Context: an optimization exercise on an open-source flow, tuned for small area. The choices shown serve that exercise and are no tape-out recipe. In this exercise RTL edits were held to simulation tests only and were not proved equivalent to the original. Some runs may be left out. An edit can pass the tests and still lose a function that they never use. No activity file was given, so power comes from the tool's default toggle rates.

Figure 1. Drive-strength map (run 1).
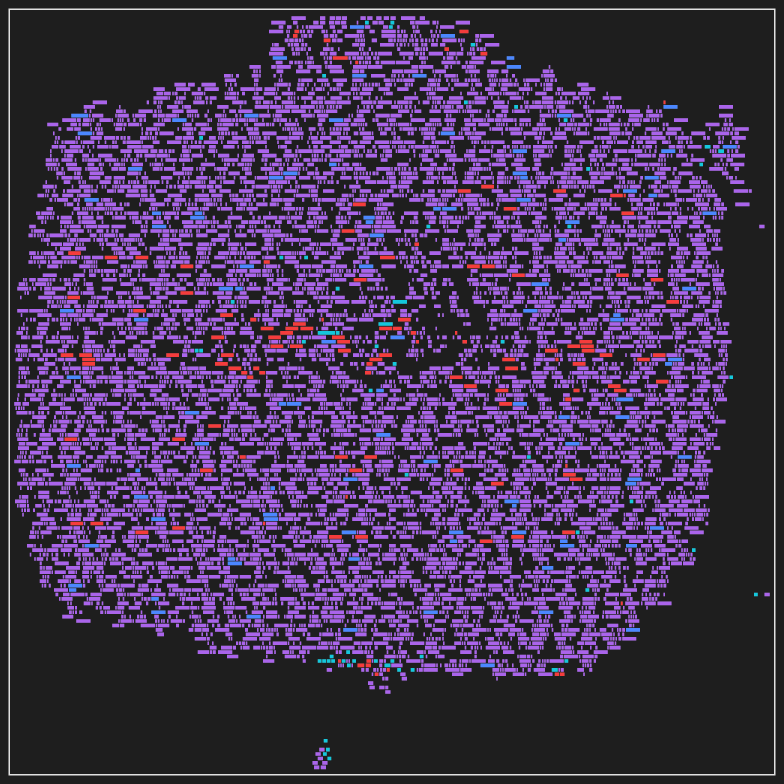
Figure 2. Cell placement (run 1).
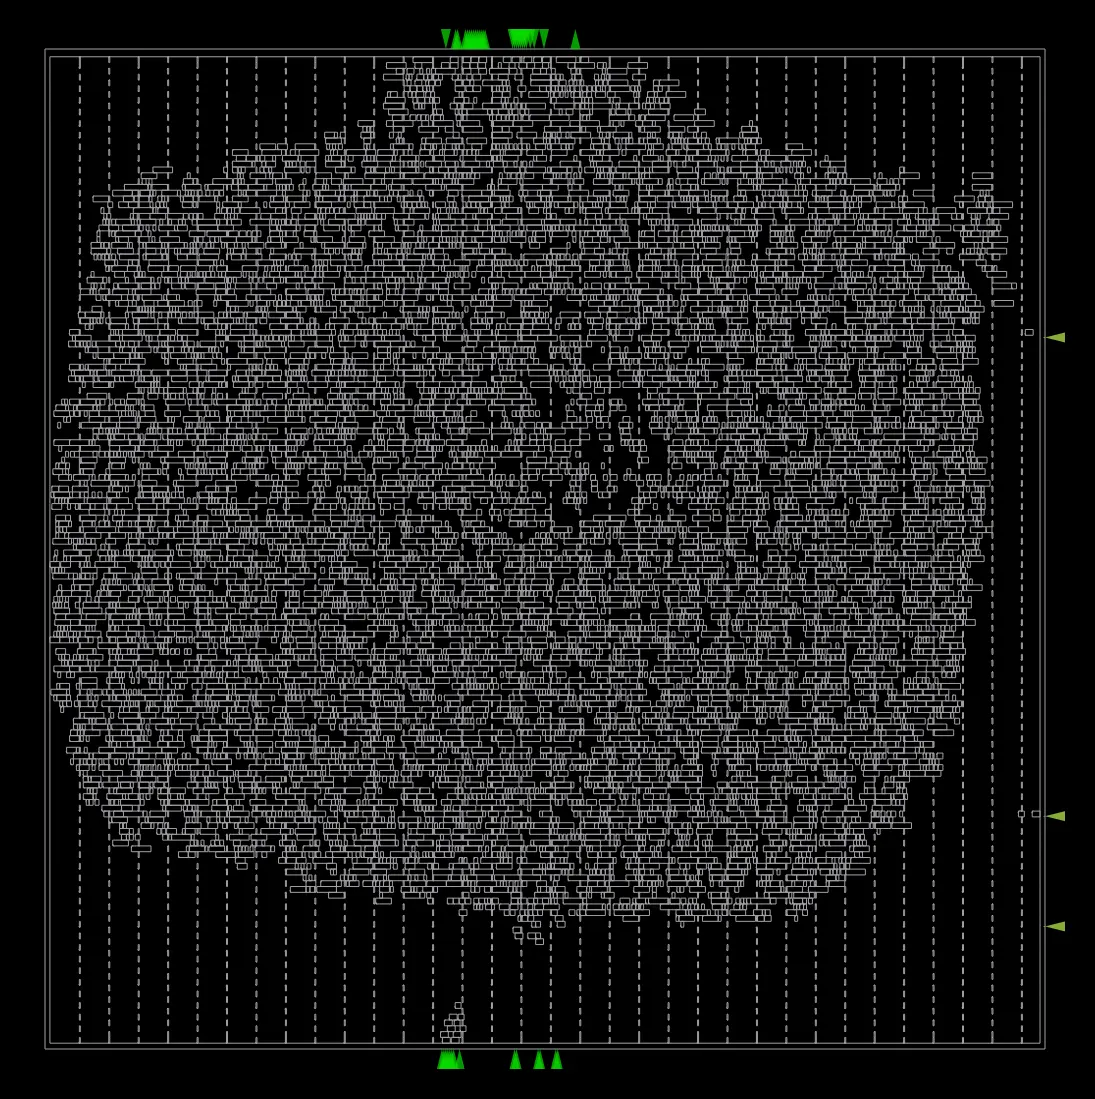
Figure 3. Wiring by layer (run 1).
Scale bar: 100 um.
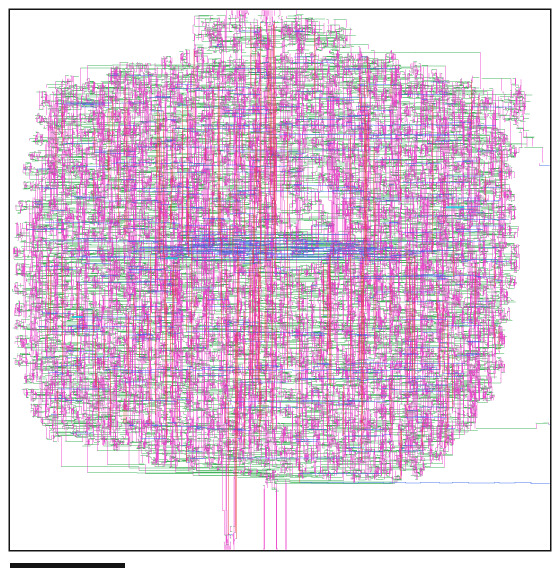
==> flow/design.v <==
module edge_detector(
  input  logic clk,
  input  logic rst,
  input  logic in,
  output logic out
);
  logic [1:0] s_reg;
  always_ff @(posedge clk,posedge rst) begin
    if (rst)
      s_reg <= 2'b0;
    else begin
      s_reg[1] <= s_reg[0];
      s_reg[0] <= in;
    end
  end
  assign out = ~s_reg[1] & s_reg[0];
endmodule
module cellCA_sv(
	input logic clk,
	input logic rst,
	input logic load,
	input logic userIn,
	input logic l,
	input logic r,
	input logic u,
	input logic d,
	input logic ul,
	input logic ur,
	input logic dl,
	input logic dr,
	output logic sigOut,
	input logic [8:0] vsync_edge,
	input logic edgeDet,
	input logic [1:0] speedCounter);
logic cellState;
logic [3:0] neighboursSum;
always_comb
begin
	neighboursSum=l+r+u+d+ul+ur+dl+dr;
end
always_ff @ (posedge clk, posedge rst)
	begin
		if(rst)
			cellState<=1'b0;
		else if (load)
		  cellState<=userIn;
		else begin
		if(vsync_edge >= 9'd3 - {7'd0, speedCounter} && edgeDet)
			begin
                if (cellState==1 && (neighboursSum==2 || neighboursSum==3))
					cellState <= 1'b1;
				else if (cellState==0 && neighboursSum==3)
					cellState <= 1'b1;
				else
					cellState <=1'b0;
			end
		end
	end	
	assign sigOut=cellState;
endmodule
module PanelDisplay (
	input logic clk,
	input logic rst,
	input logic [19:0][19:0] deadOrAlive,
	output logic hsync,
	output logic vsync,
	output logic [3:0] red,
	output logic [3:0] green,
	output logic [3:0] blue);
  localparam H_PIXELS = 800; 
  localparam H_FRONT= 56; 
  localparam H_SYNC = 120; 
  localparam H_BACK= 64; 
  localparam H_SUM = H_PIXELS + H_FRONT + H_SYNC + H_BACK;
  localparam V_LINES = 600; 
  localparam V_FRONT= 37; 
  localparam V_SYNC = 6; 
  localparam V_BACK= 23; 
  localparam V_SUM = V_LINES + V_FRONT + V_SYNC + V_BACK;
  logic [10:0] cntRow;
  logic [10:0] cntColumn;
  logic enable;
  always_ff @(posedge clk, posedge rst) begin
    if (rst)
      enable <= 1'b1;
    else
      enable <=  ~enable;
  end
  always_ff @(posedge clk, posedge rst) begin
    if (rst) 
      cntColumn <= 0;
    else begin
      if (enable) begin
        cntColumn <= cntColumn + 1;
        if (cntColumn == H_SUM-1)
          cntColumn <= 0;
      end
	end	
  end
  always_ff @(posedge clk,posedge rst) begin
    if (rst) 
      cntRow <= 0;
    else begin
      if (enable) begin
        if (cntColumn == H_SUM-1) begin
          cntRow <= cntRow + 1;
          if (cntRow == V_SUM-1)
            cntRow <= 0;
        end
      end
    end
  end
  assign hsync = (cntColumn >= H_PIXELS + H_FRONT && cntColumn <H_PIXELS+H_FRONT+H_SYNC) ? 1'b0 : 1'b1;
  assign vsync = (cntRow >= V_LINES + V_FRONT && cntRow <V_LINES+V_FRONT+V_SYNC) ? 1'b0 : 1'b1;
  logic [5:0] cx, cy, x,y;
  always_ff @(posedge clk, posedge rst) begin
  if (rst) begin
   x<=0;
   y<=0;
   cx<=1;
   cy<=1;
  end else begin
    if (enable) begin
    if(cntColumn>=100 && cntColumn<H_PIXELS-100 && cntRow>=0 && cntRow<V_LINES) begin
      x <= (x==29 || cntColumn==H_PIXELS-100) ? 0 : x+1;
      if (x == 29) begin
        cx <= (cx==20 || cntColumn==H_PIXELS-100)? 1 : cx+1;
      end else cx <= cx;
      if (cx==20 && x==29 && cntColumn==H_PIXELS -101) begin
         y <= (y==29 || cntRow==V_LINES)? 0 : y+1;
      end else y <= y;
       if (y ==29 && cntColumn==H_PIXELS-101 ) begin
            cy <= (cy == 20 || cntRow==V_LINES) ? 1 : cy + 1;
      end else cy <= cy;
   end   
  end
  end
  end
logic temp;  
assign temp=deadOrAlive[cy-1][cx-1];  
  always_comb begin
	red = 4'b0000;
    green = 4'b0000;
	blue = 4'b0000;
			if(cntColumn<H_PIXELS && cntRow<V_LINES) begin
            if (cntColumn<100 || cntColumn>=H_PIXELS-100) begin
				red = 4'b1111;
				green = 4'b1001;
				blue = 4'b1111;	
			end else if (x==29 || x==30 || y==29 || y==30) begin
					red = 4'b1111;
					green = 4'b0000;
					blue = 4'b0000;						
			end else if(  temp==1'b1)begin			        
					red = 4'b1111;
					green = 4'b1111;
					blue = 4'b1111;
				end else begin
	               red = 4'b0000;
	               green = 4'b0000;
	               blue = 4'b0000;								
				end		
  end
  end
endmodule
module GameOfLife_20(
	input logic clk,
	input logic rst,
	input logic load,
	input logic [4:0] load_row,  
	input logic [19:0] load_data,  
	input logic speedButton,  
	output logic vsync_out,
	output logic hsync_out,
	output logic [3:0] red,
	output logic [3:0] green,
	output logic [3:0] blue);
localparam GRID_SIZE_H=20;  
localparam GRID_SIZE_V=20;  
logic [19:0][19:0] userIn;
logic [19:0] rowLoad;
logic [8:0] vsync_edge;
logic vsync, hsync;
logic [19:0][19:0] arrayOut;
logic edgeDet;
logic [1:0] speedCounter;  
genvar i;
genvar j;
edge_detector hsync_edge_det(.clk(clk),
                            .rst(rst),
                            .in(vsync),
                            .out(edgeDet));
assign vsync_out = vsync;
assign hsync_out=hsync;
generate
for (i=0;i<=GRID_SIZE_V-1;i++) begin
	assign rowLoad[i] = load && (load_row == i);
	for (j=0;j<=GRID_SIZE_H-1;j++) begin
	   assign userIn[i][j]=load_data[j];
		if(i==0 && j==0)  
			cellCA_sv caCell00 (clk,rst,rowLoad[i],userIn[i][j],1'b0,arrayOut[i][j+1],1'b0,arrayOut[i+1][j],1'b0,1'b0,1'b0,arrayOut[i+1][j+1],arrayOut[i][j],vsync_edge,edgeDet,speedCounter);
		else if(i==0 && j==GRID_SIZE_H-1)
			cellCA_sv caCell1919 (clk,rst,rowLoad[i],userIn[i][j],arrayOut[i][j-1],1'b0,1'b0,arrayOut[i+1][j],1'b0,1'b0,arrayOut[i+1][j-1],1'b0,arrayOut[i][j],vsync_edge,edgeDet,speedCounter);
		else if (i==GRID_SIZE_V-1 && j==0)
			cellCA_sv caCell018 (clk,rst,rowLoad[i],userIn[i][j],1'b0,arrayOut[i][j+1],arrayOut[i-1][j],1'b0,1'b0,arrayOut[i-1][j+1],1'b0,1'b0,arrayOut[i][j],vsync_edge,edgeDet,speedCounter);	
		else if (i==GRID_SIZE_V-1 && j==GRID_SIZE_H-1)
			cellCA_sv caCell018 (clk,rst,rowLoad[i],userIn[i][j],arrayOut[i][j-1],1'b0,arrayOut[i-1][j],1'b0,arrayOut[i-1][j-1],1'b0,1'b0,1'b0,arrayOut[i][j],vsync_edge,edgeDet,speedCounter);
		else if(i==0 && j <GRID_SIZE_H-1)
			cellCA_sv caCell018 (clk,rst,rowLoad[i],userIn[i][j],arrayOut[i][j-1],arrayOut[i][j+1],1'b0,arrayOut[i+1][j],1'b0,1'b0,arrayOut[i+1][j-1],arrayOut[i+1][j+1],arrayOut[i][j],vsync_edge,edgeDet,speedCounter);
		else if(i<GRID_SIZE_V-1 && j==0)
			cellCA_sv caCell018 (clk,rst,rowLoad[i],userIn[i][j],1'b0,arrayOut[i][j+1],arrayOut[i-1][j],arrayOut[i+1][j],1'b0,arrayOut[i-1][j+1],1'b0,arrayOut[i+1][j+1],arrayOut[i][j],vsync_edge,edgeDet,speedCounter);
		else if(i==GRID_SIZE_V-1 && j <GRID_SIZE_H-1)
			cellCA_sv caCell018 (clk,rst,rowLoad[i],userIn[i][j],arrayOut[i][j-1],arrayOut[i][j+1],arrayOut[i-1][j],1'b0,arrayOut[i-1][j-1],arrayOut[i-1][j+1],1'b0,1'b0,arrayOut[i][j],vsync_edge,edgeDet,speedCounter);		
		else if(i<GRID_SIZE_V-1 && j==GRID_SIZE_H-1)
			cellCA_sv caCell018 (clk,rst,rowLoad[i],userIn[i][j],arrayOut[i][j-1],1'b0,arrayOut[i-1][j],arrayOut[i+1][j],arrayOut[i-1][j-1],1'b0,arrayOut[i+1][j-1],1'b0,arrayOut[i][j],vsync_edge,edgeDet,speedCounter);		
		else
			cellCA_sv caCell018 (clk,rst,rowLoad[i],userIn[i][j],arrayOut[i][j-1],arrayOut[i][j+1],arrayOut[i-1][j],arrayOut[i+1][j],arrayOut[i-1][j-1],arrayOut[i-1][j+1],arrayOut[i+1][j-1],arrayOut[i+1][j+1],arrayOut[i][j],vsync_edge,edgeDet,speedCounter);		
	end
end
endgenerate
PanelDisplay panel(.clk(clk),
                    .rst(rst),
                    .deadOrAlive(arrayOut),
                    .hsync(hsync),
                    .vsync(vsync),
                    .red(red),
                    .green(green),
                    .blue(blue));
  logic speedButtonEdge;  
  always_ff @ (posedge clk, posedge rst) begin  
  if(rst) begin
    speedCounter<=0;
  end else begin
    if(speedButtonEdge)
     speedCounter <= speedCounter +1;
    end   
  end
edge_detector speedButton_edge (.rst(rst),
                                .clk(clk),
                                .in(speedButton),
                                .out(speedButtonEdge));
always_ff @(posedge clk, posedge rst) begin
    if (rst)
        vsync_edge<=0;
    else begin
        if(edgeDet) begin
            if (vsync_edge >= 9'd3 - {7'd0, speedCounter})
                vsync_edge<=0;
            else
                vsync_edge<=vsync_edge+1;
            end
        end
    end
endmodule
==> flow/run.sh <==
#!/bin/bash
# synth_recipe.tcl (not shown) runs the flow's synth.tcl, then flattens the netlist and writes it again
# the make line also repeats each setting of config.mk as NAME=value (left out here)
make -C /OpenROAD-flow-scripts/flow DESIGN_CONFIG=/design/flow/config.mk WORK_HOME=/design/flow/orfs CLKGATE_MAP_FILE= SYNTH_SCRIPT=/design/flow/synth_recipe.tcl finish
==> flow/config.mk <==
export PLATFORM = sky130hd
export DESIGN_NAME = GameOfLife_20
export DESIGN_NICKNAME = GameOfLife_20
export VERILOG_FILES = /design/flow/design.v
export SDC_FILE = /design/flow/constraint.sdc
export NUM_CORES = 4
export LEC_CHECK = 0
export CAP_MARGIN = 20
export CORE_MARGIN = 2
export CORE_UTILIZATION = 40
export SLEW_MARGIN = 20
==> flow/constraint.sdc <==
create_clock -name core_clock -period 10.0 [get_ports {clk}]
set_input_delay 2.0000 -clock core_clock [delete_from_list [all_inputs] [get_ports {clk}]]
set_output_delay 2.0000 -clock core_clock [all_outputs]
set_load 0.01 [all_outputs]
==> results by group, run 1 <==
STA
  – Max Fclk: 0.103 GHz
  – Unrepaired setup endpoints after global routing: no
  – Final min period: 9660 ps
  – Final TNS setup: 0 ps
  – Period utilisation layout: 0.966
  – Slew Viols, Final: 0

Final layout
  – Antenna fix cells: 4
  – Register area: 11,600 um^2
  – Seq_cells: 462
  – Largest cell class: multi-input gates
  – Area occupied by multi-input gates: 63,100 um^2
  – Clk_buf instances: 112
  – Clock-cell share: 0.0254
  – Layout cells sized above 1: 0.0304
  – Post-route insts no fill: 12,400
  – Invs w/o clock: 2,856
  – Nets: 12,200
  – Multi-input combinational area share: 0.684

Critical path
  – Critical path startpoint category: flip-flop
  – CP Data Required Time: 8000 ps
  – CP startpoint: panel.cx[0]
  – Crit path arrival time: 7660 ps
  – Setup CP Type: reg2out
  – Reg2reg setup slack: 6120 ps
  – Crit path depth: 15
  – Slowest cell on crit path: clkinv_1
  – Worst setup endpoint: green[2]
  – Crit-path cells: clkinv_1 > ha_4 > xor2_1 > ha_4 > fa_2 > clkinv_1 > mux4_2 > o211a_1 > a2111oi_0 > o41a_1 > o311ai_1 > a211oi_1 > buf_4 > nor3b_1 > clkdlybuf4s50_1
  – Worst path bufs/invs: 4

Synth
  – Largest family of logic cells by synthesized area: adder cells
  – Ys async rst share: 1.00
  – Synthesized flop and latch total: 462
  – Mux contribution to synthesized area: 0.0258
  – Post-synthesis adder-cell area fraction: 0.503
  – Register area share after synthesis: 0.134
  – Synth Area in Compound Gates: 0.123
  – Synth cell count leaders: 2,836 x inv_1, 1,446 x fa_1, 1,163 x ha_1
  – Number of synthesized flops with an enable pin: 0
  – Syn_area_per_cell: 9.00 um^2
  – Most frequent cell after synthesis: inv_1
  – Netlist cell types: 72
  – Post-synthesis xor/xnor area fraction: 0.00375
  – Primary FF master, synth: dfrtp_1

Clock network
  – Post-CTS Resized: 0
  – Clk root buf: clkbuf_16
  – Clock latency (worst-skew pair): 730 ps
  – Maximum root-to-sink buffer count: 3
  – Cts-stage hold buffer count: 0

Global route
  – GR Overflow Total: 0
  – GR Util met3: 0.0309
  – Largest net degree at the start of global routing: 121
  – M2 GR Usage: 0.400

Floorplanning
  – I/O Pins: 43
  – DIE HEIGHT: 469 um
  – Core Rows: 170
  – Chip Width: 469 um
  – Initial core utilization: 0.403

Pwr
  – PwrDens: 254 nW/um^2
  – Overall Power: 23,500 uW
  – Comb power frac: 0.742
  – Pint: 11,300 uW
  – Comb. pwr: 17,400 uW
  – Main power group: combinational logic
  – Psw: 12,200 uW
  – P_leak: 0.0467 uW
  – Net Sw Frac: 0.518

Detailed routing
  – Drc violations: 0
  – DRT met1 WL: 105,000 um
  – DR top layer: met5
  – Starting DRT DRC Count: 4,001
  – Met2 wire length: 121,000 um
  – Via/cell ratio: 5.27

Run status
  – Status: no timing/DRC/antenna violations

Placement
  – Final HPWL DP: 194,000 um
  – # port buffers: 42

Job
  – Max_cap viols: 0
About Figure 1:
legend:
  blue:
    size: drive 6 and up
    cells: 105
    most_used: clkbuf_16
  red:
    size: drive 2
    cells: 127
    most_used: mux4_2
  purple:
    size: drive 1 or less
    cells: 9,276
    most_used: inv_1
  cyan:
    size: drive 3 to 4
    cells: 59
    most_used: buf_4
Design Area, Final: 92,300 um^2
Signal buffers: 99
Area Growth Syn to Fin: 6.77%
Final WS setup: 337 ps

About Figure 2:
sequential cell area share: 0.125
# fillers: 20,600
n_taps: 2,838

About Figure 3:
legend:
  blue:
    layer: met3
    wire_length: 12,200 um
  red:
    layer: met4
    wire_length: 11,100 um
  green:
    layer: met1
    wire_length: 105 mm
  cyan:
    layer: met5
    wire_length: 30.4 um
  magenta:
    layer: met2
    wire_length: 121 mm
GRT Resource Usage Total: 0.233
Routed WL per cell: 20.0 um
final wirelength: 249,000 um
vias: 65,400

--- run 2 (changed files replaced; the others as in run 1) ---
==> flow/design.v <==
module edge_detector(
  input  logic clk,
  input  logic rst,
  input  logic in,
  output logic out
);
  logic [1:0] s_reg;
  always_ff @(posedge clk,posedge rst) begin
    if (rst)
      s_reg <= 2'b0;
    else begin
      s_reg[1] <= s_reg[0];
      s_reg[0] <= in;
    end
  end
  assign out = ~s_reg[1] & s_reg[0];
endmodule
module cellCA_sv(
	input logic self,
	input logic [1:0] vl,  
	input logic [1:0] vc,  
	input logic [1:0] vr,  
	output logic next);
logic [3:0] s9;
always_comb begin
	s9 = vl + vc + vr;  
	next = (s9 == 4'd3) | (self & (s9 == 4'd4));
end
endmodule
module PanelDisplay (
	input logic clk,
	input logic rst,
	input logic cellOn,
	output logic [4:0] cellRow,
	output logic [4:0] cellCol,
	output logic hsync,
	output logic vsync,
	output logic [3:0] red,
	output logic [3:0] green,
	output logic [3:0] blue);
  localparam H_PIXELS = 800;
  localparam H_FRONT= 56;
  localparam H_SYNC = 120;
  localparam H_BACK= 64;
  localparam H_SUM = H_PIXELS + H_FRONT + H_SYNC + H_BACK;
  localparam V_LINES = 600;
  localparam V_FRONT= 37;
  localparam V_SYNC = 6;
  localparam V_BACK= 23;
  localparam V_SUM = V_LINES + V_FRONT + V_SYNC + V_BACK;
  logic [10:0] cntRow;
  logic [10:0] cntColumn;
  logic enable;
  always_ff @(posedge clk, posedge rst) begin
    if (rst)
      enable <= 1'b1;
    else
      enable <= ~enable;
  end
  always_ff @(posedge clk, posedge rst) begin
    if (rst)
      cntColumn <= 0;
    else if (enable) begin
      if (cntColumn == H_SUM-1)
        cntColumn <= 0;
      else
        cntColumn <= cntColumn + 1;
    end
  end
  always_ff @(posedge clk, posedge rst) begin
    if (rst)
      cntRow <= 0;
    else if (enable && cntColumn == H_SUM-1) begin
      if (cntRow == V_SUM-1)
        cntRow <= 0;
      else
        cntRow <= cntRow + 1;
    end
  end
  assign hsync = (cntColumn >= H_PIXELS + H_FRONT && cntColumn < H_PIXELS+H_FRONT+H_SYNC) ? 1'b0 : 1'b1;
  assign vsync = (cntRow >= V_LINES + V_FRONT && cntRow < V_LINES+V_FRONT+V_SYNC) ? 1'b0 : 1'b1;
  logic [4:0] x, y;
  always_ff @(posedge clk, posedge rst) begin
    if (rst) begin
      x <= 0;
      y <= 0;
      cellCol <= 0;
      cellRow <= 0;
    end else if (enable && cntColumn >= 100 && cntColumn < H_PIXELS-100 && cntRow < V_LINES) begin
      x <= (x == 29) ? 5'd0 : x + 5'd1;
      if (x == 29)
        cellCol <= (cellCol == 19) ? 5'd0 : cellCol + 5'd1;
      if (cellCol == 19 && x == 29 && cntColumn == H_PIXELS-101)
        y <= (y == 29) ? 5'd0 : y + 5'd1;
      if (y == 29 && cntColumn == H_PIXELS-101)
        cellRow <= (cellRow == 19) ? 5'd0 : cellRow + 5'd1;
    end
  end
  always_comb begin
    red = 4'b0000;
    green = 4'b0000;
    blue = 4'b0000;
    if (cntColumn < H_PIXELS && cntRow < V_LINES) begin
      if (cntColumn < 100 || cntColumn >= H_PIXELS-100) begin
        red = 4'b1111;
        green = 4'b1001;
        blue = 4'b1111;
      end else if (x == 29 || y == 29) begin
        red = 4'b1111;
      end else if (cellOn) begin
        red = 4'b1111;
        green = 4'b1111;
        blue = 4'b1111;
      end
    end
  end
endmodule
module GameOfLife_20(
	input logic clk,
	input logic rst,
	input logic load,
	input logic [4:0] load_row,  
	input logic [19:0] load_data,  
	input logic speedButton,  
	output logic vsync_out,
	output logic hsync_out,
	output logic [3:0] red,
	output logic [3:0] green,
	output logic [3:0] blue);
localparam logic [4:0] R0_RESET = 5'd0;
localparam int QN = 10;  
logic vsync, hsync;
logic edgeDet, speedButtonEdge, step;
logic [1:0] vsync_edge;
logic [1:0] speedCounter;
logic [19:0][19:0] ring;   
logic [19:0] vld;          
logic [4:0] r0;            
logic [19:0] prev;         
logic sweep;               
logic sweepReg;
always_ff @(posedge clk, posedge rst) begin
	if (rst)
		r0 <= R0_RESET;
	else
		r0 <= (r0 == 5'd19) ? 5'd0 : r0 + 5'd1;
end
assign sweep = step | sweepReg;
always_ff @(posedge clk, posedge rst) begin
	if (rst)
		sweepReg <= 1'b0;
	else
		sweepReg <= sweep & (r0 != 5'd19);
end
logic rowOk, pending, enq;
logic [5:0] dsum;
logic [4:0] dslot;
logic [19:0] ldSlot;
assign rowOk = load && (load_row < 5'd20);
assign pending = sweep && (load_row > r0);    
assign enq = rowOk && pending;
assign dsum = {1'b0, load_row} + 6'd19 - {1'b0, r0};
assign dslot = (dsum >= 6'd20) ? 5'(dsum - 6'd20) : dsum[4:0];
always_comb
	for (int s = 0; s < 20; s++)
		ldSlot[s] = rowOk && !pending && (dslot == 5'(s));
logic [QN-1:0] qv;
logic [QN-1:0][4:0] qtag;
logic [QN-1:0][19:0] qdata;
logic [QN-1:0] qhit, qfree, qalloc, qwr, qcm;
logic qanyhit, qcommit;
logic [19:0] qout;
always_comb begin
	qanyhit = 1'b0;
	qcommit = 1'b0;
	qout = 20'd0;
	for (int i = 0; i < QN; i++) begin
		qhit[i] = qv[i] && (qtag[i] == load_row);
		qfree[i] = !qv[i];
		qcm[i] = qv[i] && (qtag[i] == r0);
		qanyhit |= qhit[i];
		qcommit |= qcm[i];
		qout |= qcm[i] ? qdata[i] : 20'd0;
	end
	for (int i = 0; i < QN; i++) begin
		qalloc[i] = qfree[i];
		for (int k = 0; k < i; k++)
			if (qfree[k]) qalloc[i] = 1'b0;
		qwr[i] = enq && (qanyhit ? qhit[i] : qalloc[i]);
	end
end
always_ff @(posedge clk, posedge rst) begin
	if (rst)
		qv <= '0;
	else
		for (int i = 0; i < QN; i++)
			if (qwr[i])
				qv[i] <= 1'b1;
			else if (sweep && qcm[i])
				qv[i] <= 1'b0;
end
always_ff @(posedge clk)
	for (int i = 0; i < QN; i++)
		if (qwr[i]) begin
			qtag[i] <= load_row;
			qdata[i] <= load_data;
		end
logic [19:0] above, below, self, newRow;
logic [21:0][1:0] vsum;
assign self = ring[0];
assign above = (r0 == 5'd0) ? 20'd0 : prev;
assign below = (r0 == 5'd19) ? 20'd0 : ring[1];
assign vsum[0] = 2'd0;
assign vsum[21] = 2'd0;
genvar j;
generate
for (j = 0; j < 20; j++) begin : g_col
	assign vsum[j+1] = above[j] + self[j] + below[j];
	cellCA_sv u_cell (.self(self[j]), .vl(vsum[j]), .vc(vsum[j+1]), .vr(vsum[j+2]),
	                .next(newRow[j]));
end
endgenerate
logic [19:0] wpoint;
always_comb begin
	if (!vld[0])
		wpoint = 20'd0;
	else if (sweep)
		wpoint = qcommit ? qout : newRow;
	else
		wpoint = ring[0];
end
always_ff @(posedge clk) begin
	prev <= ring[0];
	for (int s = 0; s < 19; s++)
		ring[s] <= ldSlot[s] ? load_data : ring[s+1];
	ring[19] <= ldSlot[19] ? load_data : wpoint;
end
always_ff @(posedge clk, posedge rst) begin
	if (rst)
		vld <= '0;
	else begin
		for (int s = 0; s < 19; s++)
			vld[s] <= ldSlot[s] | vld[s+1];
		vld[19] <= 1'b1;
	end
end
logic [4:0] cellRow, cellCol;
logic [19:0] lineBuf;   
always_ff @(posedge clk) begin
	if (rowOk && load_row == cellRow)
		lineBuf <= load_data;
	else if (r0 == cellRow)
		lineBuf <= ring[0];
end
PanelDisplay panel(.clk(clk), .rst(rst), .cellOn(lineBuf[cellCol]),
                   .cellRow(cellRow), .cellCol(cellCol), .hsync(hsync),
                   .vsync(vsync), .red(red), .green(green), .blue(blue));
assign vsync_out = vsync;
assign hsync_out = hsync;
edge_detector vsync_edge_det(.clk(clk), .rst(rst), .in(vsync), .out(edgeDet));
edge_detector speedButton_edge(.clk(clk), .rst(rst), .in(speedButton), .out(speedButtonEdge));
always_ff @(posedge clk, posedge rst) begin
	if (rst)
		speedCounter <= 2'd0;
	else if (speedButtonEdge)
		speedCounter <= speedCounter + 2'd1;
end
assign step = edgeDet && ({1'b0, vsync_edge} >= 3'd3 - {1'b0, speedCounter});
always_ff @(posedge clk, posedge rst) begin
	if (rst)
		vsync_edge <= 2'd0;
	else if (edgeDet) begin
		if (step)
			vsync_edge <= 2'd0;
		else
			vsync_edge <= vsync_edge + 2'd1;
	end
end
endmodule
Figure 4. I/O pins on the die edge (run 2).
Scale bar: 100 um. Pins as bars across the die edge, other pins in grey.
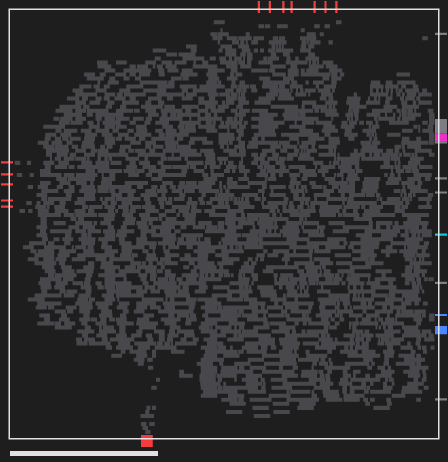
legend:
  red:
    port: load_data
    pins: 20
    direction: input
    edge: 8 south, 7 north, 5 west
  cyan:
    port: load
    pins: 1
    direction: input
    edge: east
  blue:
    port: load_row
    pins: 5
    direction: input
    edge: east
  magenta:
    port: red
    pins: 4
    direction: output
    edge: east
all pins by edge: 23 east, 8 south, 7 north, 5 west
# port buffers: 42
Chip Width: 290 um

Figure 5. Cells coloured by class (run 2).
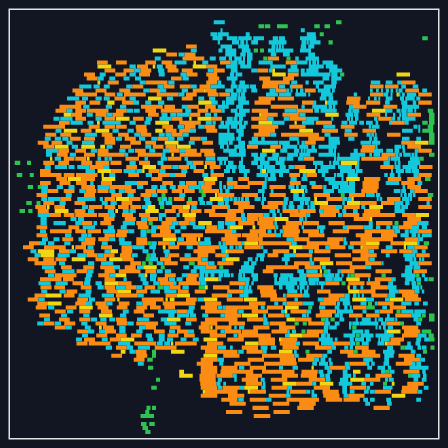
legend:
  orange:
    class: flip-flops
    cells: 777
    share_of_their_area: 52%
  yellow:
    class: clock drivers and dummy loads
    cells: 147
    share_of_their_area: 7.1%
  cyan:
    class: all other logic
    cells: 1,567
    share_of_their_area: 38%
  green:
    class: other buffers and delay cells
    cells: 115
    share_of_their_area: 2.7%
Design Area, Final: 37,100 um^2
Core Rows: 104

Figure 6. Wiring by layer (run 2).
Scale bar: 100 um.
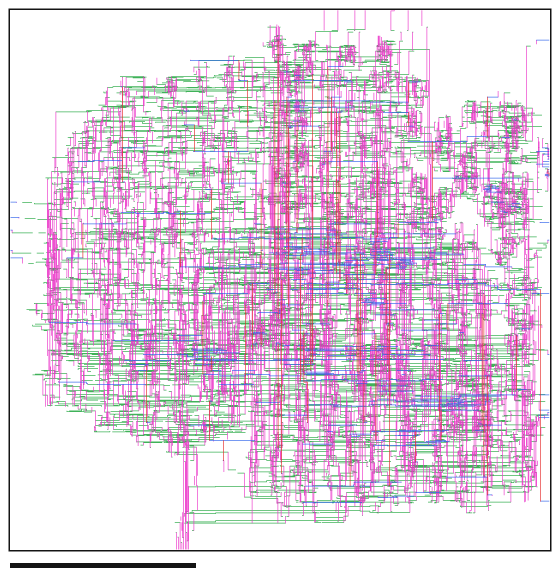
legend:
  magenta:
    layer: met2
    wire_length: 38.7 mm
  red:
    layer: met4
    wire_length: 2,840 um
  green:
    layer: met1
    wire_length: 35.3 mm
  blue:
    layer: met3
    wire_length: 4,060 um
GRT Resource Usage Total: 0.191
Routed WL per cell: 22.1 um
final wirelength: 81,000 um
vias: 19,800

Figure 7. Drive-strength map (run 2).
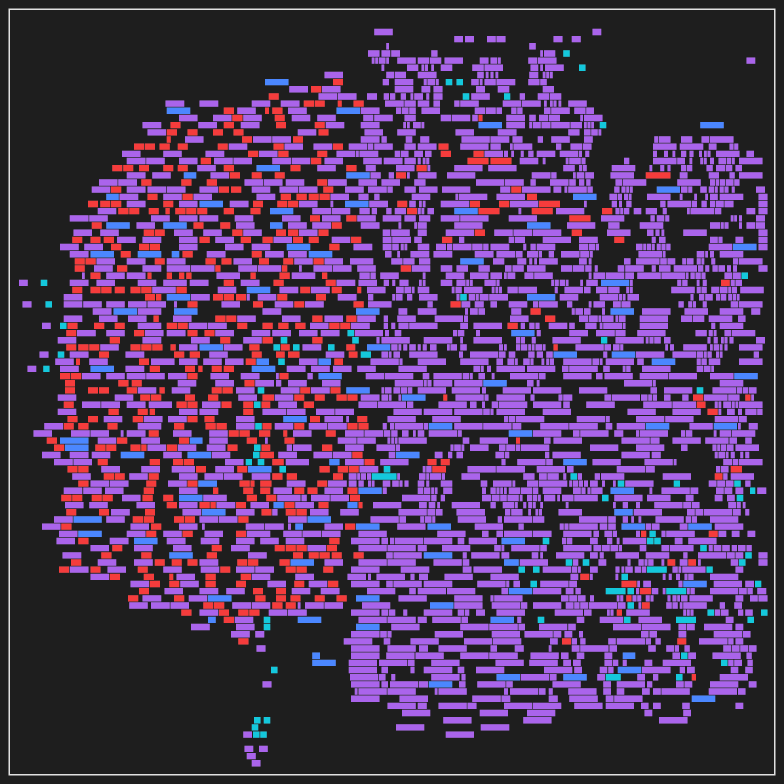
legend:
  cyan:
    size: drive 3 to 4
    cells: 79
    most_used: buf_4
  blue:
    size: drive 6 and up
    cells: 102
    most_used: clkbuf_16
  purple:
    size: drive 1 or less
    cells: 1,968
    most_used: dfxtp_1
  red:
    size: drive 2
    cells: 457
    most_used: mux2_2
Area Growth Syn to Fin: 13.4%
Final WS setup: 3670 ps
Signal buffers: 115

==> run 2 against run 1 <==
  * Still clean
  * First-iteration DRC count is 63% lower
  * Power fell by 62%
  * Cell count decreased by 70%
  * Synthesized cell count down 74%
  * Sequential power increased by 16%
  * Wire length decreased by 67%
  * Clock-buffer cell count fell by 2
  * Core utilization is 3.0 points higher
  * Global-route usage is 4.2 points lower
  * Maximum frequency is 53% higher
  * Hold slack better by 5.5 ps
  * Critical path type is now in2reg
  * Largest power group is now sequential cells
  * Highest routed layer is now met4
==> results by group, run 2 <==
Job
  – Max_cap viols: 0 (unchanged)

Final layout
  – Area occupied by multi-input gates: 13,200 um^2 (was 63,100 um^2)
  – Multi-input combinational area share: 0.355 (was 0.684)
  – Clk_buf instances: 110 (was 112)
  – Clock-cell share: 0.0687 (was 0.0254)
  – Sequential cell area share: 0.504 (was 0.125)
  – Post-route insts no fill: 3,668 (was 12,400)
  – Layout cells sized above 1: 0.245 (was 0.0304)
  – Antenna fix cells: 2 (was 4)
  – Register area: 18,700 um^2 (was 11,600 um^2)

Synth
  – Register area share after synthesis: 0.572 (was 0.134)
  – Most frequent cell after synthesis: dfxtp_1 (was inv_1)
  – Largest family of logic cells by synthesized area: multiplexers (was adder cells)
  – Syn_area_per_cell: 13.0 um^2 (was 9.00 um^2)
  – Post-synthesis adder-cell area fraction: 0.0678 (was 0.503)
  – Mux contribution to synthesized area: 0.154 (was 0.0258)
  – Primary FF master, synth: dfxtp_1 (was dfrtp_1)
  – Synth cell count leaders: 420 x dfxtp_1, 382 x mux2_2, 270 x edfxtp_1 (was 2,836 x inv_1, 1,446 x fa_1, 1,163 x ha_1)
  – Netlist cell types: 74 (was 72)
  – Synth Area in Compound Gates: 0.0597 (was 0.123)
  – Number of synthesized flops with an enable pin: 270 (was 0)

Detailed routing
  – Starting DRT DRC Count: 1,498 (was 4,001)
  – Met2 wire length: 38,700 um (was 121,000 um)
  – Drc violations: 0 (unchanged)
  – DR top layer: met4 (was met5)

Pwr
  – P_leak: 0.0145 uW (was 0.0467 uW)
  – Psw: 2530 uW (was 12,200 uW)
  – Comb power frac: 0.235 (was 0.742)
  – Comb. pwr: 2080 uW (was 17,400 uW)
  – Overall Power: 8880 uW (was 23,500 uW)

Critical path
  – Worst setup endpoint: ring[4] (was green[2])
  – Reg2reg setup slack: 3970 ps (was 6120 ps)
  – Crit-path cells: clkdlybuf4s50_1 > buf_4 > inv_1 > ha_1 > fa_1 > xor2_1 > ha_1 > a21bo_1 > o211a_2 > or4_1 > and2_1 > or4_4 > mux2_1 (was clkinv_1 > ha_4 > xor2_1 > ha_4 > fa_2 > clkinv_1 > mux4_2 > o211a_1 > a2111oi_0 > o41a_1 > o311ai_1 > a211oi_1 > buf_4 > nor3b_1 > clkdlybuf4s50_1)
  – Worst path bufs/invs: 3 (was 4)
  – Setup CP Type: in2reg (was reg2out)
  – Crit path arrival time: 6850 ps (was 7660 ps)
  – Crit path depth: 13 (was 15)
  – CP Data Required Time: 10,520 ps (was 8000 ps)
  – CP startpoint: load_row[2] (was panel.cx[0])

Global route
  – GR Util met3: 0.0316 (was 0.0309)
  – Largest net degree at the start of global routing: 53 (was 121)

Placement
  – Final HPWL DP: 50,100 um (was 194,000 um)

Floorplanning
  – Initial core utilization: 0.405 (was 0.403)
  – N_taps: 1,060 (was 2,838)
  – I/O Pins: 43 (unchanged)

Clock network
  – Cts-stage hold buffer count: 0 (unchanged)

STA
  – Slew Viols, Final: 0 (unchanged)
  – Unrepaired setup endpoints after global routing: no (unchanged)
  – Final min period: 6330 ps (was 9660 ps)
  – Final TNS setup: 0 ps (unchanged)

Run status
  – Status: no timing/DRC/antenna violations (unchanged)
==> run 3: a larger rewrite; changed files in full <==
==> flow/design.v <==
module edge_detector(
  input  logic clk,
  input  logic rst,
  input  logic in,
  output logic out
);
  logic [1:0] s_reg;
  always_ff @(posedge clk,posedge rst) begin
    if (rst)
      s_reg <= 2'b0;
    else begin
      s_reg[1] <= s_reg[0];
      s_reg[0] <= in;
    end
  end
  assign out = ~s_reg[1] & s_reg[0];
endmodule
module cellCA_sv(
	input logic self,
	input logic [2:0] vs,
	input logic [2:0] vc,
	output logic next);
logic p0, p1, q0, q1;
assign {p1, p0} = vs[0] + vs[1] + vs[2];
assign {q1, q0} = vc[0] + vc[1] + vc[2];
assign next = (p0 & ~q1 & (q0 ^ p1)) |
              (self & ~p0 & (q1 ? (~q0 & ~p1) : (q0 & p1)));
endmodule
module PanelDisplay (
	input logic clk,
	input logic rst,
	input logic cellOn,
	output logic [4:0] cellRow,
	output logic [5:0] cellCol,
	output logic [4:0] cycle20,
	output logic hsync,
	output logic vsync,
	output logic [3:0] red,
	output logic [3:0] green,
	output logic [3:0] blue);
  logic half;            
  logic [3:0] hOne;      
  logic [1:0] hTen;      
  logic [5:0] hCell;     
  logic [4:0] vLine;     
  logic [4:0] vCell;     
  logic hOneEnd, hTenEnd, lineEnd;
  assign hOneEnd = !half && hOne == 4'd9;
  assign hTenEnd = hOneEnd && (hTen == 2'd2 || (hCell == 6'd34 && hTen == 2'd1));
  assign lineEnd = hOneEnd && hCell == 6'd31 && hTen == 2'd0;
  always_ff @(posedge clk, posedge rst) begin
    if (rst) begin
      half <= 1'b0;
      hOne <= 4'd0;
      hTen <= 2'd1;      
      hCell <= 6'd31;
      vLine <= 5'd0;
      vCell <= 5'd0;
    end else begin
      half <= !half;
      if (!half)
        hOne <= (hOne == 4'd9) ? 4'd0 : hOne + 4'd1;
      if (hOneEnd)
        hTen <= hTenEnd ? 2'd0 : hTen + 2'd1;
      if (hTenEnd)
        hCell <= (hCell == 6'd34) ? 6'd0 : hCell + 6'd1;
      if (lineEnd) begin
        if (vLine == 5'd29 || (vCell == 5'd22 && vLine == 5'd5)) begin
          vLine <= 5'd0;
          vCell <= (vCell == 5'd22) ? 5'd0 : vCell + 5'd1;
        end else
          vLine <= vLine + 5'd1;
      end
    end
  end
  assign cellRow = vCell;
  assign cellCol = hCell;
  logic [3:0] hOneLag;
  assign hOneLag = !half ? hOne : (hOne == 4'd0) ? 4'd9 : hOne - 4'd1;
  assign cycle20 = {hOneLag, half};
  logic hsLow;
  always_comb begin
    if (hCell > 6'd25 && hCell < 6'd29)
      hsLow = 1'b1;
    else if (hCell == 6'd25)
      hsLow = hTen != 2'd0 || hOne >= 4'd6;
    else if (hCell == 6'd29)
      hsLow = hTen == 2'd0 && hOne <= 4'd5;
    else
      hsLow = 1'b0;
  end
  assign hsync = !hsLow;
  assign vsync = !(vCell == 5'd21 && vLine >= 5'd7 && vLine <= 5'd12);
  logic leftBar, rightBar, board, grid;
  assign leftBar = hCell > 6'd31 || (hCell == 6'd31 && hTen != 2'd0);   
  assign rightBar = (hCell >= 6'd20 && hCell <= 6'd22) || (hCell == 6'd23 && hTen == 2'd0);  
  assign board = hCell < 6'd20;                                           
  assign grid = (hTen == 2'd2 && hOne == 4'd9) || vLine == 5'd29;
  always_comb begin
    red = 4'b0000;
    green = 4'b0000;
    blue = 4'b0000;
    if (vCell < 5'd20) begin
      if (leftBar || rightBar) begin
        red = 4'b1111;
        green = 4'b1001;
        blue = 4'b1111;
      end else if (board) begin
        if (grid)
          red = 4'b1111;
        else if (cellOn) begin
          red = 4'b1111;
          green = 4'b1111;
          blue = 4'b1111;
        end
      end
    end
  end
endmodule
module GameOfLife_20(
	input logic clk,
	input logic rst,
	input logic load,
	input logic [4:0] load_row,  
	input logic [19:0] load_data,  
	input logic speedButton,  
	output logic vsync_out,
	output logic hsync_out,
	output logic [3:0] red,
	output logic [3:0] green,
	output logic [3:0] blue);
localparam int QN = 10;  
logic vsync, hsync;
logic edgeDet, speedButtonEdge, step;
logic [1:0] vsync_edge;
logic [1:0] speedCounter;
logic [19:0][19:0] ring;   
logic [19:0] vld;          
logic [4:0] r0;            
logic [19:0] prev;         
logic sweep;               
logic sweepReg;
assign sweep = step | sweepReg;
always_ff @(posedge clk, posedge rst) begin
	if (rst)
		sweepReg <= 1'b0;
	else
		sweepReg <= sweep & (r0 != 5'd19);
end
logic rowOk, pending, enq;
logic [5:0] dsum;
logic [4:0] dslot;
logic [19:0] ldSlot;
assign rowOk = load && (load_row < 5'd20);
assign pending = sweep && (load_row > r0);    
assign enq = rowOk && pending;
assign dsum = {1'b0, load_row} + 6'd19 - {1'b0, r0};
assign dslot = (dsum >= 6'd20) ? 5'(dsum - 6'd20) : dsum[4:0];
always_comb
	for (int s = 0; s < 20; s++)
		ldSlot[s] = rowOk && !pending && (dslot == 5'(s));
logic [QN-1:0] qv;
logic [QN-1:0][4:0] qtag;
logic [QN-1:0][19:0] qdata;
logic [QN-1:0] qhit, qfree, qalloc, qwr, qcm;
logic qanyhit, qcommit;
logic [19:0] qout;
always_comb begin
	qanyhit = 1'b0;
	qcommit = 1'b0;
	qout = 20'd0;
	for (int i = 0; i < QN; i++) begin
		qhit[i] = qv[i] && (qtag[i] == load_row);
		qfree[i] = !qv[i];
		qcm[i] = qv[i] && (qtag[i] == r0);
		qanyhit |= qhit[i];
		qcommit |= qcm[i];
		qout |= qcm[i] ? qdata[i] : 20'd0;
	end
	for (int i = 0; i < QN; i++) begin
		qalloc[i] = qfree[i];
		for (int k = 0; k < i; k++)
			if (qfree[k]) qalloc[i] = 1'b0;
		qwr[i] = enq && (qanyhit ? qhit[i] : qalloc[i]);
	end
end
always_ff @(posedge clk, posedge rst) begin
	if (rst)
		qv <= '0;
	else
		for (int i = 0; i < QN; i++)
			if (qwr[i])
				qv[i] <= 1'b1;
			else if (sweep && qcm[i])
				qv[i] <= 1'b0;
end
always_ff @(posedge clk)
	for (int i = 0; i < QN; i++)
		if (qwr[i]) begin
			qtag[i] <= load_row;
			qdata[i] <= load_data;
		end
logic [19:0] above, below, self, newRow;
logic [21:0] vs, vc;   
assign self = ring[0];
assign above = (r0 == 5'd0) ? 20'd0 : prev;
assign below = (r0 == 5'd19) ? 20'd0 : ~ring[1];
assign vs[0] = 1'b0;
assign vc[0] = 1'b0;
assign vs[21] = 1'b0;
assign vc[21] = 1'b0;
genvar j;
generate
for (j = 0; j < 20; j++) begin : g_col
	assign {vc[j+1], vs[j+1]} = above[j] + self[j] + below[j];
	cellCA_sv u_cell (.self(self[j]), .vs(vs[j+2:j]), .vc(vc[j+2:j]), .next(newRow[j]));
end
endgenerate
logic [19:0] wpoint;
always_comb begin
	if (!vld[0])
		wpoint = 20'd0;
	else if (sweep)
		wpoint = qcommit ? qout : newRow;
	else
		wpoint = ring[0];
end
always_ff @(posedge clk) begin
	prev <= ring[0];
	for (int s = 0; s < 19; s++)
		ring[s] <= ldSlot[s] ? ((s % 2 == 1) ? ~load_data : load_data) : ~ring[s+1];
	ring[19] <= ldSlot[19] ? ~load_data : ~wpoint;
end
always_ff @(posedge clk, posedge rst) begin
	if (rst)
		vld <= '0;
	else begin
		for (int s = 0; s < 19; s++)
			vld[s] <= ldSlot[s] | vld[s+1];
		vld[19] <= 1'b1;
	end
end
logic [4:0] cellRow;
logic [5:0] cellCol;
logic [19:0] lineBuf;   
always_ff @(posedge clk) begin
	if (rowOk && load_row == cellRow)
		lineBuf <= load_data;
	else if (r0 == cellRow)
		lineBuf <= ring[0];
end
PanelDisplay panel(.clk(clk), .rst(rst), .cellOn(lineBuf[cellCol[4:0]]),
                   .cellRow(cellRow), .cellCol(cellCol), .cycle20(r0), .hsync(hsync),
                   .vsync(vsync), .red(red), .green(green), .blue(blue));
assign vsync_out = vsync;
assign hsync_out = hsync;
edge_detector vsync_edge_det(.clk(clk), .rst(rst), .in(vsync), .out(edgeDet));
edge_detector speedButton_edge(.clk(clk), .rst(rst), .in(speedButton), .out(speedButtonEdge));
always_ff @(posedge clk, posedge rst) begin
	if (rst)
		speedCounter <= 2'd0;
	else if (speedButtonEdge)
		speedCounter <= speedCounter + 2'd1;
end
assign step = edgeDet && ({1'b0, vsync_edge} >= 3'd3 - {1'b0, speedCounter});
always_ff @(posedge clk, posedge rst) begin
	if (rst)
		vsync_edge <= 2'd0;
	else if (edgeDet) begin
		if (step)
			vsync_edge <= 2'd0;
		else
			vsync_edge <= vsync_edge + 2'd1;
	end
end
endmodule
==> flow/config.mk <==
export PLATFORM = sky130hd
export DESIGN_NAME = GameOfLife_20
export DESIGN_NICKNAME = GameOfLife_20
export VERILOG_FILES = /design/flow/design.v
export SDC_FILE = /design/flow/constraint.sdc
export NUM_CORES = 4
export LEC_CHECK = 0
export CAP_MARGIN = 20
export CORE_MARGIN = 2
export CORE_UTILIZATION = 40
export CTS_BUF_LIST = sky130_fd_sc_hd__clkbuf_4
export SLEW_MARGIN = 20
Figure 8. I/O pins on the die edge (run 3).
Scale bar: 100 um. Pins as bars across the die edge, other pins in grey.
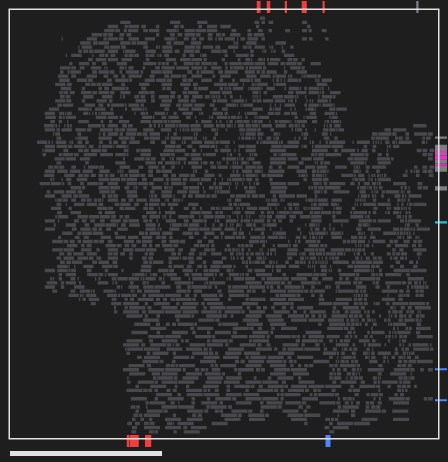
legend:
  red:
    port: load_data
    pins: 20
    direction: input
    edge: 11 south, 9 north
  magenta:
    port: red
    pins: 4
    direction: output
    edge: east
  blue:
    port: load_row
    pins: 5
    direction: input
    edge: 3 south, 2 east
  cyan:
    port: load
    pins: 1
    direction: input
    edge: east
Chip Width: 281 um
DIE HEIGHT: 281 um

Figure 9. Drive-strength map (run 3).
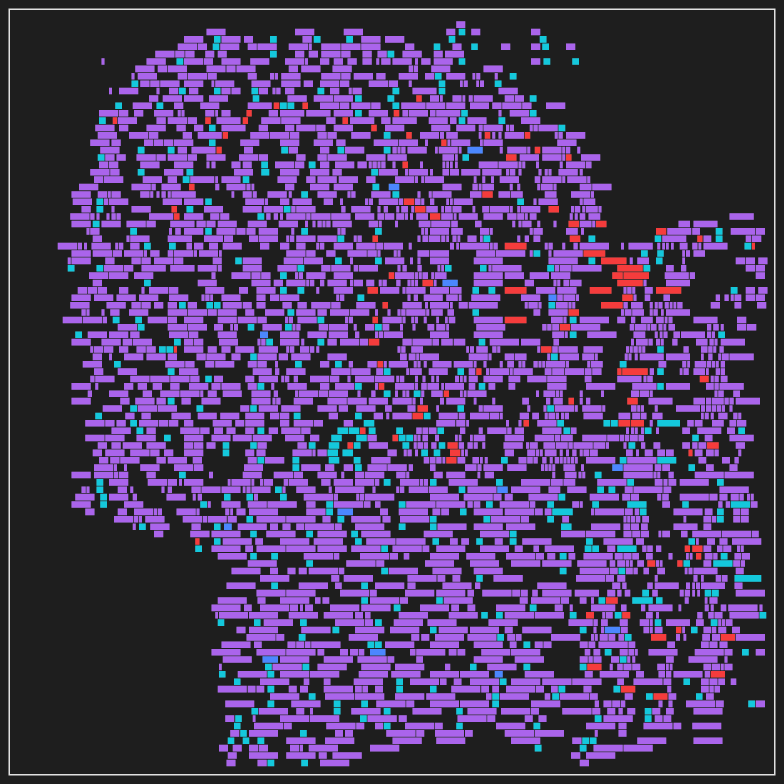
legend:
  red:
    size: drive 2
    cells: 96
    most_used: or2_2
  blue:
    size: drive 6 and up
    cells: 13
    most_used: clkinv_8
  cyan:
    size: drive 3 to 4
    cells: 363
    most_used: clkbuf_4
  purple:
    size: drive 1 or less
    cells: 2,332
    most_used: dfxtp_1
Area Growth Syn to Fin: 13.7%
Signal buffers: 108
Design Area, Final: 35,000 um^2
Final WS setup: 3750 ps

Figure 10. Cell placement (run 3).
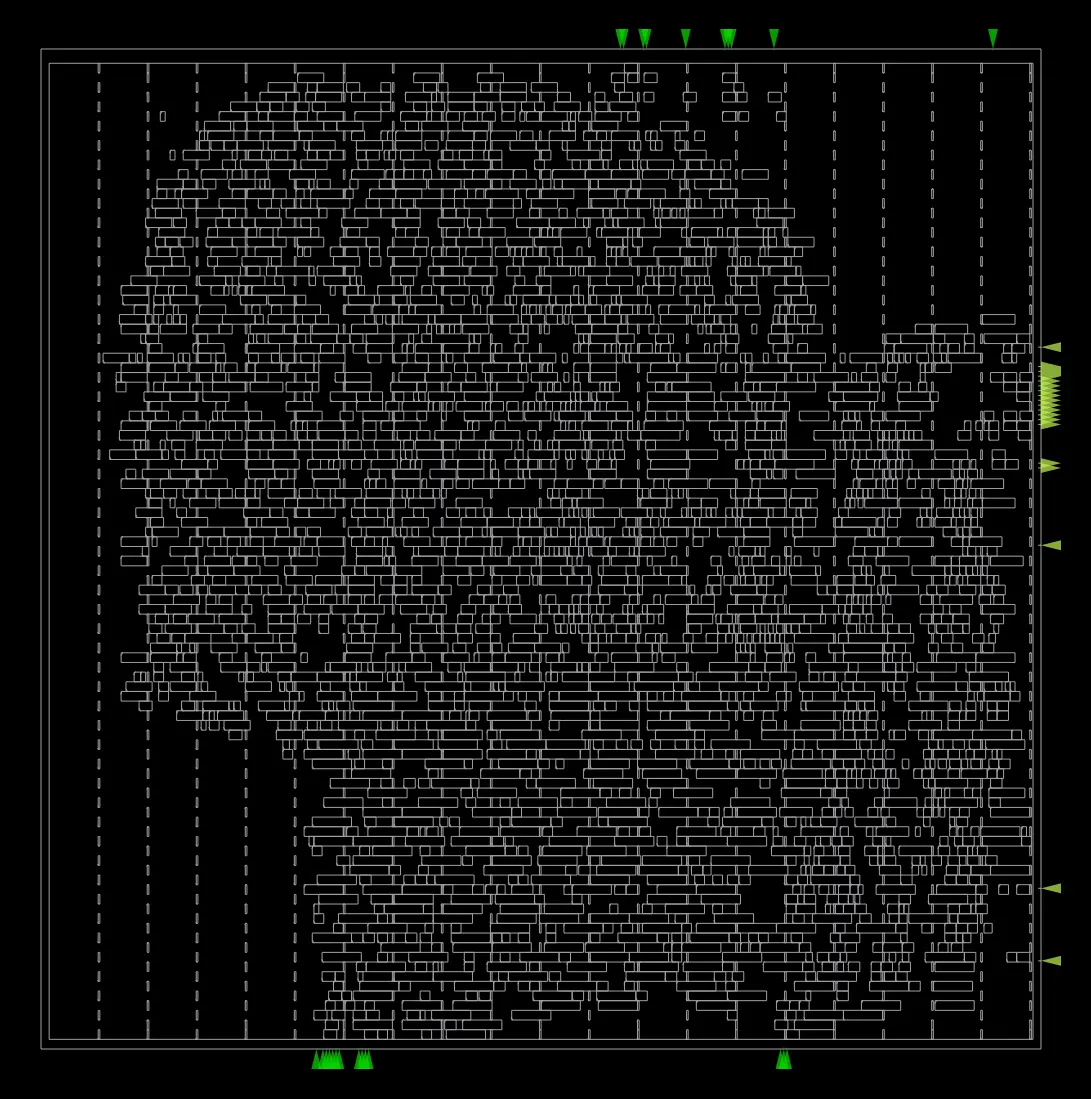
Core Rows: 101
# fillers: 6,907
core box area: 76,100 um^2

Figure 11. Wiring by layer (run 3).
Scale bar: 100 um.
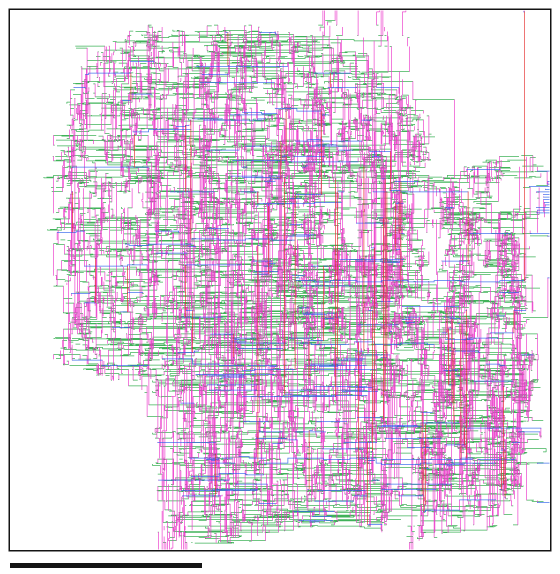
legend:
  red:
    layer: met4
    wire_length: 2,500 um
  magenta:
    layer: met2
    wire_length: 37.1 mm
  blue:
    layer: met3
    wire_length: 3,680 um
  green:
    layer: met1
    wire_length: 34.5 mm
Routed WL per cell: 20.3 um
vias: 19,700
GRT Resource Usage Total: 0.200

==> run 3 against run 2 <==
  * Power about the same
  * Register-to-register slack worse by 220 ps
  * Global-route usage up 0.84 points
  * Via count down 0.43%
  * Clock skew up 55 ps
  * Sequential share of layout area up 1.2 points
  * Sequential power up 2%
  * Design area down 5.6%
==> results by group, run 3 <==
Run status
  – Status: no timing/DRC/antenna violations (unchanged)

STA
  – Unrepaired setup endpoints after global routing: no (unchanged)
  – Slew Viols, Final: 0 (unchanged)
  – Max Fclk: 0.160 GHz (was 0.158 GHz)
  – Final TNS setup: 0 ps (unchanged)
  – Final min period: 6250 ps (was 6330 ps)

Critical path
  – Worst setup endpoint: ring[297] (was ring[4])
  – Setup CP Type: reg2reg (was in2reg)
  – Crit-path cells: inv_1 > ha_1 > inv_1 > ha_1 > ha_1 > inv_1 > fa_1 > xnor2_1 > inv_1 > ha_1 > nand2_1 > nand2_1 > a21oi_1 > nand2_1 > mux2_2 > nor2_4 > mux2i_1 (was clkdlybuf4s50_1 > buf_4 > inv_1 > ha_1 > fa_1 > xor2_1 > ha_1 > a21bo_1 > o211a_2 > or4_1 > and2_1 > or4_4 > mux2_1)
  – Critical path startpoint category: flip-flop (was input pin)
  – Slowest cell on crit path: dfrtp_1 (was or4_4)
  – Crit path depth: 17 (was 13)
  – CP startpoint: panel.half (was load_row[2])

Synth
  – Synth cell count leaders: 420 x dfxtp_1, 291 x mux2i_1, 270 x edfxtp_1 (was 420 x dfxtp_1, 382 x mux2_2, 270 x edfxtp_1)
  – Largest family of logic cells by synthesized area: multiplexers (unchanged)
  – Mux contribution to synthesized area: 0.108 (was 0.154)
  – Syn_area_per_cell: 12.3 um^2 (was 13.0 um^2)
  – Primary FF master, synth: dfxtp_1 (unchanged)
  – Synthesized flop and latch total: 752 (was 777)

Floorplanning
  – N_taps: 1,030 (was 1,060)
  – Initial core utilization: 0.405 (about the same)

Pwr
  – Main power group: sequential cells (unchanged)
  – P_leak: 0.0129 uW (was 0.0145 uW)
  – Comb. pwr: 2330 uW (was 2080 uW)
  – Comb power frac: 0.263 (was 0.235)
  – Overall Power: 8870 uW (was 8880 uW)

Detailed routing
  – Drc violations: 0 (unchanged)
  – Final wirelength: 77,800 um (was 81,000 um)
  – DR top layer: met4 (unchanged)

Global route
  – M2 GR Usage: 0.327 (was 0.320)
  – GR Overflow Total: 0 (unchanged)
  – GR Util met3: 0.0403 (was 0.0316)
  – Largest net degree at the start of global routing: 63 (was 53)

Clock network
  – Post-CTS Resized: 0 (unchanged)
  – Cts-stage hold buffer count: 0 (unchanged)
  – Clock latency (worst-skew pair): 1050 ps (was 650 ps)
  – Maximum root-to-sink buffer count: 3 (unchanged)

Placement
  – Final HPWL DP: 47,400 um (was 50,100 um)
  – # port buffers: 42 (unchanged)

Final layout
  – Invs w/o clock: 145 (was 94)
  – Post-route insts no fill: 3,836 (was 3,668)
  – Largest cell class: sequential cells (unchanged)
  – Layout cells sized above 1: 0.168 (was 0.245)
--- run 4 (diff from run 3) ---
--- a/flow/config.mk
+++ b/flow/config.mk
@@ -7,6 +7,7 @@
 export LEC_CHECK = 0
 export CAP_MARGIN = 20
 export CORE_MARGIN = 2
-export CORE_UTILIZATION = 40
-export CTS_BUF_LIST = sky130_fd_sc_hd__clkbuf_4
+export CORE_UTILIZATION = 60
+export CTS_BUF_LIST = sky130_fd_sc_hd__clkbuf_8
+export CTS_CLUSTER_SIZE = 30
 export SLEW_MARGIN = 20
Figure 12. I/O pins on the die edge (run 4).
Scale bar: 50 um. Pins as bars across the die edge, other pins in grey.
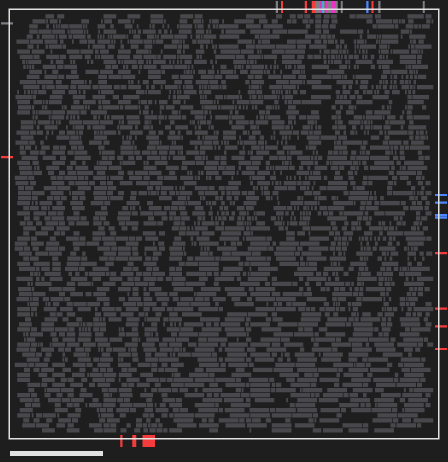
legend:
  red:
    port: load_data
    pins: 20
    direction: input
    edge: 10 south, 5 north, 4 east, 1 west
  magenta:
    port: red
    pins: 4
    direction: output
    edge: north
  cyan:
    port: load
    pins: 1
    direction: input
    edge: north
  blue:
    port: load_row
    pins: 5
    direction: input
    edge: 4 east, 1 north
all pins by edge: 23 north, 10 south, 8 east, 2 west
DIE HEIGHT: 231 um
Chip Width: 231 um

Figure 13. Wiring by layer (run 4).
Scale bar: 50 um.
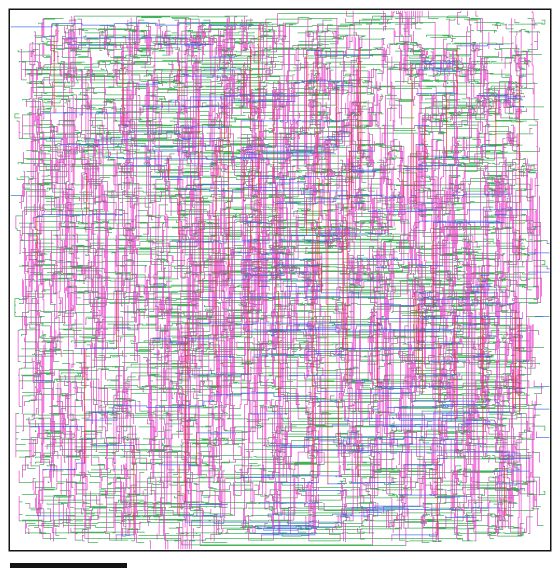
legend:
  green:
    layer: met1
    wire_length: 34.5 mm
  red:
    layer: met4
    wire_length: 2,610 um
  magenta:
    layer: met2
    wire_length: 38.6 mm
  blue:
    layer: met3
    wire_length: 4,600 um
Routed WL per cell: 23.8 um
GRT Resource Usage Total: 0.307

Figure 14. Cell placement (run 4).
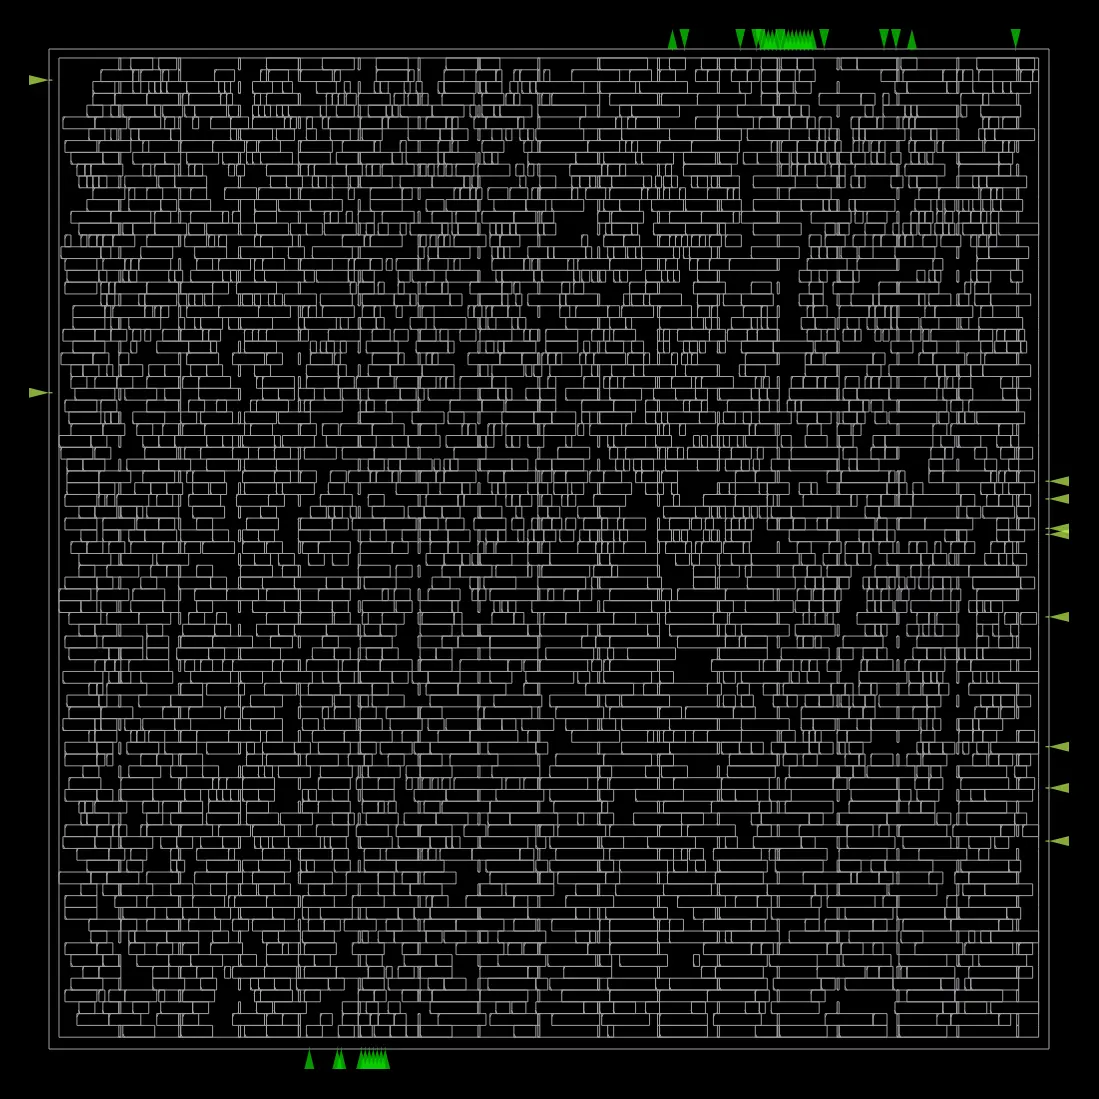
core box area: 51,000 um^2
seq_cells: 752
n_taps: 680
post-route insts no fill: 3,374

Figure 15. Drive-strength map (run 4).
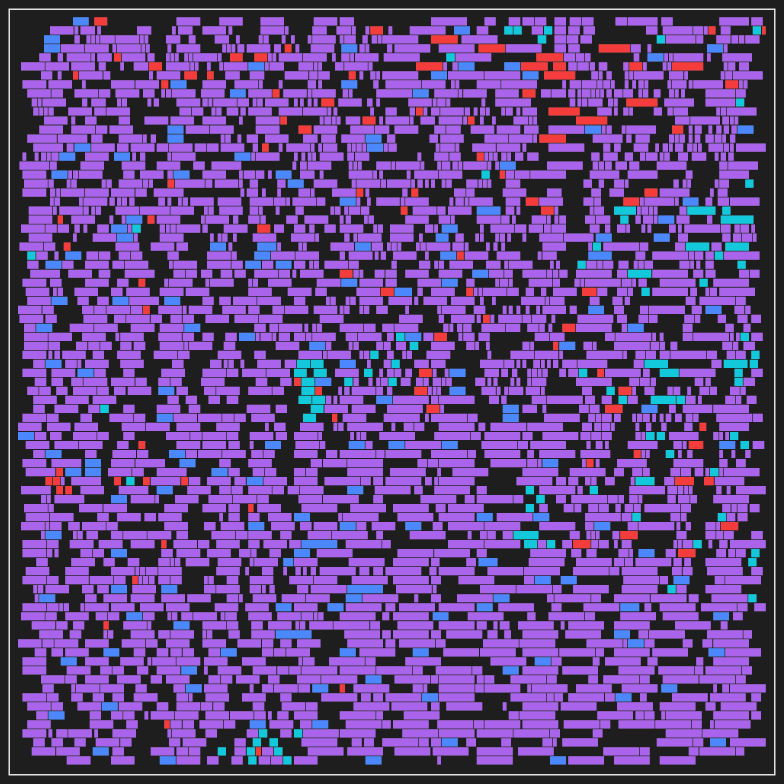
legend:
  red:
    size: drive 2
    cells: 99
    most_used: or2_2
  cyan:
    size: drive 3 to 4
    cells: 88
    most_used: buf_4
  blue:
    size: drive 6 and up
    cells: 157
    most_used: clkbuf_8
  purple:
    size: drive 1 or less
    cells: 2,349
    most_used: dfxtp_1
Area Growth Syn to Fin: 12.5%
Design Area, Final: 34,600 um^2
Final WS setup: 4000 ps

==> run 4 against run 3 <==
  * Flip-flop and latch count did not move
  * First-iteration DRC count up 26%
  * Core utilization rose by 22 points
  * Wire length rose by 3.2%
  * Clock power grew 3%
  * Clock-buffer cell count decreased by 131
  * Non-clock buffer count unchanged
  * Critical path type is now in2reg
  * Largest cell class unchanged
==> results by group, run 4 <==
Run status
  – Status: no timing/DRC/antenna violations (unchanged)

Final layout
  – # fillers: 3,842 (was 6,907)
  – Signal buffers: 108 (unchanged)
  – Antenna fix cells: 1 (was 2)
  – Clk_buf instances: 146 (was 277)
  – Invs w/o clock: 145 (unchanged)
  – Area occupied by multi-input gates: 11,800 um^2 (about the same)
  – Largest cell class: sequential cells (unchanged)
  – Layout cells sized above 1: 0.128 (was 0.168)
  – Register area: 18,100 um^2 (unchanged)
  – Multi-input combinational area share: 0.340 (was 0.336)
  – Nets: 2,753 (was 2,828)
  – Clock-cell share: 0.0709 (was 0.0687)
  – Biggest regs: ring x400, qdata x200, qtag x50 (unchanged)
  – Sequential cell area share: 0.522 (was 0.516)

Pwr
  – Comb power frac: 0.264 (was 0.263)
  – Pint: 6190 uW (was 6080 uW)
  – PwrDens: 261 nW/um^2 (was 254 nW/um^2)
  – Comb. pwr: 2390 uW (was 2330 uW)
  – Overall Power: 9040 uW (was 8870 uW)
  – Net Sw Frac: 0.315 (about the same)
  – Psw: 2850 uW (was 2800 uW)
  – Main power group: sequential cells (unchanged)

Placement
  – Final HPWL DP: 50,600 um (was 47,400 um)
  – # port buffers: 42 (unchanged)

Global route
  – Largest net degree at the start of global routing: 63 (unchanged)
  – M2 GR Usage: 0.514 (was 0.327)
  – GR Util met3: 0.0462 (was 0.0403)
  – GR Overflow Total: 0 (unchanged)
  – Antenna violations before repair: 1 (was 3)

Synth
  – Syn_area_per_cell: 12.3 um^2 (unchanged)
  – Simple-gate area share of the yosys netlist: 0.0805 (unchanged)
  – Register area share after synthesis: 0.587 (unchanged)
  – Most frequent cell after synthesis: dfxtp_1 (unchanged)
  – Number of synthesized flops with an enable pin: 270 (unchanged)
  – Synth Area in Compound Gates: 0.0854 (unchanged)
  – Mux contribution to synthesized area: 0.108 (unchanged)
  – Largest family of logic cells by synthesized area: multiplexers (unchanged)
  – Ys async rst share: 0.0824 (unchanged)
  – Post-synthesis xor/xnor area fraction: 0.0327 (unchanged)
  – Post-synthesis adder-cell area fraction: 0.0680 (unchanged)
  – Mapped Area: 30,800 um^2 (unchanged)
  – Netlist cell types: 68 (unchanged)
  – Primary FF master, synth: dfxtp_1 (unchanged)
  – Synth cell count leaders: 420 x dfxtp_1, 291 x mux2i_1, 270 x edfxtp_1 (unchanged)
  – Synthesized flop and latch total: 752 (unchanged)

Critical path
  – CP Data Required Time: 10,660 ps (was 10,920 ps)
  – Critical path startpoint category: input pin (was flip-flop)
  – Slowest cell on crit path: nor2_2 (was dfrtp_1)
  – Setup CP Type: in2reg (was reg2reg)
  – CP startpoint: load_row[2] (was panel.half)
  – Reg2reg setup slack: 4340 ps (was 3750 ps)
  – Top delay family on crit path: buffers and inverters (was adder cells)
  – Crit path depth: 16 (was 17)
  – Crit-path max cell delay: 680 ps (was 1020 ps)
  – Crit-path cells: clkdlybuf4s50_1 > buf_4 > inv_1 > ha_1 > fa_1 > xnor2_1 > inv_1 > ha_1 > nand2_1 > nand2_1 > a21oi_1 > nand2_1 > mux2_2 > nor2_2 > buf_4 > mux2i_1 (was inv_1 > ha_1 > inv_1 > ha_1 > ha_1 > inv_1 > fa_1 > xnor2_1 > inv_1 > ha_1 > nand2_1 > nand2_1 > a21oi_1 > nand2_1 > mux2_2 > nor2_4 > mux2i_1)
  – Worst setup endpoint: ring[300] (was ring[297])
  – Crit path arrival time: 6660 ps (was 7170 ps)
  – Worst path bufs/invs: 5 (was 4)

Job
  – Max_cap viols: 0 (unchanged)

Detailed routing
  – Vias: 19,800 (was 19,700)
  – DR top layer: met4 (unchanged)
  – Final wirelength: 80,300 um (was 77,800 um)
  – Via/cell ratio: 5.86 (was 5.14)
  – Drc violations: 0 (unchanged)
  – Starting DRT DRC Count: 1,479 (was 1,171)
  – DRT met1 WL: 34,500 um (about the same)
  – Met2 wire length: 38,600 um (was 37,100 um)

STA
  – Final TNS setup: 0 ps (unchanged)
  – Unrepaired setup endpoints after global routing: no (unchanged)
  – Final hold vios: 0 (unchanged)
  – Final min period: 6000 ps (was 6250 ps)
  – Slew Viols, Final: 0 (unchanged)
  – Max Fclk: 0.167 GHz (was 0.160 GHz)
  – Period utilisation layout: 0.600 (was 0.625)
  – Setup-failing EPs final: 0 (unchanged)

Clock network
  – Post-CTS Resized: 0 (unchanged)
  – Clk root buf: clkbuf_8 (was clkbuf_4)
  – Clock latency (worst-skew pair): 750 ps (was 1050 ps)
  – Maximum root-to-sink buffer count: 3 (unchanged)
  – Cts-stage hold buffer count: 0 (unchanged)

Floorplanning
  – I/O Pins: 43 (unchanged)
  – Initial core utilization: 0.604 (was 0.405)
  – Core Rows: 83 (was 101)
--- run 5 (diff from run 4) ---
--- a/flow/config.mk
+++ b/flow/config.mk
@@ -8,6 +8,5 @@
 export CAP_MARGIN = 20
 export CORE_MARGIN = 2
 export CORE_UTILIZATION = 60
-export CTS_BUF_LIST = sky130_fd_sc_hd__clkbuf_8
-export CTS_CLUSTER_SIZE = 30
+export CTS_BUF_LIST = sky130_fd_sc_hd__clkbuf_1 sky130_fd_sc_hd__clkbuf_2 sky130_fd_sc_hd__clkbuf_4 sky130_fd_sc_hd__clkbuf_8
 export SLEW_MARGIN = 20
Figure 16. Cells coloured by class (run 5).
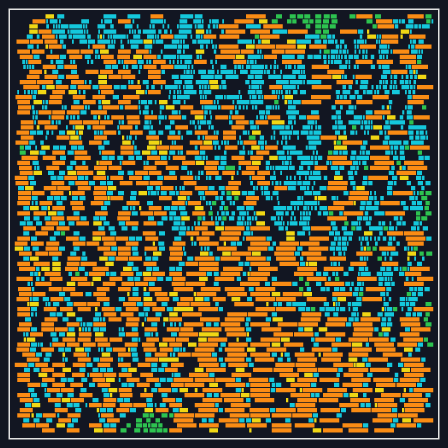
legend:
  orange:
    class: flip-flops
    cells: 752
    share_of_their_area: 53%
  green:
    class: other buffers and delay cells
    cells: 108
    share_of_their_area: 2.7%
  yellow:
    class: clock drivers and dummy loads
    cells: 219
    share_of_their_area: 7.3%
  cyan:
    class: all other logic
    cells: 1,614
    share_of_their_area: 37%
Util after Layout: 0.679
sequential cell area share: 0.522
Core Rows: 83

Figure 17. Wiring by layer (run 5).
Scale bar: 50 um.
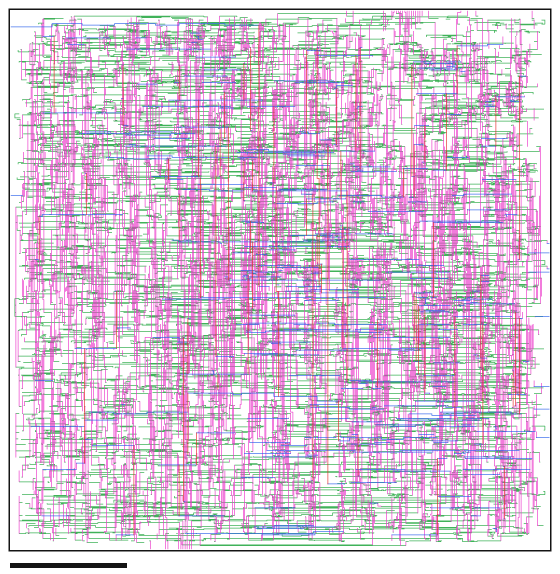
legend:
  green:
    layer: met1
    wire_length: 34.7 mm
  blue:
    layer: met3
    wire_length: 4,400 um
  red:
    layer: met4
    wire_length: 2,550 um
  magenta:
    layer: met2
    wire_length: 38.6 mm
Routed WL per cell: 23.8 um
vias: 19,700

==> run 5 against run 4 <==
  * Clock skew rose by 2.7 ps
  * Wire length barely moved
  * Non-clock buffer count did not move
  * Clock power rose by 2%
  * Design area did not move
  * Core utilization did not move
  * Global-route usage did not move
  * Cell count did not move
  * Combinational power barely moved
  * Sequential power barely moved
  * Critical endpoint unchanged
  * Largest cell class unchanged
  * Highest routed layer unchanged
==> results by group, run 5 <==
Run status
  – Status: no timing/DRC/antenna violations (unchanged)

Final layout
  – Area Growth Syn to Fin: 12.5% (unchanged)
  – Biggest regs: ring x400, qdata x200, qtag x50 (unchanged)
  – Antenna fix cells: 1 (unchanged)
  – Multi-input combinational area share: 0.340 (unchanged)
  – Nets: 2,753 (unchanged)
  – # fillers: 3,842 (unchanged)
  – Layout cells sized above 1: 0.128 (unchanged)
  – Post-route insts no fill: 3,374 (unchanged)
  – Largest cell class: sequential cells (unchanged)
  – Clock-cell share: 0.0709 (about the same)
  – Signal buffers: 108 (unchanged)
  – Register area: 18,100 um^2 (unchanged)
  – Seq_cells: 752 (unchanged)

Critical path
  – Critical path startpoint category: input pin (unchanged)
  – Reg2reg setup slack: 4330 ps (was 4340 ps)
  – Crit-path max cell delay: 680 ps (about the same)
  – Crit-path cells: clkdlybuf4s50_1 > buf_4 > inv_1 > ha_1 > fa_1 > xnor2_1 > inv_1 > ha_1 > nand2_1 > nand2_1 > a21oi_1 > nand2_1 > mux2_2 > nor2_2 > buf_4 > mux2i_1 (unchanged)
  – Worst setup endpoint: ring[300] (unchanged)
  – CP startpoint: load_row[2] (unchanged)
  – Worst path bufs/invs: 5 (unchanged)
  – Top delay family on crit path: buffers and inverters (unchanged)
  – CP Data Required Time: 10,660 ps (about the same)
  – Setup CP Type: in2reg (unchanged)

Synth
  – Synth cell count leaders: 420 x dfxtp_1, 291 x mux2i_1, 270 x edfxtp_1 (unchanged)
  – Synth Area in Compound Gates: 0.0854 (unchanged)
  – Simple-gate area share of the yosys netlist: 0.0805 (unchanged)
  – Ys async rst share: 0.0824 (unchanged)
  – Register area share after synthesis: 0.587 (unchanged)
  – Most frequent cell after synthesis: dfxtp_1 (unchanged)
  – Synthesized flop and latch total: 752 (unchanged)
  – Mapped Area: 30,800 um^2 (unchanged)
  – Netlist cell types: 68 (unchanged)
  – Post-synthesis xor/xnor area fraction: 0.0327 (unchanged)
  – Number of synthesized flops with an enable pin: 270 (unchanged)
  – Largest family of logic cells by synthesized area: multiplexers (unchanged)
  – Syn_area_per_cell: 12.3 um^2 (unchanged)
  – Post-synthesis adder-cell area fraction: 0.0680 (unchanged)

Placement
  – Final HPWL DP: 50,600 um (unchanged)
  – # port buffers: 42 (unchanged)

Floorplanning
  – Initial core utilization: 0.604 (unchanged)
  – Core box area: 51,000 um^2 (unchanged)
  – DIE HEIGHT: 231 um (unchanged)
  – I/O Pins: 43 (unchanged)
  – Chip Width: 231 um (unchanged)

Pwr
  – Comb power frac: 0.263 (was 0.264)
  – PwrDens: 262 nW/um^2 (was 261 nW/um^2)
  – Net Sw Frac: 0.314 (was 0.315)
  – Psw: 2850 uW (about the same)
  – Main power group: sequential cells (unchanged)

Global route
  – GRT Resource Usage Total: 0.307 (unchanged)
  – GR Util met3: 0.0462 (unchanged)
  – GR Overflow Total: 0 (unchanged)
  – M2 GR Usage: 0.514 (unchanged)
  – Largest net degree at the start of global routing: 63 (unchanged)

Clock network
  – Clock latency (worst-skew pair): 750 ps (about the same)
  – Maximum root-to-sink buffer count: 3 (unchanged)
  – Cts-stage hold buffer count: 0 (unchanged)
  – Post-CTS Resized: 0 (unchanged)

STA
  – Slew Viols, Final: 0 (unchanged)
  – Period utilisation layout: 0.599 (was 0.600)
  – Unrepaired setup endpoints after global routing: no (unchanged)
  – Final min period: 5990 ps (was 6000 ps)
  – Final WS setup: 4010 ps (was 4000 ps)
  – Final TNS setup: 0 ps (unchanged)

Detailed routing
  – Final wirelength: 80,300 um (about the same)
  – Starting DRT DRC Count: 1,451 (was 1,479)
  – DRT met1 WL: 34,700 um (was 34,500 um)
  – DR top layer: met4 (unchanged)

Job
  – Max_cap viols: 0 (unchanged)
--- run 6 (diff from run 5) ---
--- a/flow/config.mk
+++ b/flow/config.mk
@@ -8,5 +8,6 @@
 export CAP_MARGIN = 20
 export CORE_MARGIN = 2
 export CORE_UTILIZATION = 60
-export CTS_BUF_LIST = sky130_fd_sc_hd__clkbuf_1 sky130_fd_sc_hd__clkbuf_2 sky130_fd_sc_hd__clkbuf_4 sky130_fd_sc_hd__clkbuf_8
+export CTS_BUF_LIST = sky130_fd_sc_hd__clkbuf_2
+export CTS_CLUSTER_SIZE = 10
 export SLEW_MARGIN = 20
Figure 18. Drive-strength map (run 6).
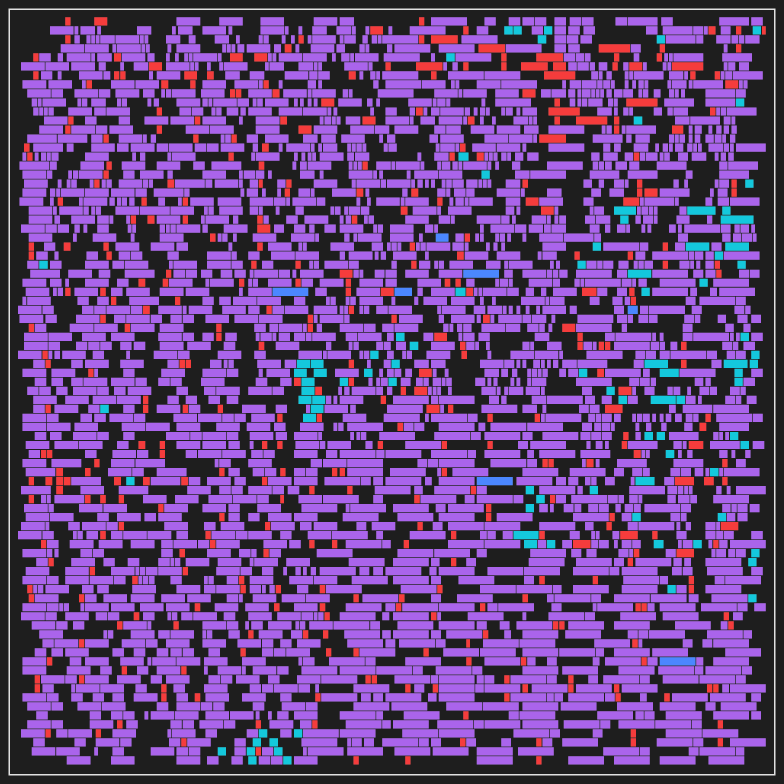
legend:
  red:
    size: drive 2
    cells: 375
    most_used: clkbuf_2
  purple:
    size: drive 1 or less
    cells: 2,332
    most_used: dfxtp_1
  cyan:
    size: drive 3 to 4
    cells: 91
    most_used: buf_4
  blue:
    size: drive 6 and up
    cells: 7
    most_used: bufinv_16
Design Area, Final: 33,900 um^2
Final WS setup: 3750 ps
Area Growth Syn to Fin: 10.1%

Figure 19. Cell placement (run 6).
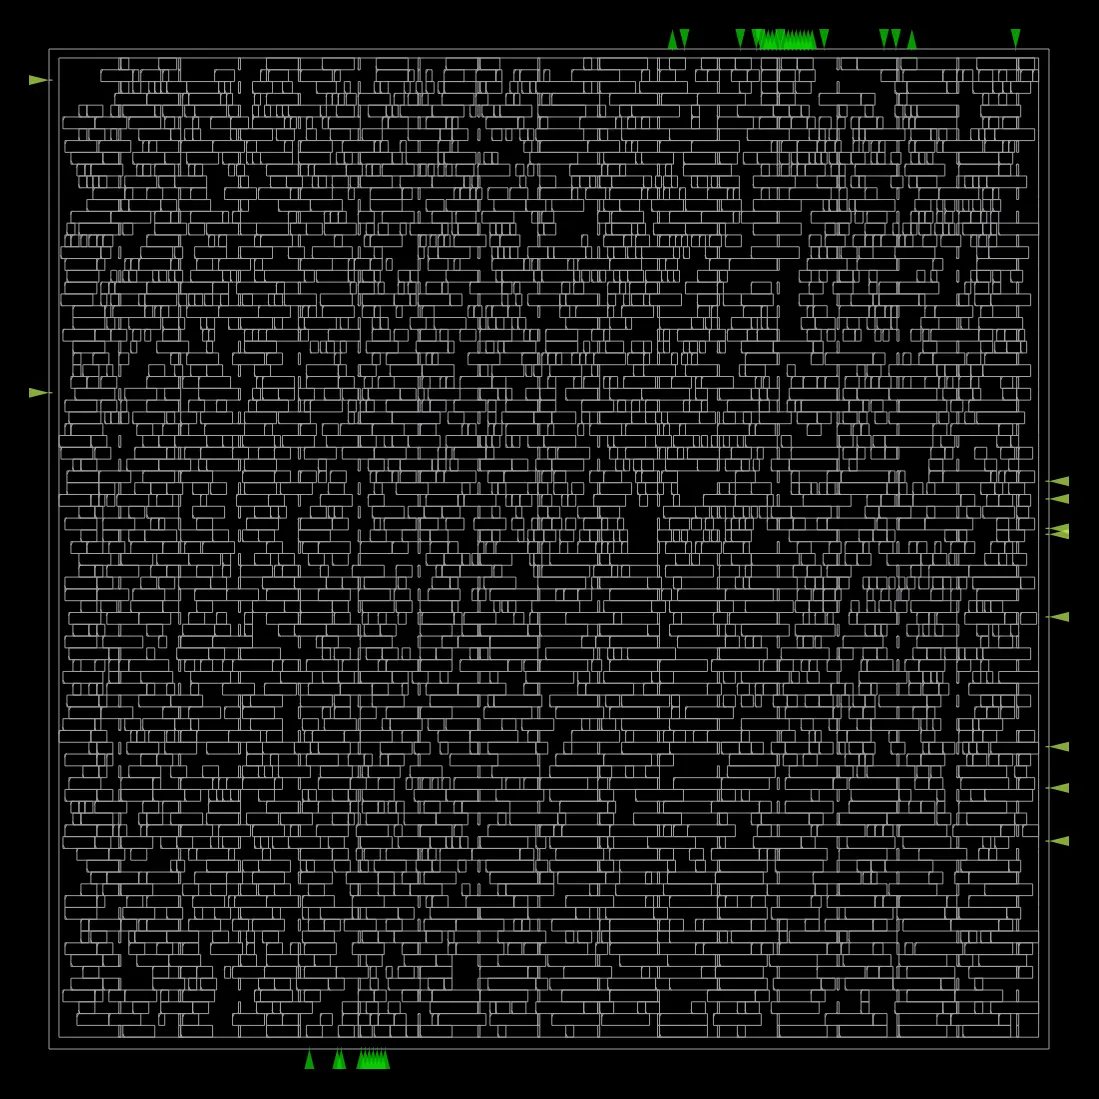
post-route insts no fill: 3,487
# fillers: 3,994
Util after Layout: 0.665
sequential cell area share: 0.533

Figure 20. Wiring by layer (run 6).
Scale bar: 50 um.
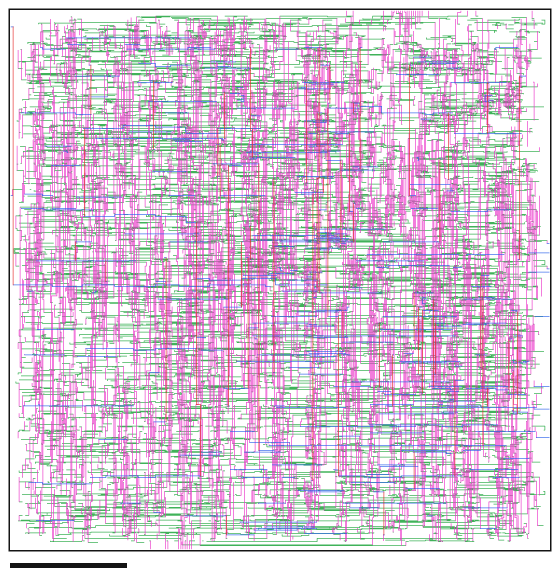
legend:
  red:
    layer: met4
    wire_length: 2,250 um
  blue:
    layer: met3
    wire_length: 4,250 um
  green:
    layer: met1
    wire_length: 35.1 mm
  magenta:
    layer: met2
    wire_length: 39.0 mm
final wirelength: 80,700 um
Routed WL per cell: 23.1 um
GRT Resource Usage Total: 0.312
vias: 20,100

Figure 21. I/O pins on the die edge (run 6).
Scale bar: 50 um. Pins as bars across the die edge, other pins in grey.
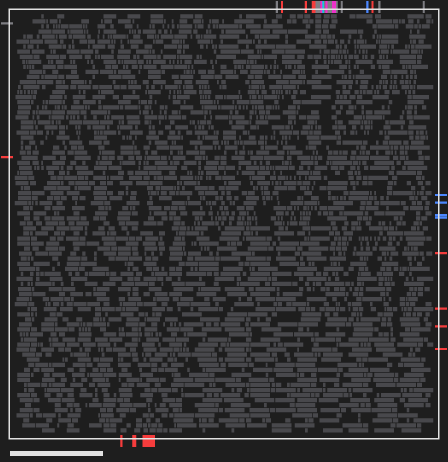
legend:
  cyan:
    port: load
    pins: 1
    direction: input
    edge: north
  magenta:
    port: red
    pins: 4
    direction: output
    edge: north
  red:
    port: load_data
    pins: 20
    direction: input
    edge: 10 south, 5 north, 4 east, 1 west
  blue:
    port: load_row
    pins: 5
    direction: input
    edge: 4 east, 1 north

==> run 6 against run 5 <==
  * Still clean
  * Largest power group unchanged
  * Synthesized cell count stayed put
  * Maximum frequency decreased by 4.1%
  * Clock-buffer cell count up 94
  * Area after synthesis did not move
  * Hold slack better by 8.8 ps
  * Core utilization is 1.4 points lower
  * Setup slack got worse by 260 ps
  * Clock power shrank 22%
==> results by group, run 6 <==
Run status
  – Status: no timing/DRC/antenna violations (unchanged)

Pwr
  – Pint: 5630 uW (was 6240 uW)
  – Comb. pwr: 2390 uW (about the same)
  – Overall Power: 8470 uW (was 9080 uW)
  – Main power group: sequential cells (unchanged)
  – Power share of the clock group: 0.244 (was 0.294)
  – Comb power frac: 0.282 (was 0.263)
  – P_leak: 0.0128 uW (was 0.0127 uW)
  – Psw: 2840 uW (was 2850 uW)
  – Clock-net power: 2070 uW (was 2670 uW)
  – Net Sw Frac: 0.335 (was 0.314)
  – PwrDens: 250 nW/um^2 (was 262 nW/um^2)

Floorplanning
  – Initial core utilization: 0.604 (unchanged)
  – Core box area: 51,000 um^2 (unchanged)
  – I/O Pins: 43 (unchanged)
  – Chip Width: 231 um (unchanged)
  – Core Rows: 83 (unchanged)
  – DIE HEIGHT: 231 um (unchanged)
  – N_taps: 680 (unchanged)

Final layout
  – Multi-input combinational area share: 0.348 (was 0.340)
  – Biggest regs: ring x400, qdata x200, qtag x50 (unchanged)
  – Commonest non-fill, non-tap cells in the layout: 420 x dfxtp_1, 291 x mux2i_1, 282 x clkbuf_2 (was 420 x dfxtp_1, 291 x mux2i_1, 270 x edfxtp_1)
  – Reg with most FFs: ring (unchanged)
  – Nets: 2,821 (was 2,753)
  – Signal buffers: 108 (unchanged)
  – Invs w/o clock: 145 (unchanged)
  – Layout cells sized above 1: 0.169 (was 0.128)
  – Seq_cells: 752 (unchanged)
  – Antenna fix cells: 2 (was 1)
  – Final non-clock buffer share: 0.0272 (was 0.0266)
  – Clock-cell share: 0.0509 (was 0.0709)
  – Clk_buf instances: 282 (was 188)
  – Area occupied by multi-input gates: 11,800 um^2 (unchanged)
  – Register area: 18,100 um^2 (unchanged)
  – Max reg flops: 400 (unchanged)
  – Largest cell class: sequential cells (unchanged)
  – Commonest non-fill, non-tap cell in the layout: dfxtp_1 (unchanged)

Detailed routing
  – Drc violations: 0 (unchanged)
  – Starting DRT DRC Count: 1,416 (was 1,451)
  – DRT met1 WL: 35,100 um (was 34,700 um)
  – Met2 wire length: 39,000 um (was 38,600 um)
  – Via/cell ratio: 5.76 (was 5.85)
  – Met3 wire len: 4250 um (was 4400 um)
  – DR top layer: met4 (unchanged)

Placement
  – Setup WS pre-CTS: 3220 ps (unchanged)
  – Dpl cell area: 32,200 um^2 (unchanged)
  – # port buffers: 42 (unchanged)
  – Final HPWL DP: 50,600 um (unchanged)

Global route
  – Largest net degree at the start of global routing: 63 (unchanged)
  – M2 GR Usage: 0.517 (was 0.514)
  – Met1 GRT Util: 0.409 (was 0.411)
  – GR Overflow Total: 0 (unchanged)
  – GR Util met3: 0.0530 (was 0.0462)
  – Antenna violations before repair: 1 (unchanged)

Critical path
  – Worst path bufs/invs: 1 (was 5)
  – Reg2reg setup slack: 4390 ps (was 4330 ps)
  – Crit-path max cell delay: 720 ps (was 680 ps)
  – Top delay family on crit path: multiplexers (was buffers and inverters)
  – Crit path depth: 6 (was 16)
  – CP startpoint: panel.hCell[0] (was load_row[2])
  – Worst setup endpoint: blue[0] (was ring[300])
  – Worst Reg-to-Reg Cells: 17 (unchanged)
  – CP max FO: 10 (was 24)
  – Critical path startpoint category: flip-flop (was input pin)
  – Crit path arrival time: 4250 ps (was 6650 ps)
  – Crit-path cells: mux4_2 > mux4_2 > mux2_2 > nor4bb_1 > o21bai_1 > clkdlybuf4s50_1 (was clkdlybuf4s50_1 > buf_4 > inv_1 > ha_1 > fa_1 > xnor2_1 > inv_1 > ha_1 > nand2_1 > nand2_1 > a21oi_1 > nand2_1 > mux2_2 > nor2_2 > buf_4 > mux2i_1)
  – CP Data Required Time: 8000 ps (was 10,660 ps)
  – Slowest cell on crit path: dfstp_2 (was nor2_2)
  – Setup CP Type: reg2out (was in2reg)

Clock network
  – Clock latency (worst-skew pair): 1350 ps (was 750 ps)
  – Maximum root-to-sink buffer count: 3 (unchanged)
  – Cts-stage hold buffer count: 0 (unchanged)
  – Post-CTS Resized: 0 (unchanged)
  – H-tree depth: 4 (was 3)
  – CTS tree: done (unchanged)
  – Clk root buf: clkbuf_2 (was clkbuf_8)
  – Setup Buffers After CTS: 0 (unchanged)

Synth
  – Most frequent cell after synthesis: dfxtp_1 (unchanged)
  – Number of synthesized flops with an enable pin: 270 (unchanged)
  – Primary FF master, synth: dfxtp_1 (unchanged)
  – Post-synthesis xor/xnor area fraction: 0.0327 (unchanged)
  – Ys async rst share: 0.0824 (unchanged)
  – Mux contribution to synthesized area: 0.108 (unchanged)
  – Simple-gate area share of the yosys netlist: 0.0805 (unchanged)
  – Mapped Area: 30,800 um^2 (unchanged)
  – Post-synthesis adder-cell area fraction: 0.0680 (unchanged)
  – Largest family of logic cells by synthesized area: multiplexers (unchanged)
  – Synthesized flop and latch total: 752 (unchanged)
  – Netlist cell types: 68 (unchanged)
  – Register area share after synthesis: 0.587 (unchanged)
  – Syn_area_per_cell: 12.3 um^2 (unchanged)
  – Synth cell count leaders: 420 x dfxtp_1, 291 x mux2i_1, 270 x edfxtp_1 (unchanged)
  – Syn Nets: 2,674 (unchanged)
  – Syn Inst Count: 2,513 (unchanged)
  – Synth Area in Compound Gates: 0.0854 (unchanged)
  – Top cells by area, synth: dfxtp_1 27%, edfxtp_1 26%, mux2i_1 9.5% (unchanged)

STA
  – Setup-failing EPs final: 0 (unchanged)
  – Period utilisation layout: 0.625 (was 0.599)
  – Slew Viols, Final: 0 (unchanged)
  – Worst Clk Skew: 71.2 ps (was 25.1 ps)
  – Unrepaired setup endpoints after global routing: no (unchanged)
  – Final min period: 6250 ps (was 5990 ps)
  – Final TNS setup: 0 ps (unchanged)
  – WHS: 381 ps (was 372 ps)
  – Final hold vios: 0 (unchanged)
  – Max Fclk: 0.160 GHz (was 0.167 GHz)
  – Actual slew at the worst max-slew pin: 1160 ps (was 1130 ps)

Job
  – Max_cap viols: 0 (unchanged)
--- run 7 (diff from run 6) ---
--- a/flow/design.v
+++ b/flow/design.v
@@ -135,17 +135,19 @@
 logic [1:0] vsync_edge;
 logic [1:0] speedCounter;
 logic [19:0][19:0] ring;   
-logic [19:0] vld;          
 logic [4:0] r0;            
-logic [19:0] prev;         
 logic sweep;               
 logic sweepReg;
+logic clearing;            
 assign sweep = step | sweepReg;
 always_ff @(posedge clk, posedge rst) begin
-	if (rst)
-		sweepReg <= 1'b0;
-	else
+	if (rst) begin
+		sweepReg <= 1'b1;
+		clearing <= 1'b1;
+	end else begin
 		sweepReg <= sweep & (r0 != 5'd19);
+		clearing <= clearing & (r0 != 5'd19);
+	end
 end
 logic rowOk, pending, enq;
 logic [5:0] dsum;
@@ -201,9 +203,10 @@
 			qdata[i] <= load_data;
 		end
 logic [19:0] above, below, self, newRow;
+logic [19:0] lineBuf;
 logic [21:0] vs, vc;   
 assign self = ring[0];
-assign above = (r0 == 5'd0) ? 20'd0 : prev;
+assign above = (r0 == 5'd0) ? 20'd0 : lineBuf;   
 assign below = (r0 == 5'd19) ? 20'd0 : ~ring[1];
 assign vs[0] = 1'b0;
 assign vc[0] = 1'b0;
@@ -218,35 +221,22 @@
 endgenerate
 logic [19:0] wpoint;
 always_comb begin
-	if (!vld[0])
-		wpoint = 20'd0;
-	else if (sweep)
-		wpoint = qcommit ? qout : newRow;
+	if (sweep)
+		wpoint = qcommit ? qout : clearing ? 20'd0 : newRow;
 	else
 		wpoint = ring[0];
 end
 always_ff @(posedge clk) begin
-	prev <= ring[0];
 	for (int s = 0; s < 19; s++)
 		ring[s] <= ldSlot[s] ? ((s % 2 == 1) ? ~load_data : load_data) : ~ring[s+1];
 	ring[19] <= ldSlot[19] ? ~load_data : ~wpoint;
 end
-always_ff @(posedge clk, posedge rst) begin
-	if (rst)
-		vld <= '0;
-	else begin
-		for (int s = 0; s < 19; s++)
-			vld[s] <= ldSlot[s] | vld[s+1];
-		vld[19] <= 1'b1;
-	end
-end
 logic [4:0] cellRow;
 logic [5:0] cellCol;
-logic [19:0] lineBuf;   
 always_ff @(posedge clk) begin
 	if (rowOk && load_row == cellRow)
 		lineBuf <= load_data;
-	else if (r0 == cellRow)
+	else if (sweep || r0 == cellRow)
 		lineBuf <= ring[0];
 end
 PanelDisplay panel(.clk(clk), .rst(rst), .cellOn(lineBuf[cellCol[4:0]]),
==> flow/flow/run.sh (new file) <==
#!/bin/bash
set -e
export CTS_ARGS="-sink_clustering_enable -repair_clock_nets -buf_list sky130_fd_sc_hd__clkbuf_4 -dont_use_dummy_load"
bash standard.sh > standard_run.log 2>&1
==> flow/standard.sh (new file) <==
#!/bin/bash
# synth_recipe.tcl (not shown) runs the flow's synth.tcl, then flattens the netlist and writes it again
# the make line also repeats each setting of config.mk as NAME=value (left out here)
make -C /OpenROAD-flow-scripts/flow DESIGN_CONFIG=/design/flow/config.mk WORK_HOME=/design/flow/orfs CLKGATE_MAP_FILE= SYNTH_SCRIPT=/design/flow/synth_recipe.tcl "${@:-finish}"
--- a/flow/config.mk
+++ b/flow/config.mk
@@ -8,6 +8,4 @@
 export CAP_MARGIN = 20
 export CORE_MARGIN = 2
 export CORE_UTILIZATION = 60
-export CTS_BUF_LIST = sky130_fd_sc_hd__clkbuf_2
-export CTS_CLUSTER_SIZE = 10
 export SLEW_MARGIN = 20
removed: flow/run.sh
Figure 22. Cells coloured by class (run 7).
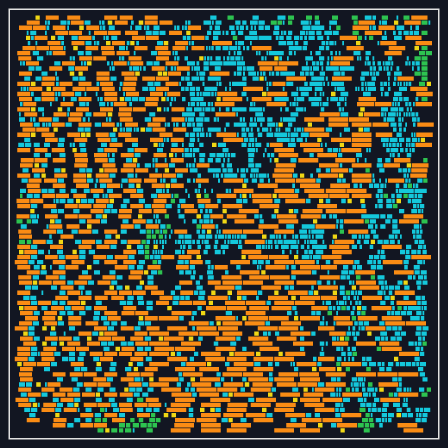
legend:
  cyan:
    class: all other logic
    cells: 1,658
    share_of_their_area: 39%
  green:
    class: other buffers and delay cells
    cells: 112
    share_of_their_area: 3.0%
  yellow:
    class: cells driving clock nets
    cells: 178
    share_of_their_area: 4.2%
  orange:
    class: flip-flops
    cells: 713
    share_of_their_area: 54%
Util after Layout: 0.653
sequential cell area share: 0.527
Core Rows: 82
Design Area, Final: 32,600 um^2
core box area: 50,000 um^2

Figure 23. Drive-strength map (run 7).
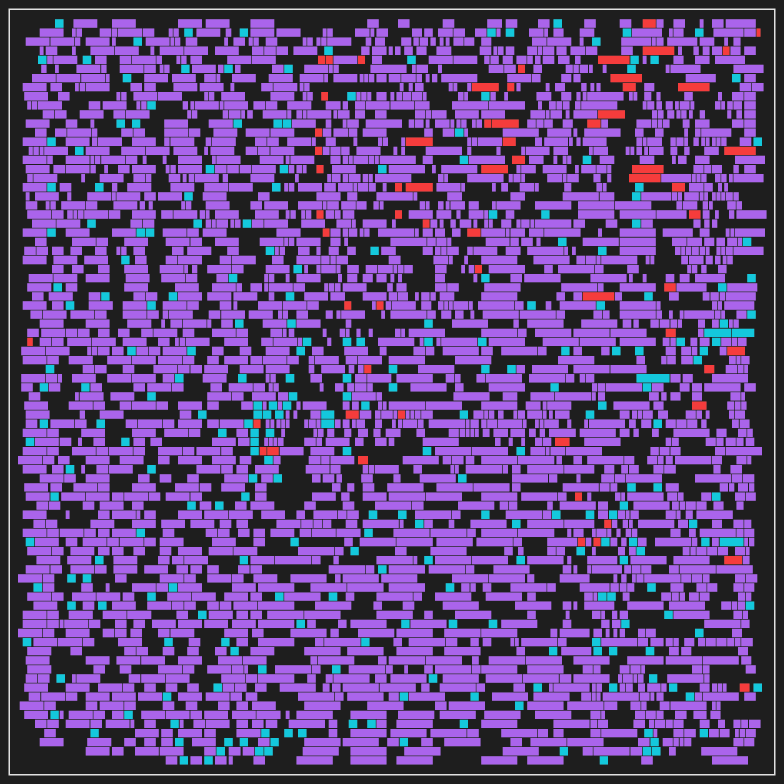
legend:
  cyan:
    size: drive 3 to 4
    cells: 254
    most_used: clkbuf_4
  purple:
    size: drive 1 or less
    cells: 2,345
    most_used: dfxtp_1
  red:
    size: drive 2
    cells: 62
    most_used: or2_2
Area Growth Syn to Fin: 8.00%
Final WS setup: 4230 ps
Signal buffers: 112

Figure 24. Cell placement (run 7).
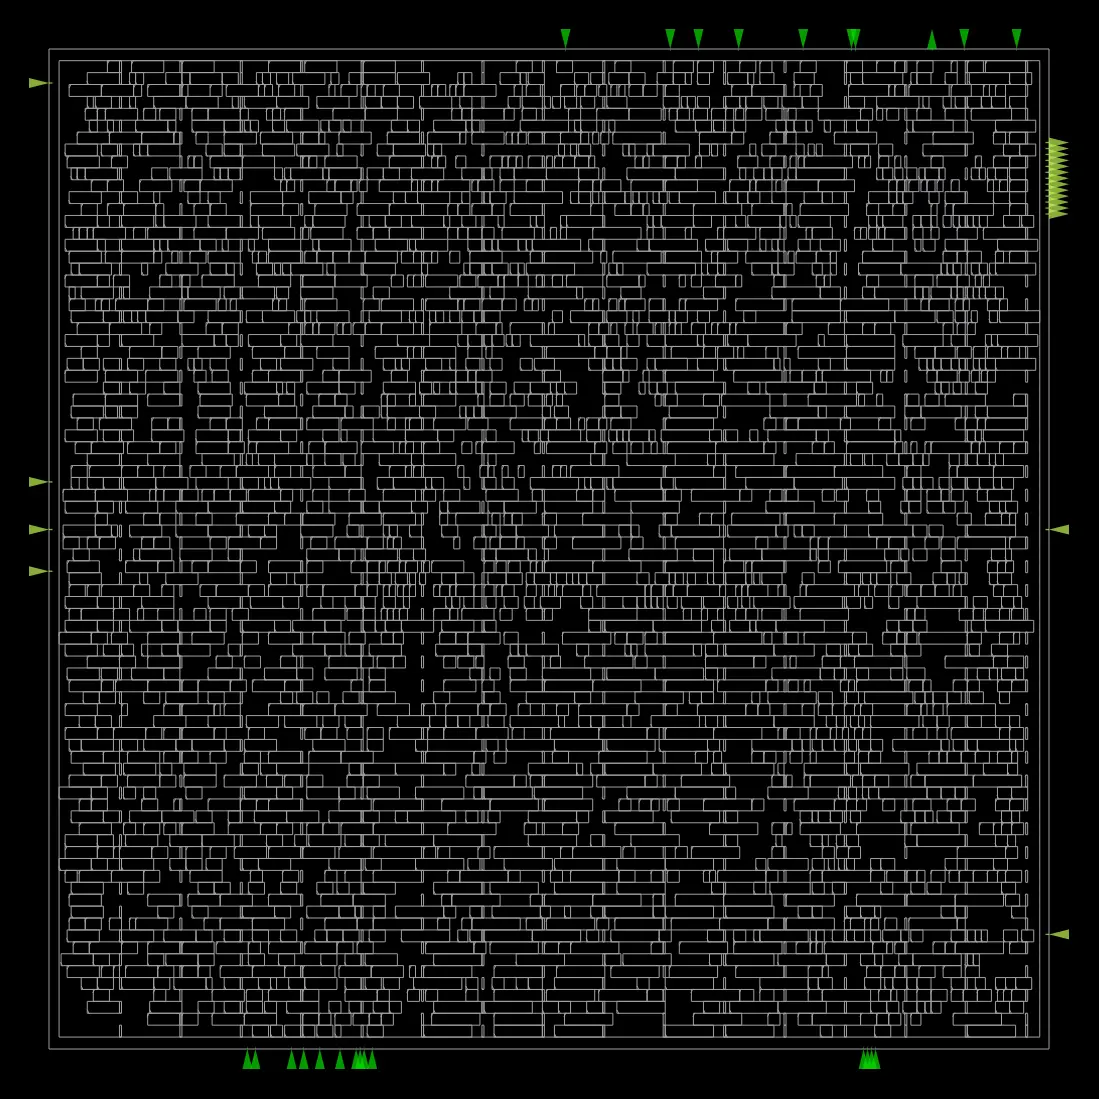
seq_cells: 713
# fillers: 3,892
post-route insts no fill: 3,335
n_taps: 672

Figure 25. I/O pins on the die edge (run 7).
Scale bar: 50 um. Pins as bars across the die edge, other pins in grey.
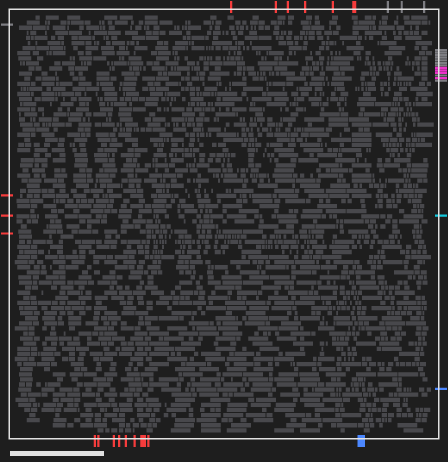
legend:
  magenta:
    port: red
    pins: 4
    direction: output
    edge: east
  blue:
    port: load_row
    pins: 5
    direction: input
    edge: 4 south, 1 east
  red:
    port: load_data
    pins: 20
    direction: input
    edge: 10 south, 7 north, 3 west
  cyan:
    port: load
    pins: 1
    direction: input
    edge: east
all pins by edge: 15 east, 14 south, 10 north, 4 west
Chip Width: 228 um
DIE HEIGHT: 228 um

==> run 7 against run 6 <==
  * Sequential power hardly changed
  * Non-clock buffer count is 4 higher
  * Critical endpoint is now green[1]
  * Clock power is 13% lower
  * Via count is 0.98% lower
  * Global-route usage is 0.89 points lower
  * Synthesized cell count is 0.84% higher
  * Wire length is 3.6% lower
  * Setup slack better by 480 ps
  * Area after synthesis is 1.9% lower
  * Largest cell class unchanged
  * Clock skew is 31 ps higher
  * Cell count is 4.4% lower
  * Die area is 1.8% lower
  * Critical path type unchanged
==> results by group, run 7 <==
Detailed routing
  – Met2 wire length: 37,100 um (was 39,000 um)
  – DRT met1 WL: 32,700 um (was 35,100 um)
  – Drt pass-1 iters: 6 (was 5)
  – Final wirelength: 77,800 um (was 80,700 um)
  – Vias: 19,900 (was 20,100)
  – Met3 wire len: 5030 um (was 4250 um)
  – DR top layer: met4 (unchanged)
  – Routed WL per cell: 23.3 um (was 23.1 um)
  – Drc violations: 0 (unchanged)

Clock network
  – Maximum root-to-sink buffer count: 3 (unchanged)
  – Post-CTS Resized: 0 (unchanged)
  – Clock latency (worst-skew pair): 990 ps (was 1350 ps)
  – CTS tree: done (unchanged)
  – Cts-stage hold buffer count: 0 (unchanged)
  – Clk root buf: clkbuf_4 (was clkbuf_2)
  – H-tree depth: 4 (unchanged)
  – Setup Buffers After CTS: 0 (unchanged)

Synth
  – Syn_area_per_cell: 11.9 um^2 (was 12.3 um^2)
  – Synth cell count leaders: 400 x dfxtp_1, 332 x mux2i_1, 270 x edfxtp_1 (was 420 x dfxtp_1, 291 x mux2i_1, 270 x edfxtp_1)
  – Primary FF master, synth: dfxtp_1 (unchanged)
  – Largest family of logic cells by synthesized area: multiplexers (unchanged)
  – Mux contribution to synthesized area: 0.118 (was 0.108)
  – Ys async rst share: 0.0603 (was 0.0824)
  – Post-synthesis adder-cell area fraction: 0.0523 (was 0.0680)
  – Top cells by area, synth: edfxtp_1 27%, dfxtp_1 26%, mux2i_1 11% (was dfxtp_1 27%, edfxtp_1 26%, mux2i_1 9.5%)
  – Netlist cell types: 83 (was 68)
  – Register area share after synthesis: 0.569 (was 0.587)
  – Synthesized flop and latch total: 713 (was 752)
  – Syn Nets: 2,662 (was 2,674)
  – Simple-gate area share of the yosys netlist: 0.0853 (was 0.0805)
  – Number of synthesized flops with an enable pin: 270 (unchanged)
  – Synth Area in Compound Gates: 0.0918 (was 0.0854)
  – Post-synthesis xor/xnor area fraction: 0.0433 (was 0.0327)
  – Area leader, netlist: edfxtp_1 (was dfxtp_1)
  – Number of synthesis warnings: 3 (unchanged)

STA
  – Final TNS setup: 0 ps (unchanged)
  – Setup-failing EPs final: 0 (unchanged)
  – Worst Clk Skew: 102 ps (was 71.2 ps)
  – WHS: 352 ps (was 381 ps)
  – Final min period: 5770 ps (was 6250 ps)
  – Unrepaired setup endpoints after global routing: no (unchanged)
  – Period utilisation layout: 0.577 (was 0.625)
  – Actual slew at the worst max-slew pin: 1080 ps (was 1160 ps)
  – Final hold vios: 0 (unchanged)
  – Slew Viols, Final: 0 (unchanged)

Global route
  – GR Overflow Total: 0 (unchanged)
  – M2 GR Usage: 0.498 (was 0.517)
  – Met1 GRT Util: 0.389 (was 0.409)
  – Antenna violations before repair: 2 (was 1)
  – GRT Resource Usage Total: 0.303 (was 0.312)
  – GR Util met3: 0.0560 (was 0.0530)
  – Largest net degree at the start of global routing: 46 (was 63)

Critical path
  – CP startpoint: panel.hOne[1] (was panel.hCell[0])
  – CP Data Required Time: 8000 ps (about the same)
  – Reg2reg setup slack: 4350 ps (was 4390 ps)
  – Crit path arrival time: 3770 ps (was 4250 ps)
  – CP max FO: 22 (was 10)
  – Crit-path cells: inv_1 > a41oi_1 > nand2_1 > nor3b_1 > clkdlybuf4s50_1 (was mux4_2 > mux4_2 > mux2_2 > nor4bb_1 > o21bai_1 > clkdlybuf4s50_1)
  – Critical path startpoint category: flip-flop (unchanged)
  – Top delay family on crit path: buffers and inverters (was multiplexers)
  – Worst setup endpoint: green[1] (was blue[0])
  – Crit path depth: 5 (was 6)
  – Worst Reg-to-Reg Cells: 15 (was 17)

Final layout
  – Reg with most FFs: ring (unchanged)
  – Area occupied by multi-input gates: 11,900 um^2 (was 11,800 um^2)
  – Final non-clock buffer share: 0.0288 (was 0.0272)
  – Antenna fix cells: 2 (unchanged)
  – Clock-cell share: 0.0409 (was 0.0509)
  – Max reg flops: 400 (unchanged)
  – Commonest non-fill, non-tap cell in the layout: dfxtp_1 (unchanged)
  – Multi-input combinational area share: 0.363 (was 0.348)
  – Invs w/o clock: 121 (was 145)
  – Clk_buf instances: 178 (was 282)
  – Nets: 2,791 (was 2,821)
  – Biggest regs: ring x400, qdata x200, qtag x50 (unchanged)
  – Register area: 17,200 um^2 (was 18,100 um^2)
  – Commonest non-fill, non-tap cells in the layout: 400 x dfxtp_1, 332 x mux2i_1, 270 x edfxtp_1 (was 420 x dfxtp_1, 291 x mux2i_1, 282 x clkbuf_2)

Pwr
  – Overall Power: 8260 uW (was 8470 uW)
  – Clock-net power: 1800 uW (was 2070 uW)
  – Main power group: sequential cells (unchanged)
  – PwrDens: 253 nW/um^2 (was 250 nW/um^2)
  – Comb. pwr: 2460 uW (was 2390 uW)
  – Psw: 2690 uW (was 2840 uW)
  – P_leak: 0.0142 uW (was 0.0128 uW)
  – Comb power frac: 0.297 (was 0.282)
  – Net Sw Frac: 0.326 (was 0.335)
  – Power share of the clock group: 0.218 (was 0.244)

Placement
  – Dpl cell area: 31,300 um^2 (was 32,200 um^2)
  – Final HPWL DP: 49,800 um (was 50,600 um)
  – # port buffers: 42 (unchanged)

Floorplanning
  – Initial core utilization: 0.605 (was 0.604)
  – I/O Pins: 43 (unchanged)

Run status
  – Status: no timing/DRC/antenna violations (unchanged)

Job
  – Max_cap viols: 0 (unchanged)
--- run 8 (diff from run 7) ---
==> flow/flow/run.sh (replaced) <==
#!/bin/bash
set -e
export CTS_ARGS="-sink_clustering_enable -repair_clock_nets -buf_list sky130_fd_sc_hd__clkbuf_2 -sink_clustering_size 8 -dont_use_dummy_load"
bash standard.sh > standard_run.log 2>&1
--- a/flow/config.mk
+++ b/flow/config.mk
@@ -5,7 +5,7 @@
 export SDC_FILE = /design/flow/constraint.sdc
 export NUM_CORES = 4
 export LEC_CHECK = 0
-export CAP_MARGIN = 20
+export CAP_MARGIN = 0
 export CORE_MARGIN = 2
-export CORE_UTILIZATION = 60
-export SLEW_MARGIN = 20
+export CORE_UTILIZATION = 70
+export SLEW_MARGIN = 0
Figure 26. I/O pins on the die edge (run 8).
Scale bar: 50 um. Pins as bars across the die edge, other pins in grey.
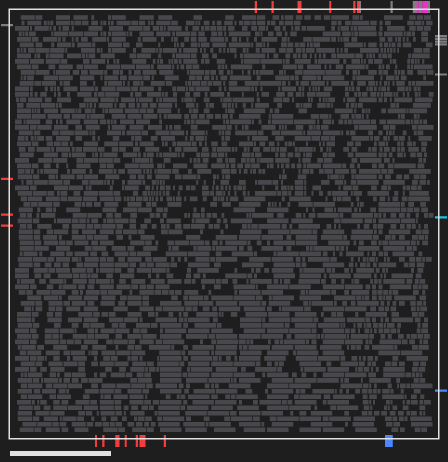
legend:
  blue:
    port: load_row
    pins: 5
    direction: input
    edge: 4 south, 1 east
  magenta:
    port: red
    pins: 4
    direction: output
    edge: north
  cyan:
    port: load
    pins: 1
    direction: input
    edge: east
  red:
    port: load_data
    pins: 20
    direction: input
    edge: 10 south, 7 north, 3 west
all pins by edge: 18 north, 14 south, 7 east, 4 west
Chip Width: 212 um
DIE HEIGHT: 212 um

Figure 27. Cell placement (run 8).
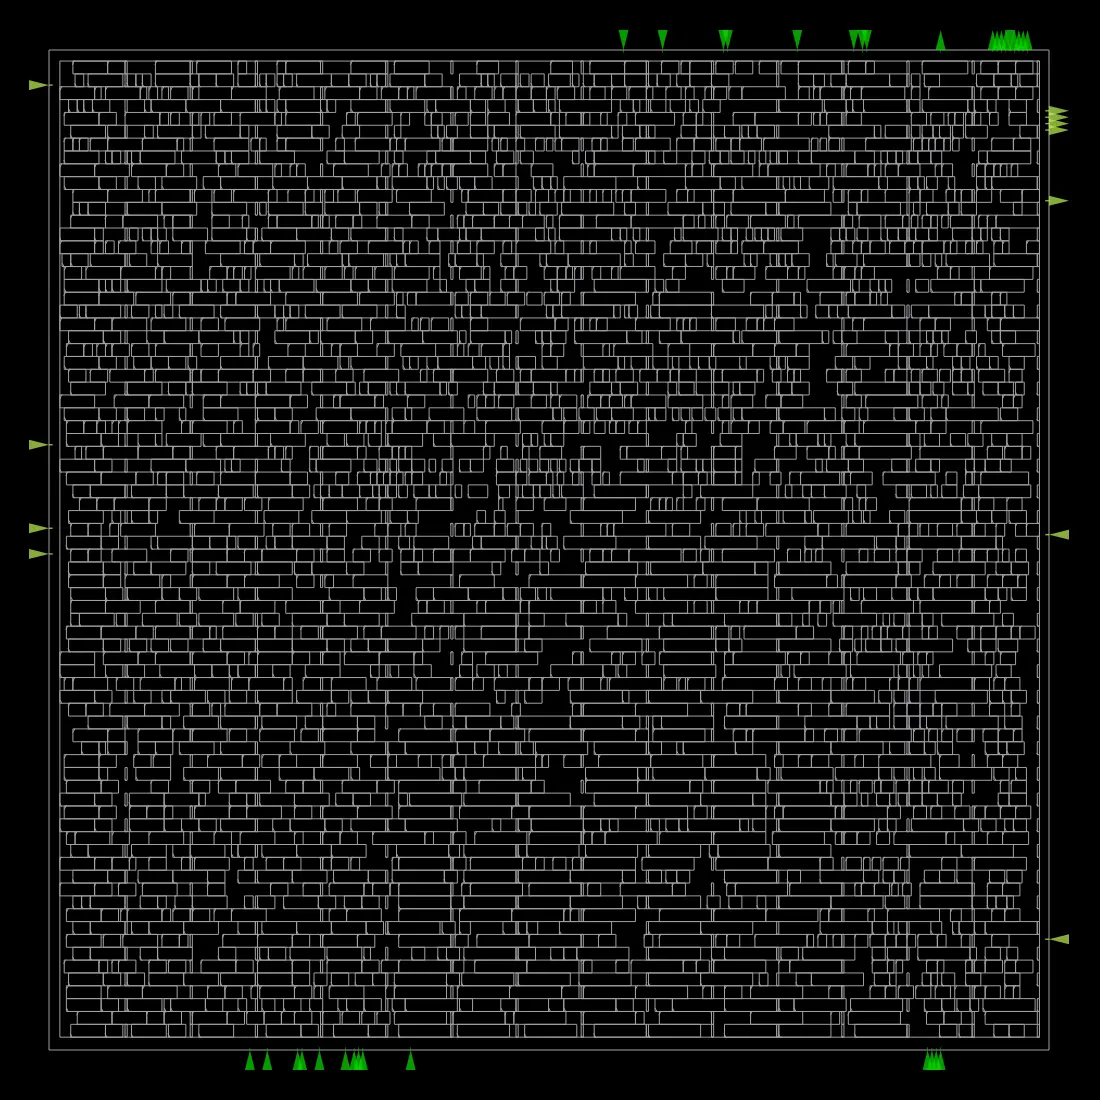
n_taps: 585
# fillers: 2,990
Util after Layout: 0.747

Figure 28. Wiring by layer (run 8).
Scale bar: 50 um.
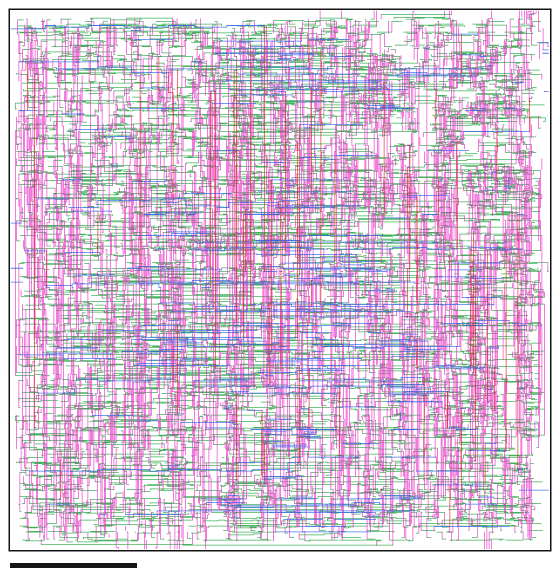
legend:
  blue:
    layer: met3
    wire_length: 5,460 um
  green:
    layer: met1
    wire_length: 31.2 mm
  magenta:
    layer: met2
    wire_length: 36.4 mm
  red:
    layer: met4
    wire_length: 2,660 um
Routed WL per cell: 23.4 um
final wirelength: 75,700 um
vias: 20,000
GRT Resource Usage Total: 0.347

Figure 29. Cells coloured by class (run 8).
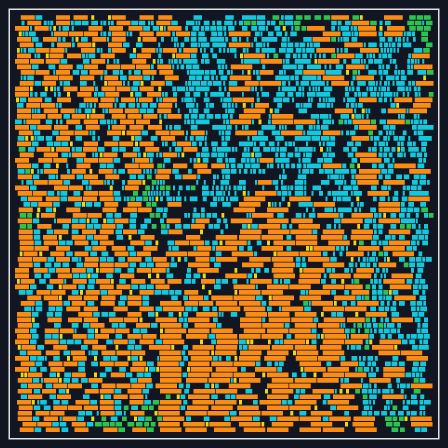
legend:
  cyan:
    class: all other logic
    cells: 1,658
    share_of_their_area: 39%
  orange:
    class: flip-flops
    cells: 713
    share_of_their_area: 55%
  green:
    class: other buffers and delay cells
    cells: 110
    share_of_their_area: 3.0%
  yellow:
    class: cells driving clock nets
    cells: 167
    share_of_their_area: 2.7%
core box area: 42,900 um^2
sequential cell area share: 0.537
Design Area, Final: 32,000 um^2
Core Rows: 76

==> run 8 against run 7 <==
  * Clock power down 22%
  * Cell count down 2.9%
  * Register-to-register slack better by 80 ps
  * Still clean on timing, DRC and antenna
  * Sequential share of layout area up 1.0 points
  * Clock skew up 33 ps
  * Via count up 0.29%
  * Largest cell class unchanged
  * Sequential power about the same
==> results by group, run 8 <==
Detailed routing
  – Drc violations: 0 (unchanged)
  – Starting DRT DRC Count: 1,736 (was 1,563)
  – DR top layer: met4 (unchanged)

Clock network
  – Clock latency (worst-skew pair): 1350 ps (was 990 ps)
  – Cts-stage hold buffer count: 0 (unchanged)
  – H-tree depth: 4 (unchanged)
  – Maximum root-to-sink buffer count: 3 (unchanged)
  – CTS tree: done (unchanged)

Critical path
  – CP max FO: 22 (unchanged)
  – Worst path bufs/invs: 2 (unchanged)
  – CP startpoint: panel.hOne[1] (unchanged)
  – Top delay family on crit path: buffers and inverters (unchanged)
  – CP Data Required Time: 8000 ps (about the same)
  – Setup CP Type: reg2out (unchanged)
  – Crit path depth: 5 (unchanged)
  – Worst setup endpoint: blue[3] (was green[1])
  – Crit path arrival time: 4100 ps (was 3770 ps)
  – Crit-path max cell delay: 890 ps (about the same)

Run status
  – Status: no timing/DRC/antenna violations (unchanged)

Job
  – Max_cap viols: 0 (unchanged)

Global route
  – Antenna violations before repair: 1 (was 2)
  – GR Util met3: 0.0774 (was 0.0560)
  – GR Overflow Total: 0 (unchanged)
  – Largest net degree at the start of global routing: 46 (unchanged)

Pwr
  – Comb. pwr: 2480 uW (was 2460 uW)
  – P_leak: 0.0140 uW (was 0.0142 uW)
  – Net Sw Frac: 0.341 (was 0.326)
  – Comb power frac: 0.314 (was 0.297)
  – Main power group: sequential cells (unchanged)
  – Pint: 5190 uW (was 5570 uW)
  – Overall Power: 7880 uW (was 8260 uW)

STA
  – Max Fclk: 0.164 GHz (was 0.173 GHz)
  – Unrepaired setup endpoints after global routing: no (unchanged)
  – WHS: 341 ps (was 352 ps)
  – Final TNS setup: 0 ps (unchanged)
  – Actual slew at the worst max-slew pin: 1230 ps (was 1080 ps)
  – Slew Viols, Final: 0 (unchanged)
  – Final WS setup: 3900 ps (was 4230 ps)
  – Period utilisation layout: 0.610 (was 0.577)
  – Final hold vios: 0 (unchanged)
  – Final min period: 6100 ps (was 5770 ps)

Synth
  – Mux contribution to synthesized area: 0.118 (unchanged)
  – Post-synthesis adder-cell area fraction: 0.0523 (unchanged)
  – Top cells by area, synth: edfxtp_1 27%, dfxtp_1 26%, mux2i_1 11% (unchanged)
  – Post-synthesis xor/xnor area fraction: 0.0433 (unchanged)
  – Largest family of logic cells by synthesized area: multiplexers (unchanged)
  – Register area share after synthesis: 0.569 (unchanged)
  – Syn Nets: 2,662 (unchanged)
  – Primary FF master, synth: dfxtp_1 (unchanged)
  – Number of synthesized flops with an enable pin: 270 (unchanged)
  – Syn Inst Count: 2,534 (unchanged)
  – Synthesized flop and latch total: 713 (unchanged)
  – Number of synthesis warnings: 3 (unchanged)
  – Most frequent cell after synthesis: dfxtp_1 (unchanged)
  – Netlist cell types: 83 (unchanged)
  – Mapped Area: 30,200 um^2 (unchanged)

Floorplanning
  – Initial core utilization: 0.705 (was 0.605)
  – I/O Pins: 43 (unchanged)

Final layout
  – Antenna fix cells: 4 (was 2)
  – Invs w/o clock: 121 (unchanged)
  – Final non-clock buffer share: 0.0291 (was 0.0288)
  – Max reg flops: 400 (unchanged)
  – Nets: 2,778 (was 2,791)
  – Reg with most FFs: ring (unchanged)
  – Area Growth Syn to Fin: 5.97% (was 8.00%)
  – Biggest regs: ring x400, qdata x200, qtag x50 (unchanged)
  – Seq_cells: 713 (unchanged)
  – Multi-input combinational area share: 0.370 (was 0.363)
  – Clock-cell share: 0.0261 (was 0.0409)
  – Commonest non-fill, non-tap cell in the layout: dfxtp_1 (unchanged)

Placement
  – # port buffers: 42 (unchanged)
--- run 9 (diff from run 8) ---
==> flow/flow/run.sh (replaced) <==
#!/bin/bash
set -e
export CTS_ARGS="-sink_clustering_enable -repair_clock_nets -buf_list sky130_fd_sc_hd__clkbuf_2 -sink_clustering_size 8 -dont_use_dummy_load"
export BUFFER_PORTS_ARGS="-buffer_cell sky130_fd_sc_hd__buf_1"
bash standard.sh > standard_run.log 2>&1
Figure 30. Cells coloured by class (run 9).
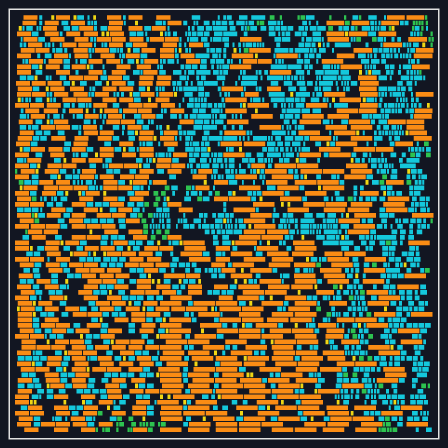
legend:
  orange:
    class: flip-flops
    cells: 713
    share_of_their_area: 55%
  cyan:
    class: all other logic
    cells: 1,658
    share_of_their_area: 40%
  green:
    class: other buffers and delay cells
    cells: 111
    share_of_their_area: 2.2%
  yellow:
    class: cells driving clock nets
    cells: 168
    share_of_their_area: 2.7%
Design Area, Final: 31,800 um^2
Util after Layout: 0.741
sequential cell area share: 0.541

Figure 31. Wiring by layer (run 9).
Scale bar: 50 um.
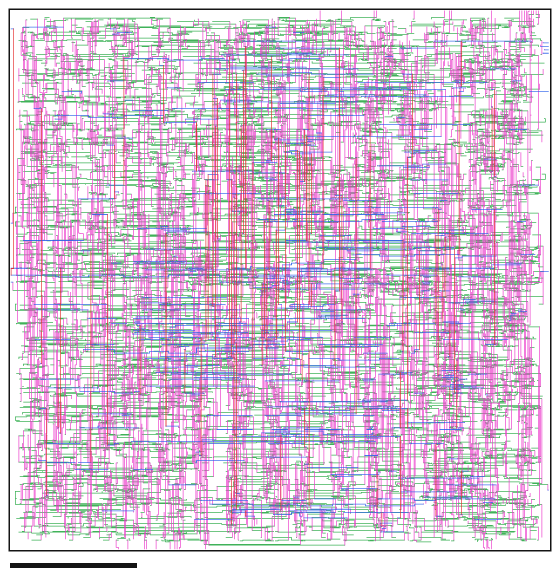
legend:
  green:
    layer: met1
    wire_length: 31.0 mm
  blue:
    layer: met3
    wire_length: 5,710 um
  red:
    layer: met4
    wire_length: 3,940 um
  magenta:
    layer: met2
    wire_length: 35.3 mm
final wirelength: 76,000 um
Routed WL per cell: 23.5 um
vias: 20,100

Figure 32. I/O pins on the die edge (run 9).
Scale bar: 50 um. Pins as bars across the die edge, other pins in grey.
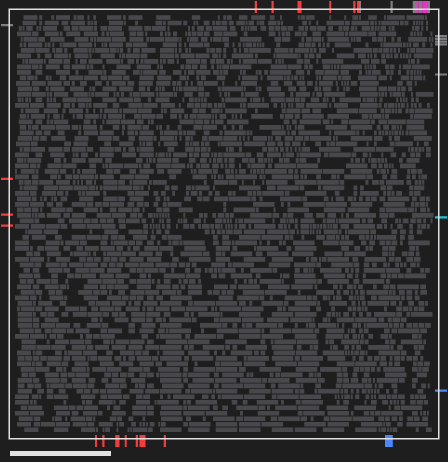
legend:
  blue:
    port: load_row
    pins: 5
    direction: input
    edge: 4 south, 1 east
  magenta:
    port: red
    pins: 4
    direction: output
    edge: north
  cyan:
    port: load
    pins: 1
    direction: input
    edge: east
  red:
    port: load_data
    pins: 20
    direction: input
    edge: 10 south, 7 north, 3 west

Figure 33. Cell placement (run 9).
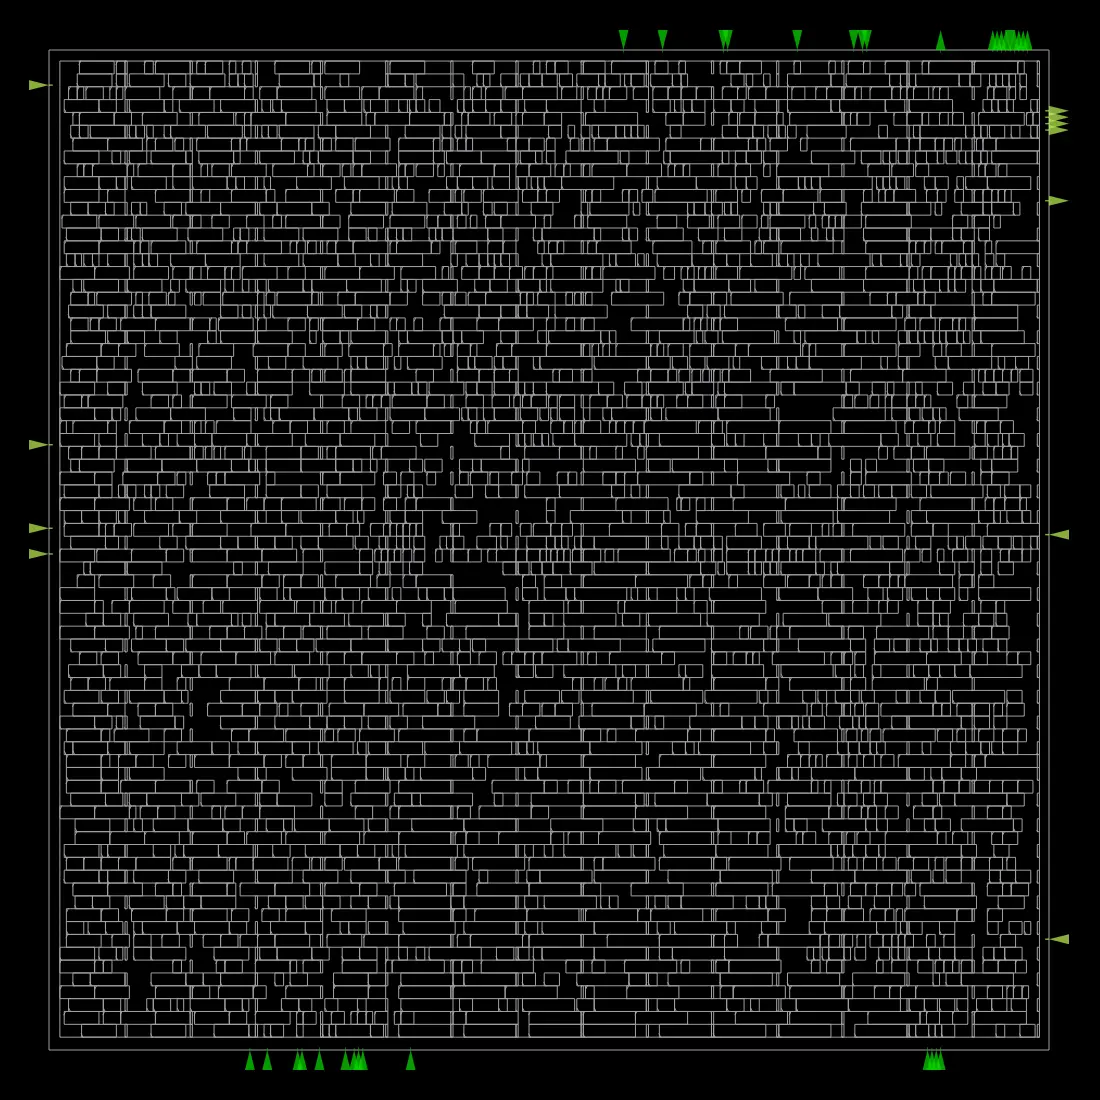
# fillers: 2,993
post-route insts no fill: 3,239

==> run 9 against run 8 <==
  * Still clean
  * Register-to-register slack worse by 80 ps
  * Core utilization down 0.58 points
  * Wire length up 0.41%
  * First-iteration DRC count up 7.8%
  * Clock power about the same
  * Largest power group unchanged
==> results by group, run 9 <==
Run status
  – Status: no timing/DRC/antenna violations (unchanged)

Global route
  – M2 GR Usage: 0.550 (was 0.566)
  – Largest net degree at the start of global routing: 46 (unchanged)
  – GR Util met3: 0.0770 (was 0.0774)
  – Antenna violations before repair: 2 (was 1)

STA
  – Setup-failing EPs final: 0 (unchanged)
  – Final TNS setup: 0 ps (unchanged)
  – Actual slew at the worst max-slew pin: 1120 ps (was 1230 ps)
  – Slew Viols, Final: 0 (unchanged)
  – WHS: 361 ps (was 341 ps)
  – Final min period: 5650 ps (was 6100 ps)
  – Period utilisation layout: 0.565 (was 0.610)

Synth
  – Number of synthesis warnings: 3 (unchanged)
  – Register area share after synthesis: 0.569 (unchanged)
  – Synth Area in Compound Gates: 0.0918 (unchanged)
  – Post-synthesis xor/xnor area fraction: 0.0433 (unchanged)
  – Syn Nets: 2,662 (unchanged)
  – Syn_area_per_cell: 11.9 um^2 (unchanged)
  – Synth cell count leaders: 400 x dfxtp_1, 332 x mux2i_1, 270 x edfxtp_1 (unchanged)
  – Area leader, netlist: edfxtp_1 (unchanged)
  – Number of synthesized flops with an enable pin: 270 (unchanged)
  – Simple-gate area share of the yosys netlist: 0.0853 (unchanged)
  – Ys async rst share: 0.0603 (unchanged)
  – Most frequent cell after synthesis: dfxtp_1 (unchanged)
  – Top cells by area, synth: edfxtp_1 27%, dfxtp_1 26%, mux2i_1 11% (unchanged)
  – Post-synthesis adder-cell area fraction: 0.0523 (unchanged)
  – Mux contribution to synthesized area: 0.118 (unchanged)

Clock network
  – Clock latency (worst-skew pair): 1320 ps (was 1350 ps)
  – Setup Buffers After CTS: 0 (unchanged)
  – Cts-stage hold buffer count: 0 (unchanged)
  – Clk root buf: clkbuf_2 (unchanged)

Final layout
  – Area occupied by multi-input gates: 11,900 um^2 (unchanged)
  – Register area: 17,200 um^2 (unchanged)
  – Nets: 2,780 (was 2,778)
  – Max reg flops: 400 (unchanged)
  – Clk_buf instances: 168 (was 167)
  – Seq_cells: 713 (unchanged)
  – Invs w/o clock: 121 (unchanged)
  – Area Growth Syn to Fin: 5.15% (was 5.97%)
  – Biggest regs: ring x400, qdata x200, qtag x50 (unchanged)
  – Signal buffers: 111 (was 110)

Placement
  – Setup WS pre-CTS: 3680 ps (was 3280 ps)
  – Final HPWL DP: 49,100 um (was 48,600 um)
  – Dpl cell area: 30,900 um^2 (was 31,200 um^2)
  – # port buffers: 42 (unchanged)

Detailed routing
  – DR top layer: met4 (unchanged)
  – Starting DRT DRC Count: 1,871 (was 1,736)
  – Via/cell ratio: 6.20 (was 6.17)
  – DRT met1 WL: 31,000 um (was 31,200 um)
  – Met3 wire len: 5710 um (was 5460 um)

Critical path
  – Worst Reg-to-Reg Cells: 15 (unchanged)
  – Crit path depth: 15 (was 5)
  – Reg2reg setup slack: 4350 ps (was 4430 ps)
  – Setup CP Type: reg2reg (was reg2out)
  – Top delay family on crit path: simple AND/OR/NAND/NOR gates (was buffers and inverters)
  – Worst setup endpoint: ring[395] (was blue[3])
  – Crit path arrival time: 6750 ps (was 4100 ps)
  – Slowest cell on crit path: nor2_4 (was dfrtp_1)
  – Crit-path cells: buf_4 > nand2b_1 > nand2_1 > and2_1 > inv_1 > ha_1 > fa_1 > xor2_1 > ha_1 > nand2_1 > a21oi_1 > mux2_2 > nor2_4 > nor2_2 > a221o_1 (was inv_1 > a41oi_1 > nand2_1 > a21oi_1 > clkdlybuf4s50_1)

Pwr
  – Main power group: sequential cells (unchanged)
  – Power share of the clock group: 0.179 (was 0.178)
  – Overall Power: 7890 uW (was 7880 uW)
  – Comb power frac: 0.313 (was 0.314)
  – Clock-net power: 1410 uW (about the same)
  – Pint: 5190 uW (about the same)

Floorplanning
  – DIE HEIGHT: 212 um (unchanged)
  – Initial core utilization: 0.705 (unchanged)
  – Core box area: 42,900 um^2 (unchanged)
  – Chip Width: 212 um (unchanged)
  – Core Rows: 76 (unchanged)

==> afterwards: timing with drivers on the ports <==
The flow's constraints put no driver on any port. The routed layouts listed below were extracted and timed again, unchanged, in two steps. Step 1: set_driving_cell puts a clkbuf_16 on clk and a buf_2 on each other input, an assumption about the parent block. Step 2, shift: input delay + t, output delay - t, t = (earliest + latest rising clock arrival at the registers) / 2. This alone moves slack from input paths to output paths. a / b / c = no drivers / after step 1 / after step 2; a / b = the first two.
run	shift t [ns]	setup slack, ns
run 1	0.811	0.337 / 0.238 / 1.049
run 2	0.701	3.665 / 3.706 / 3.005
run 3	1.076	3.749 / 3.749 / 3.352
run 4	0.796	4.000 / 4.034 / 3.238
run 5	0.792	4.009 / 4.042 / 3.250
run 6	1.363	3.752 / 3.700 / 3.280
run 7	1.011	4.228 / 4.168 / 3.256
run 8	1.328	3.901 / 3.846 / 3.240
run 9	1.301	4.349 / 4.332 / 3.555
After both steps setup and hold are still met in every run listed.
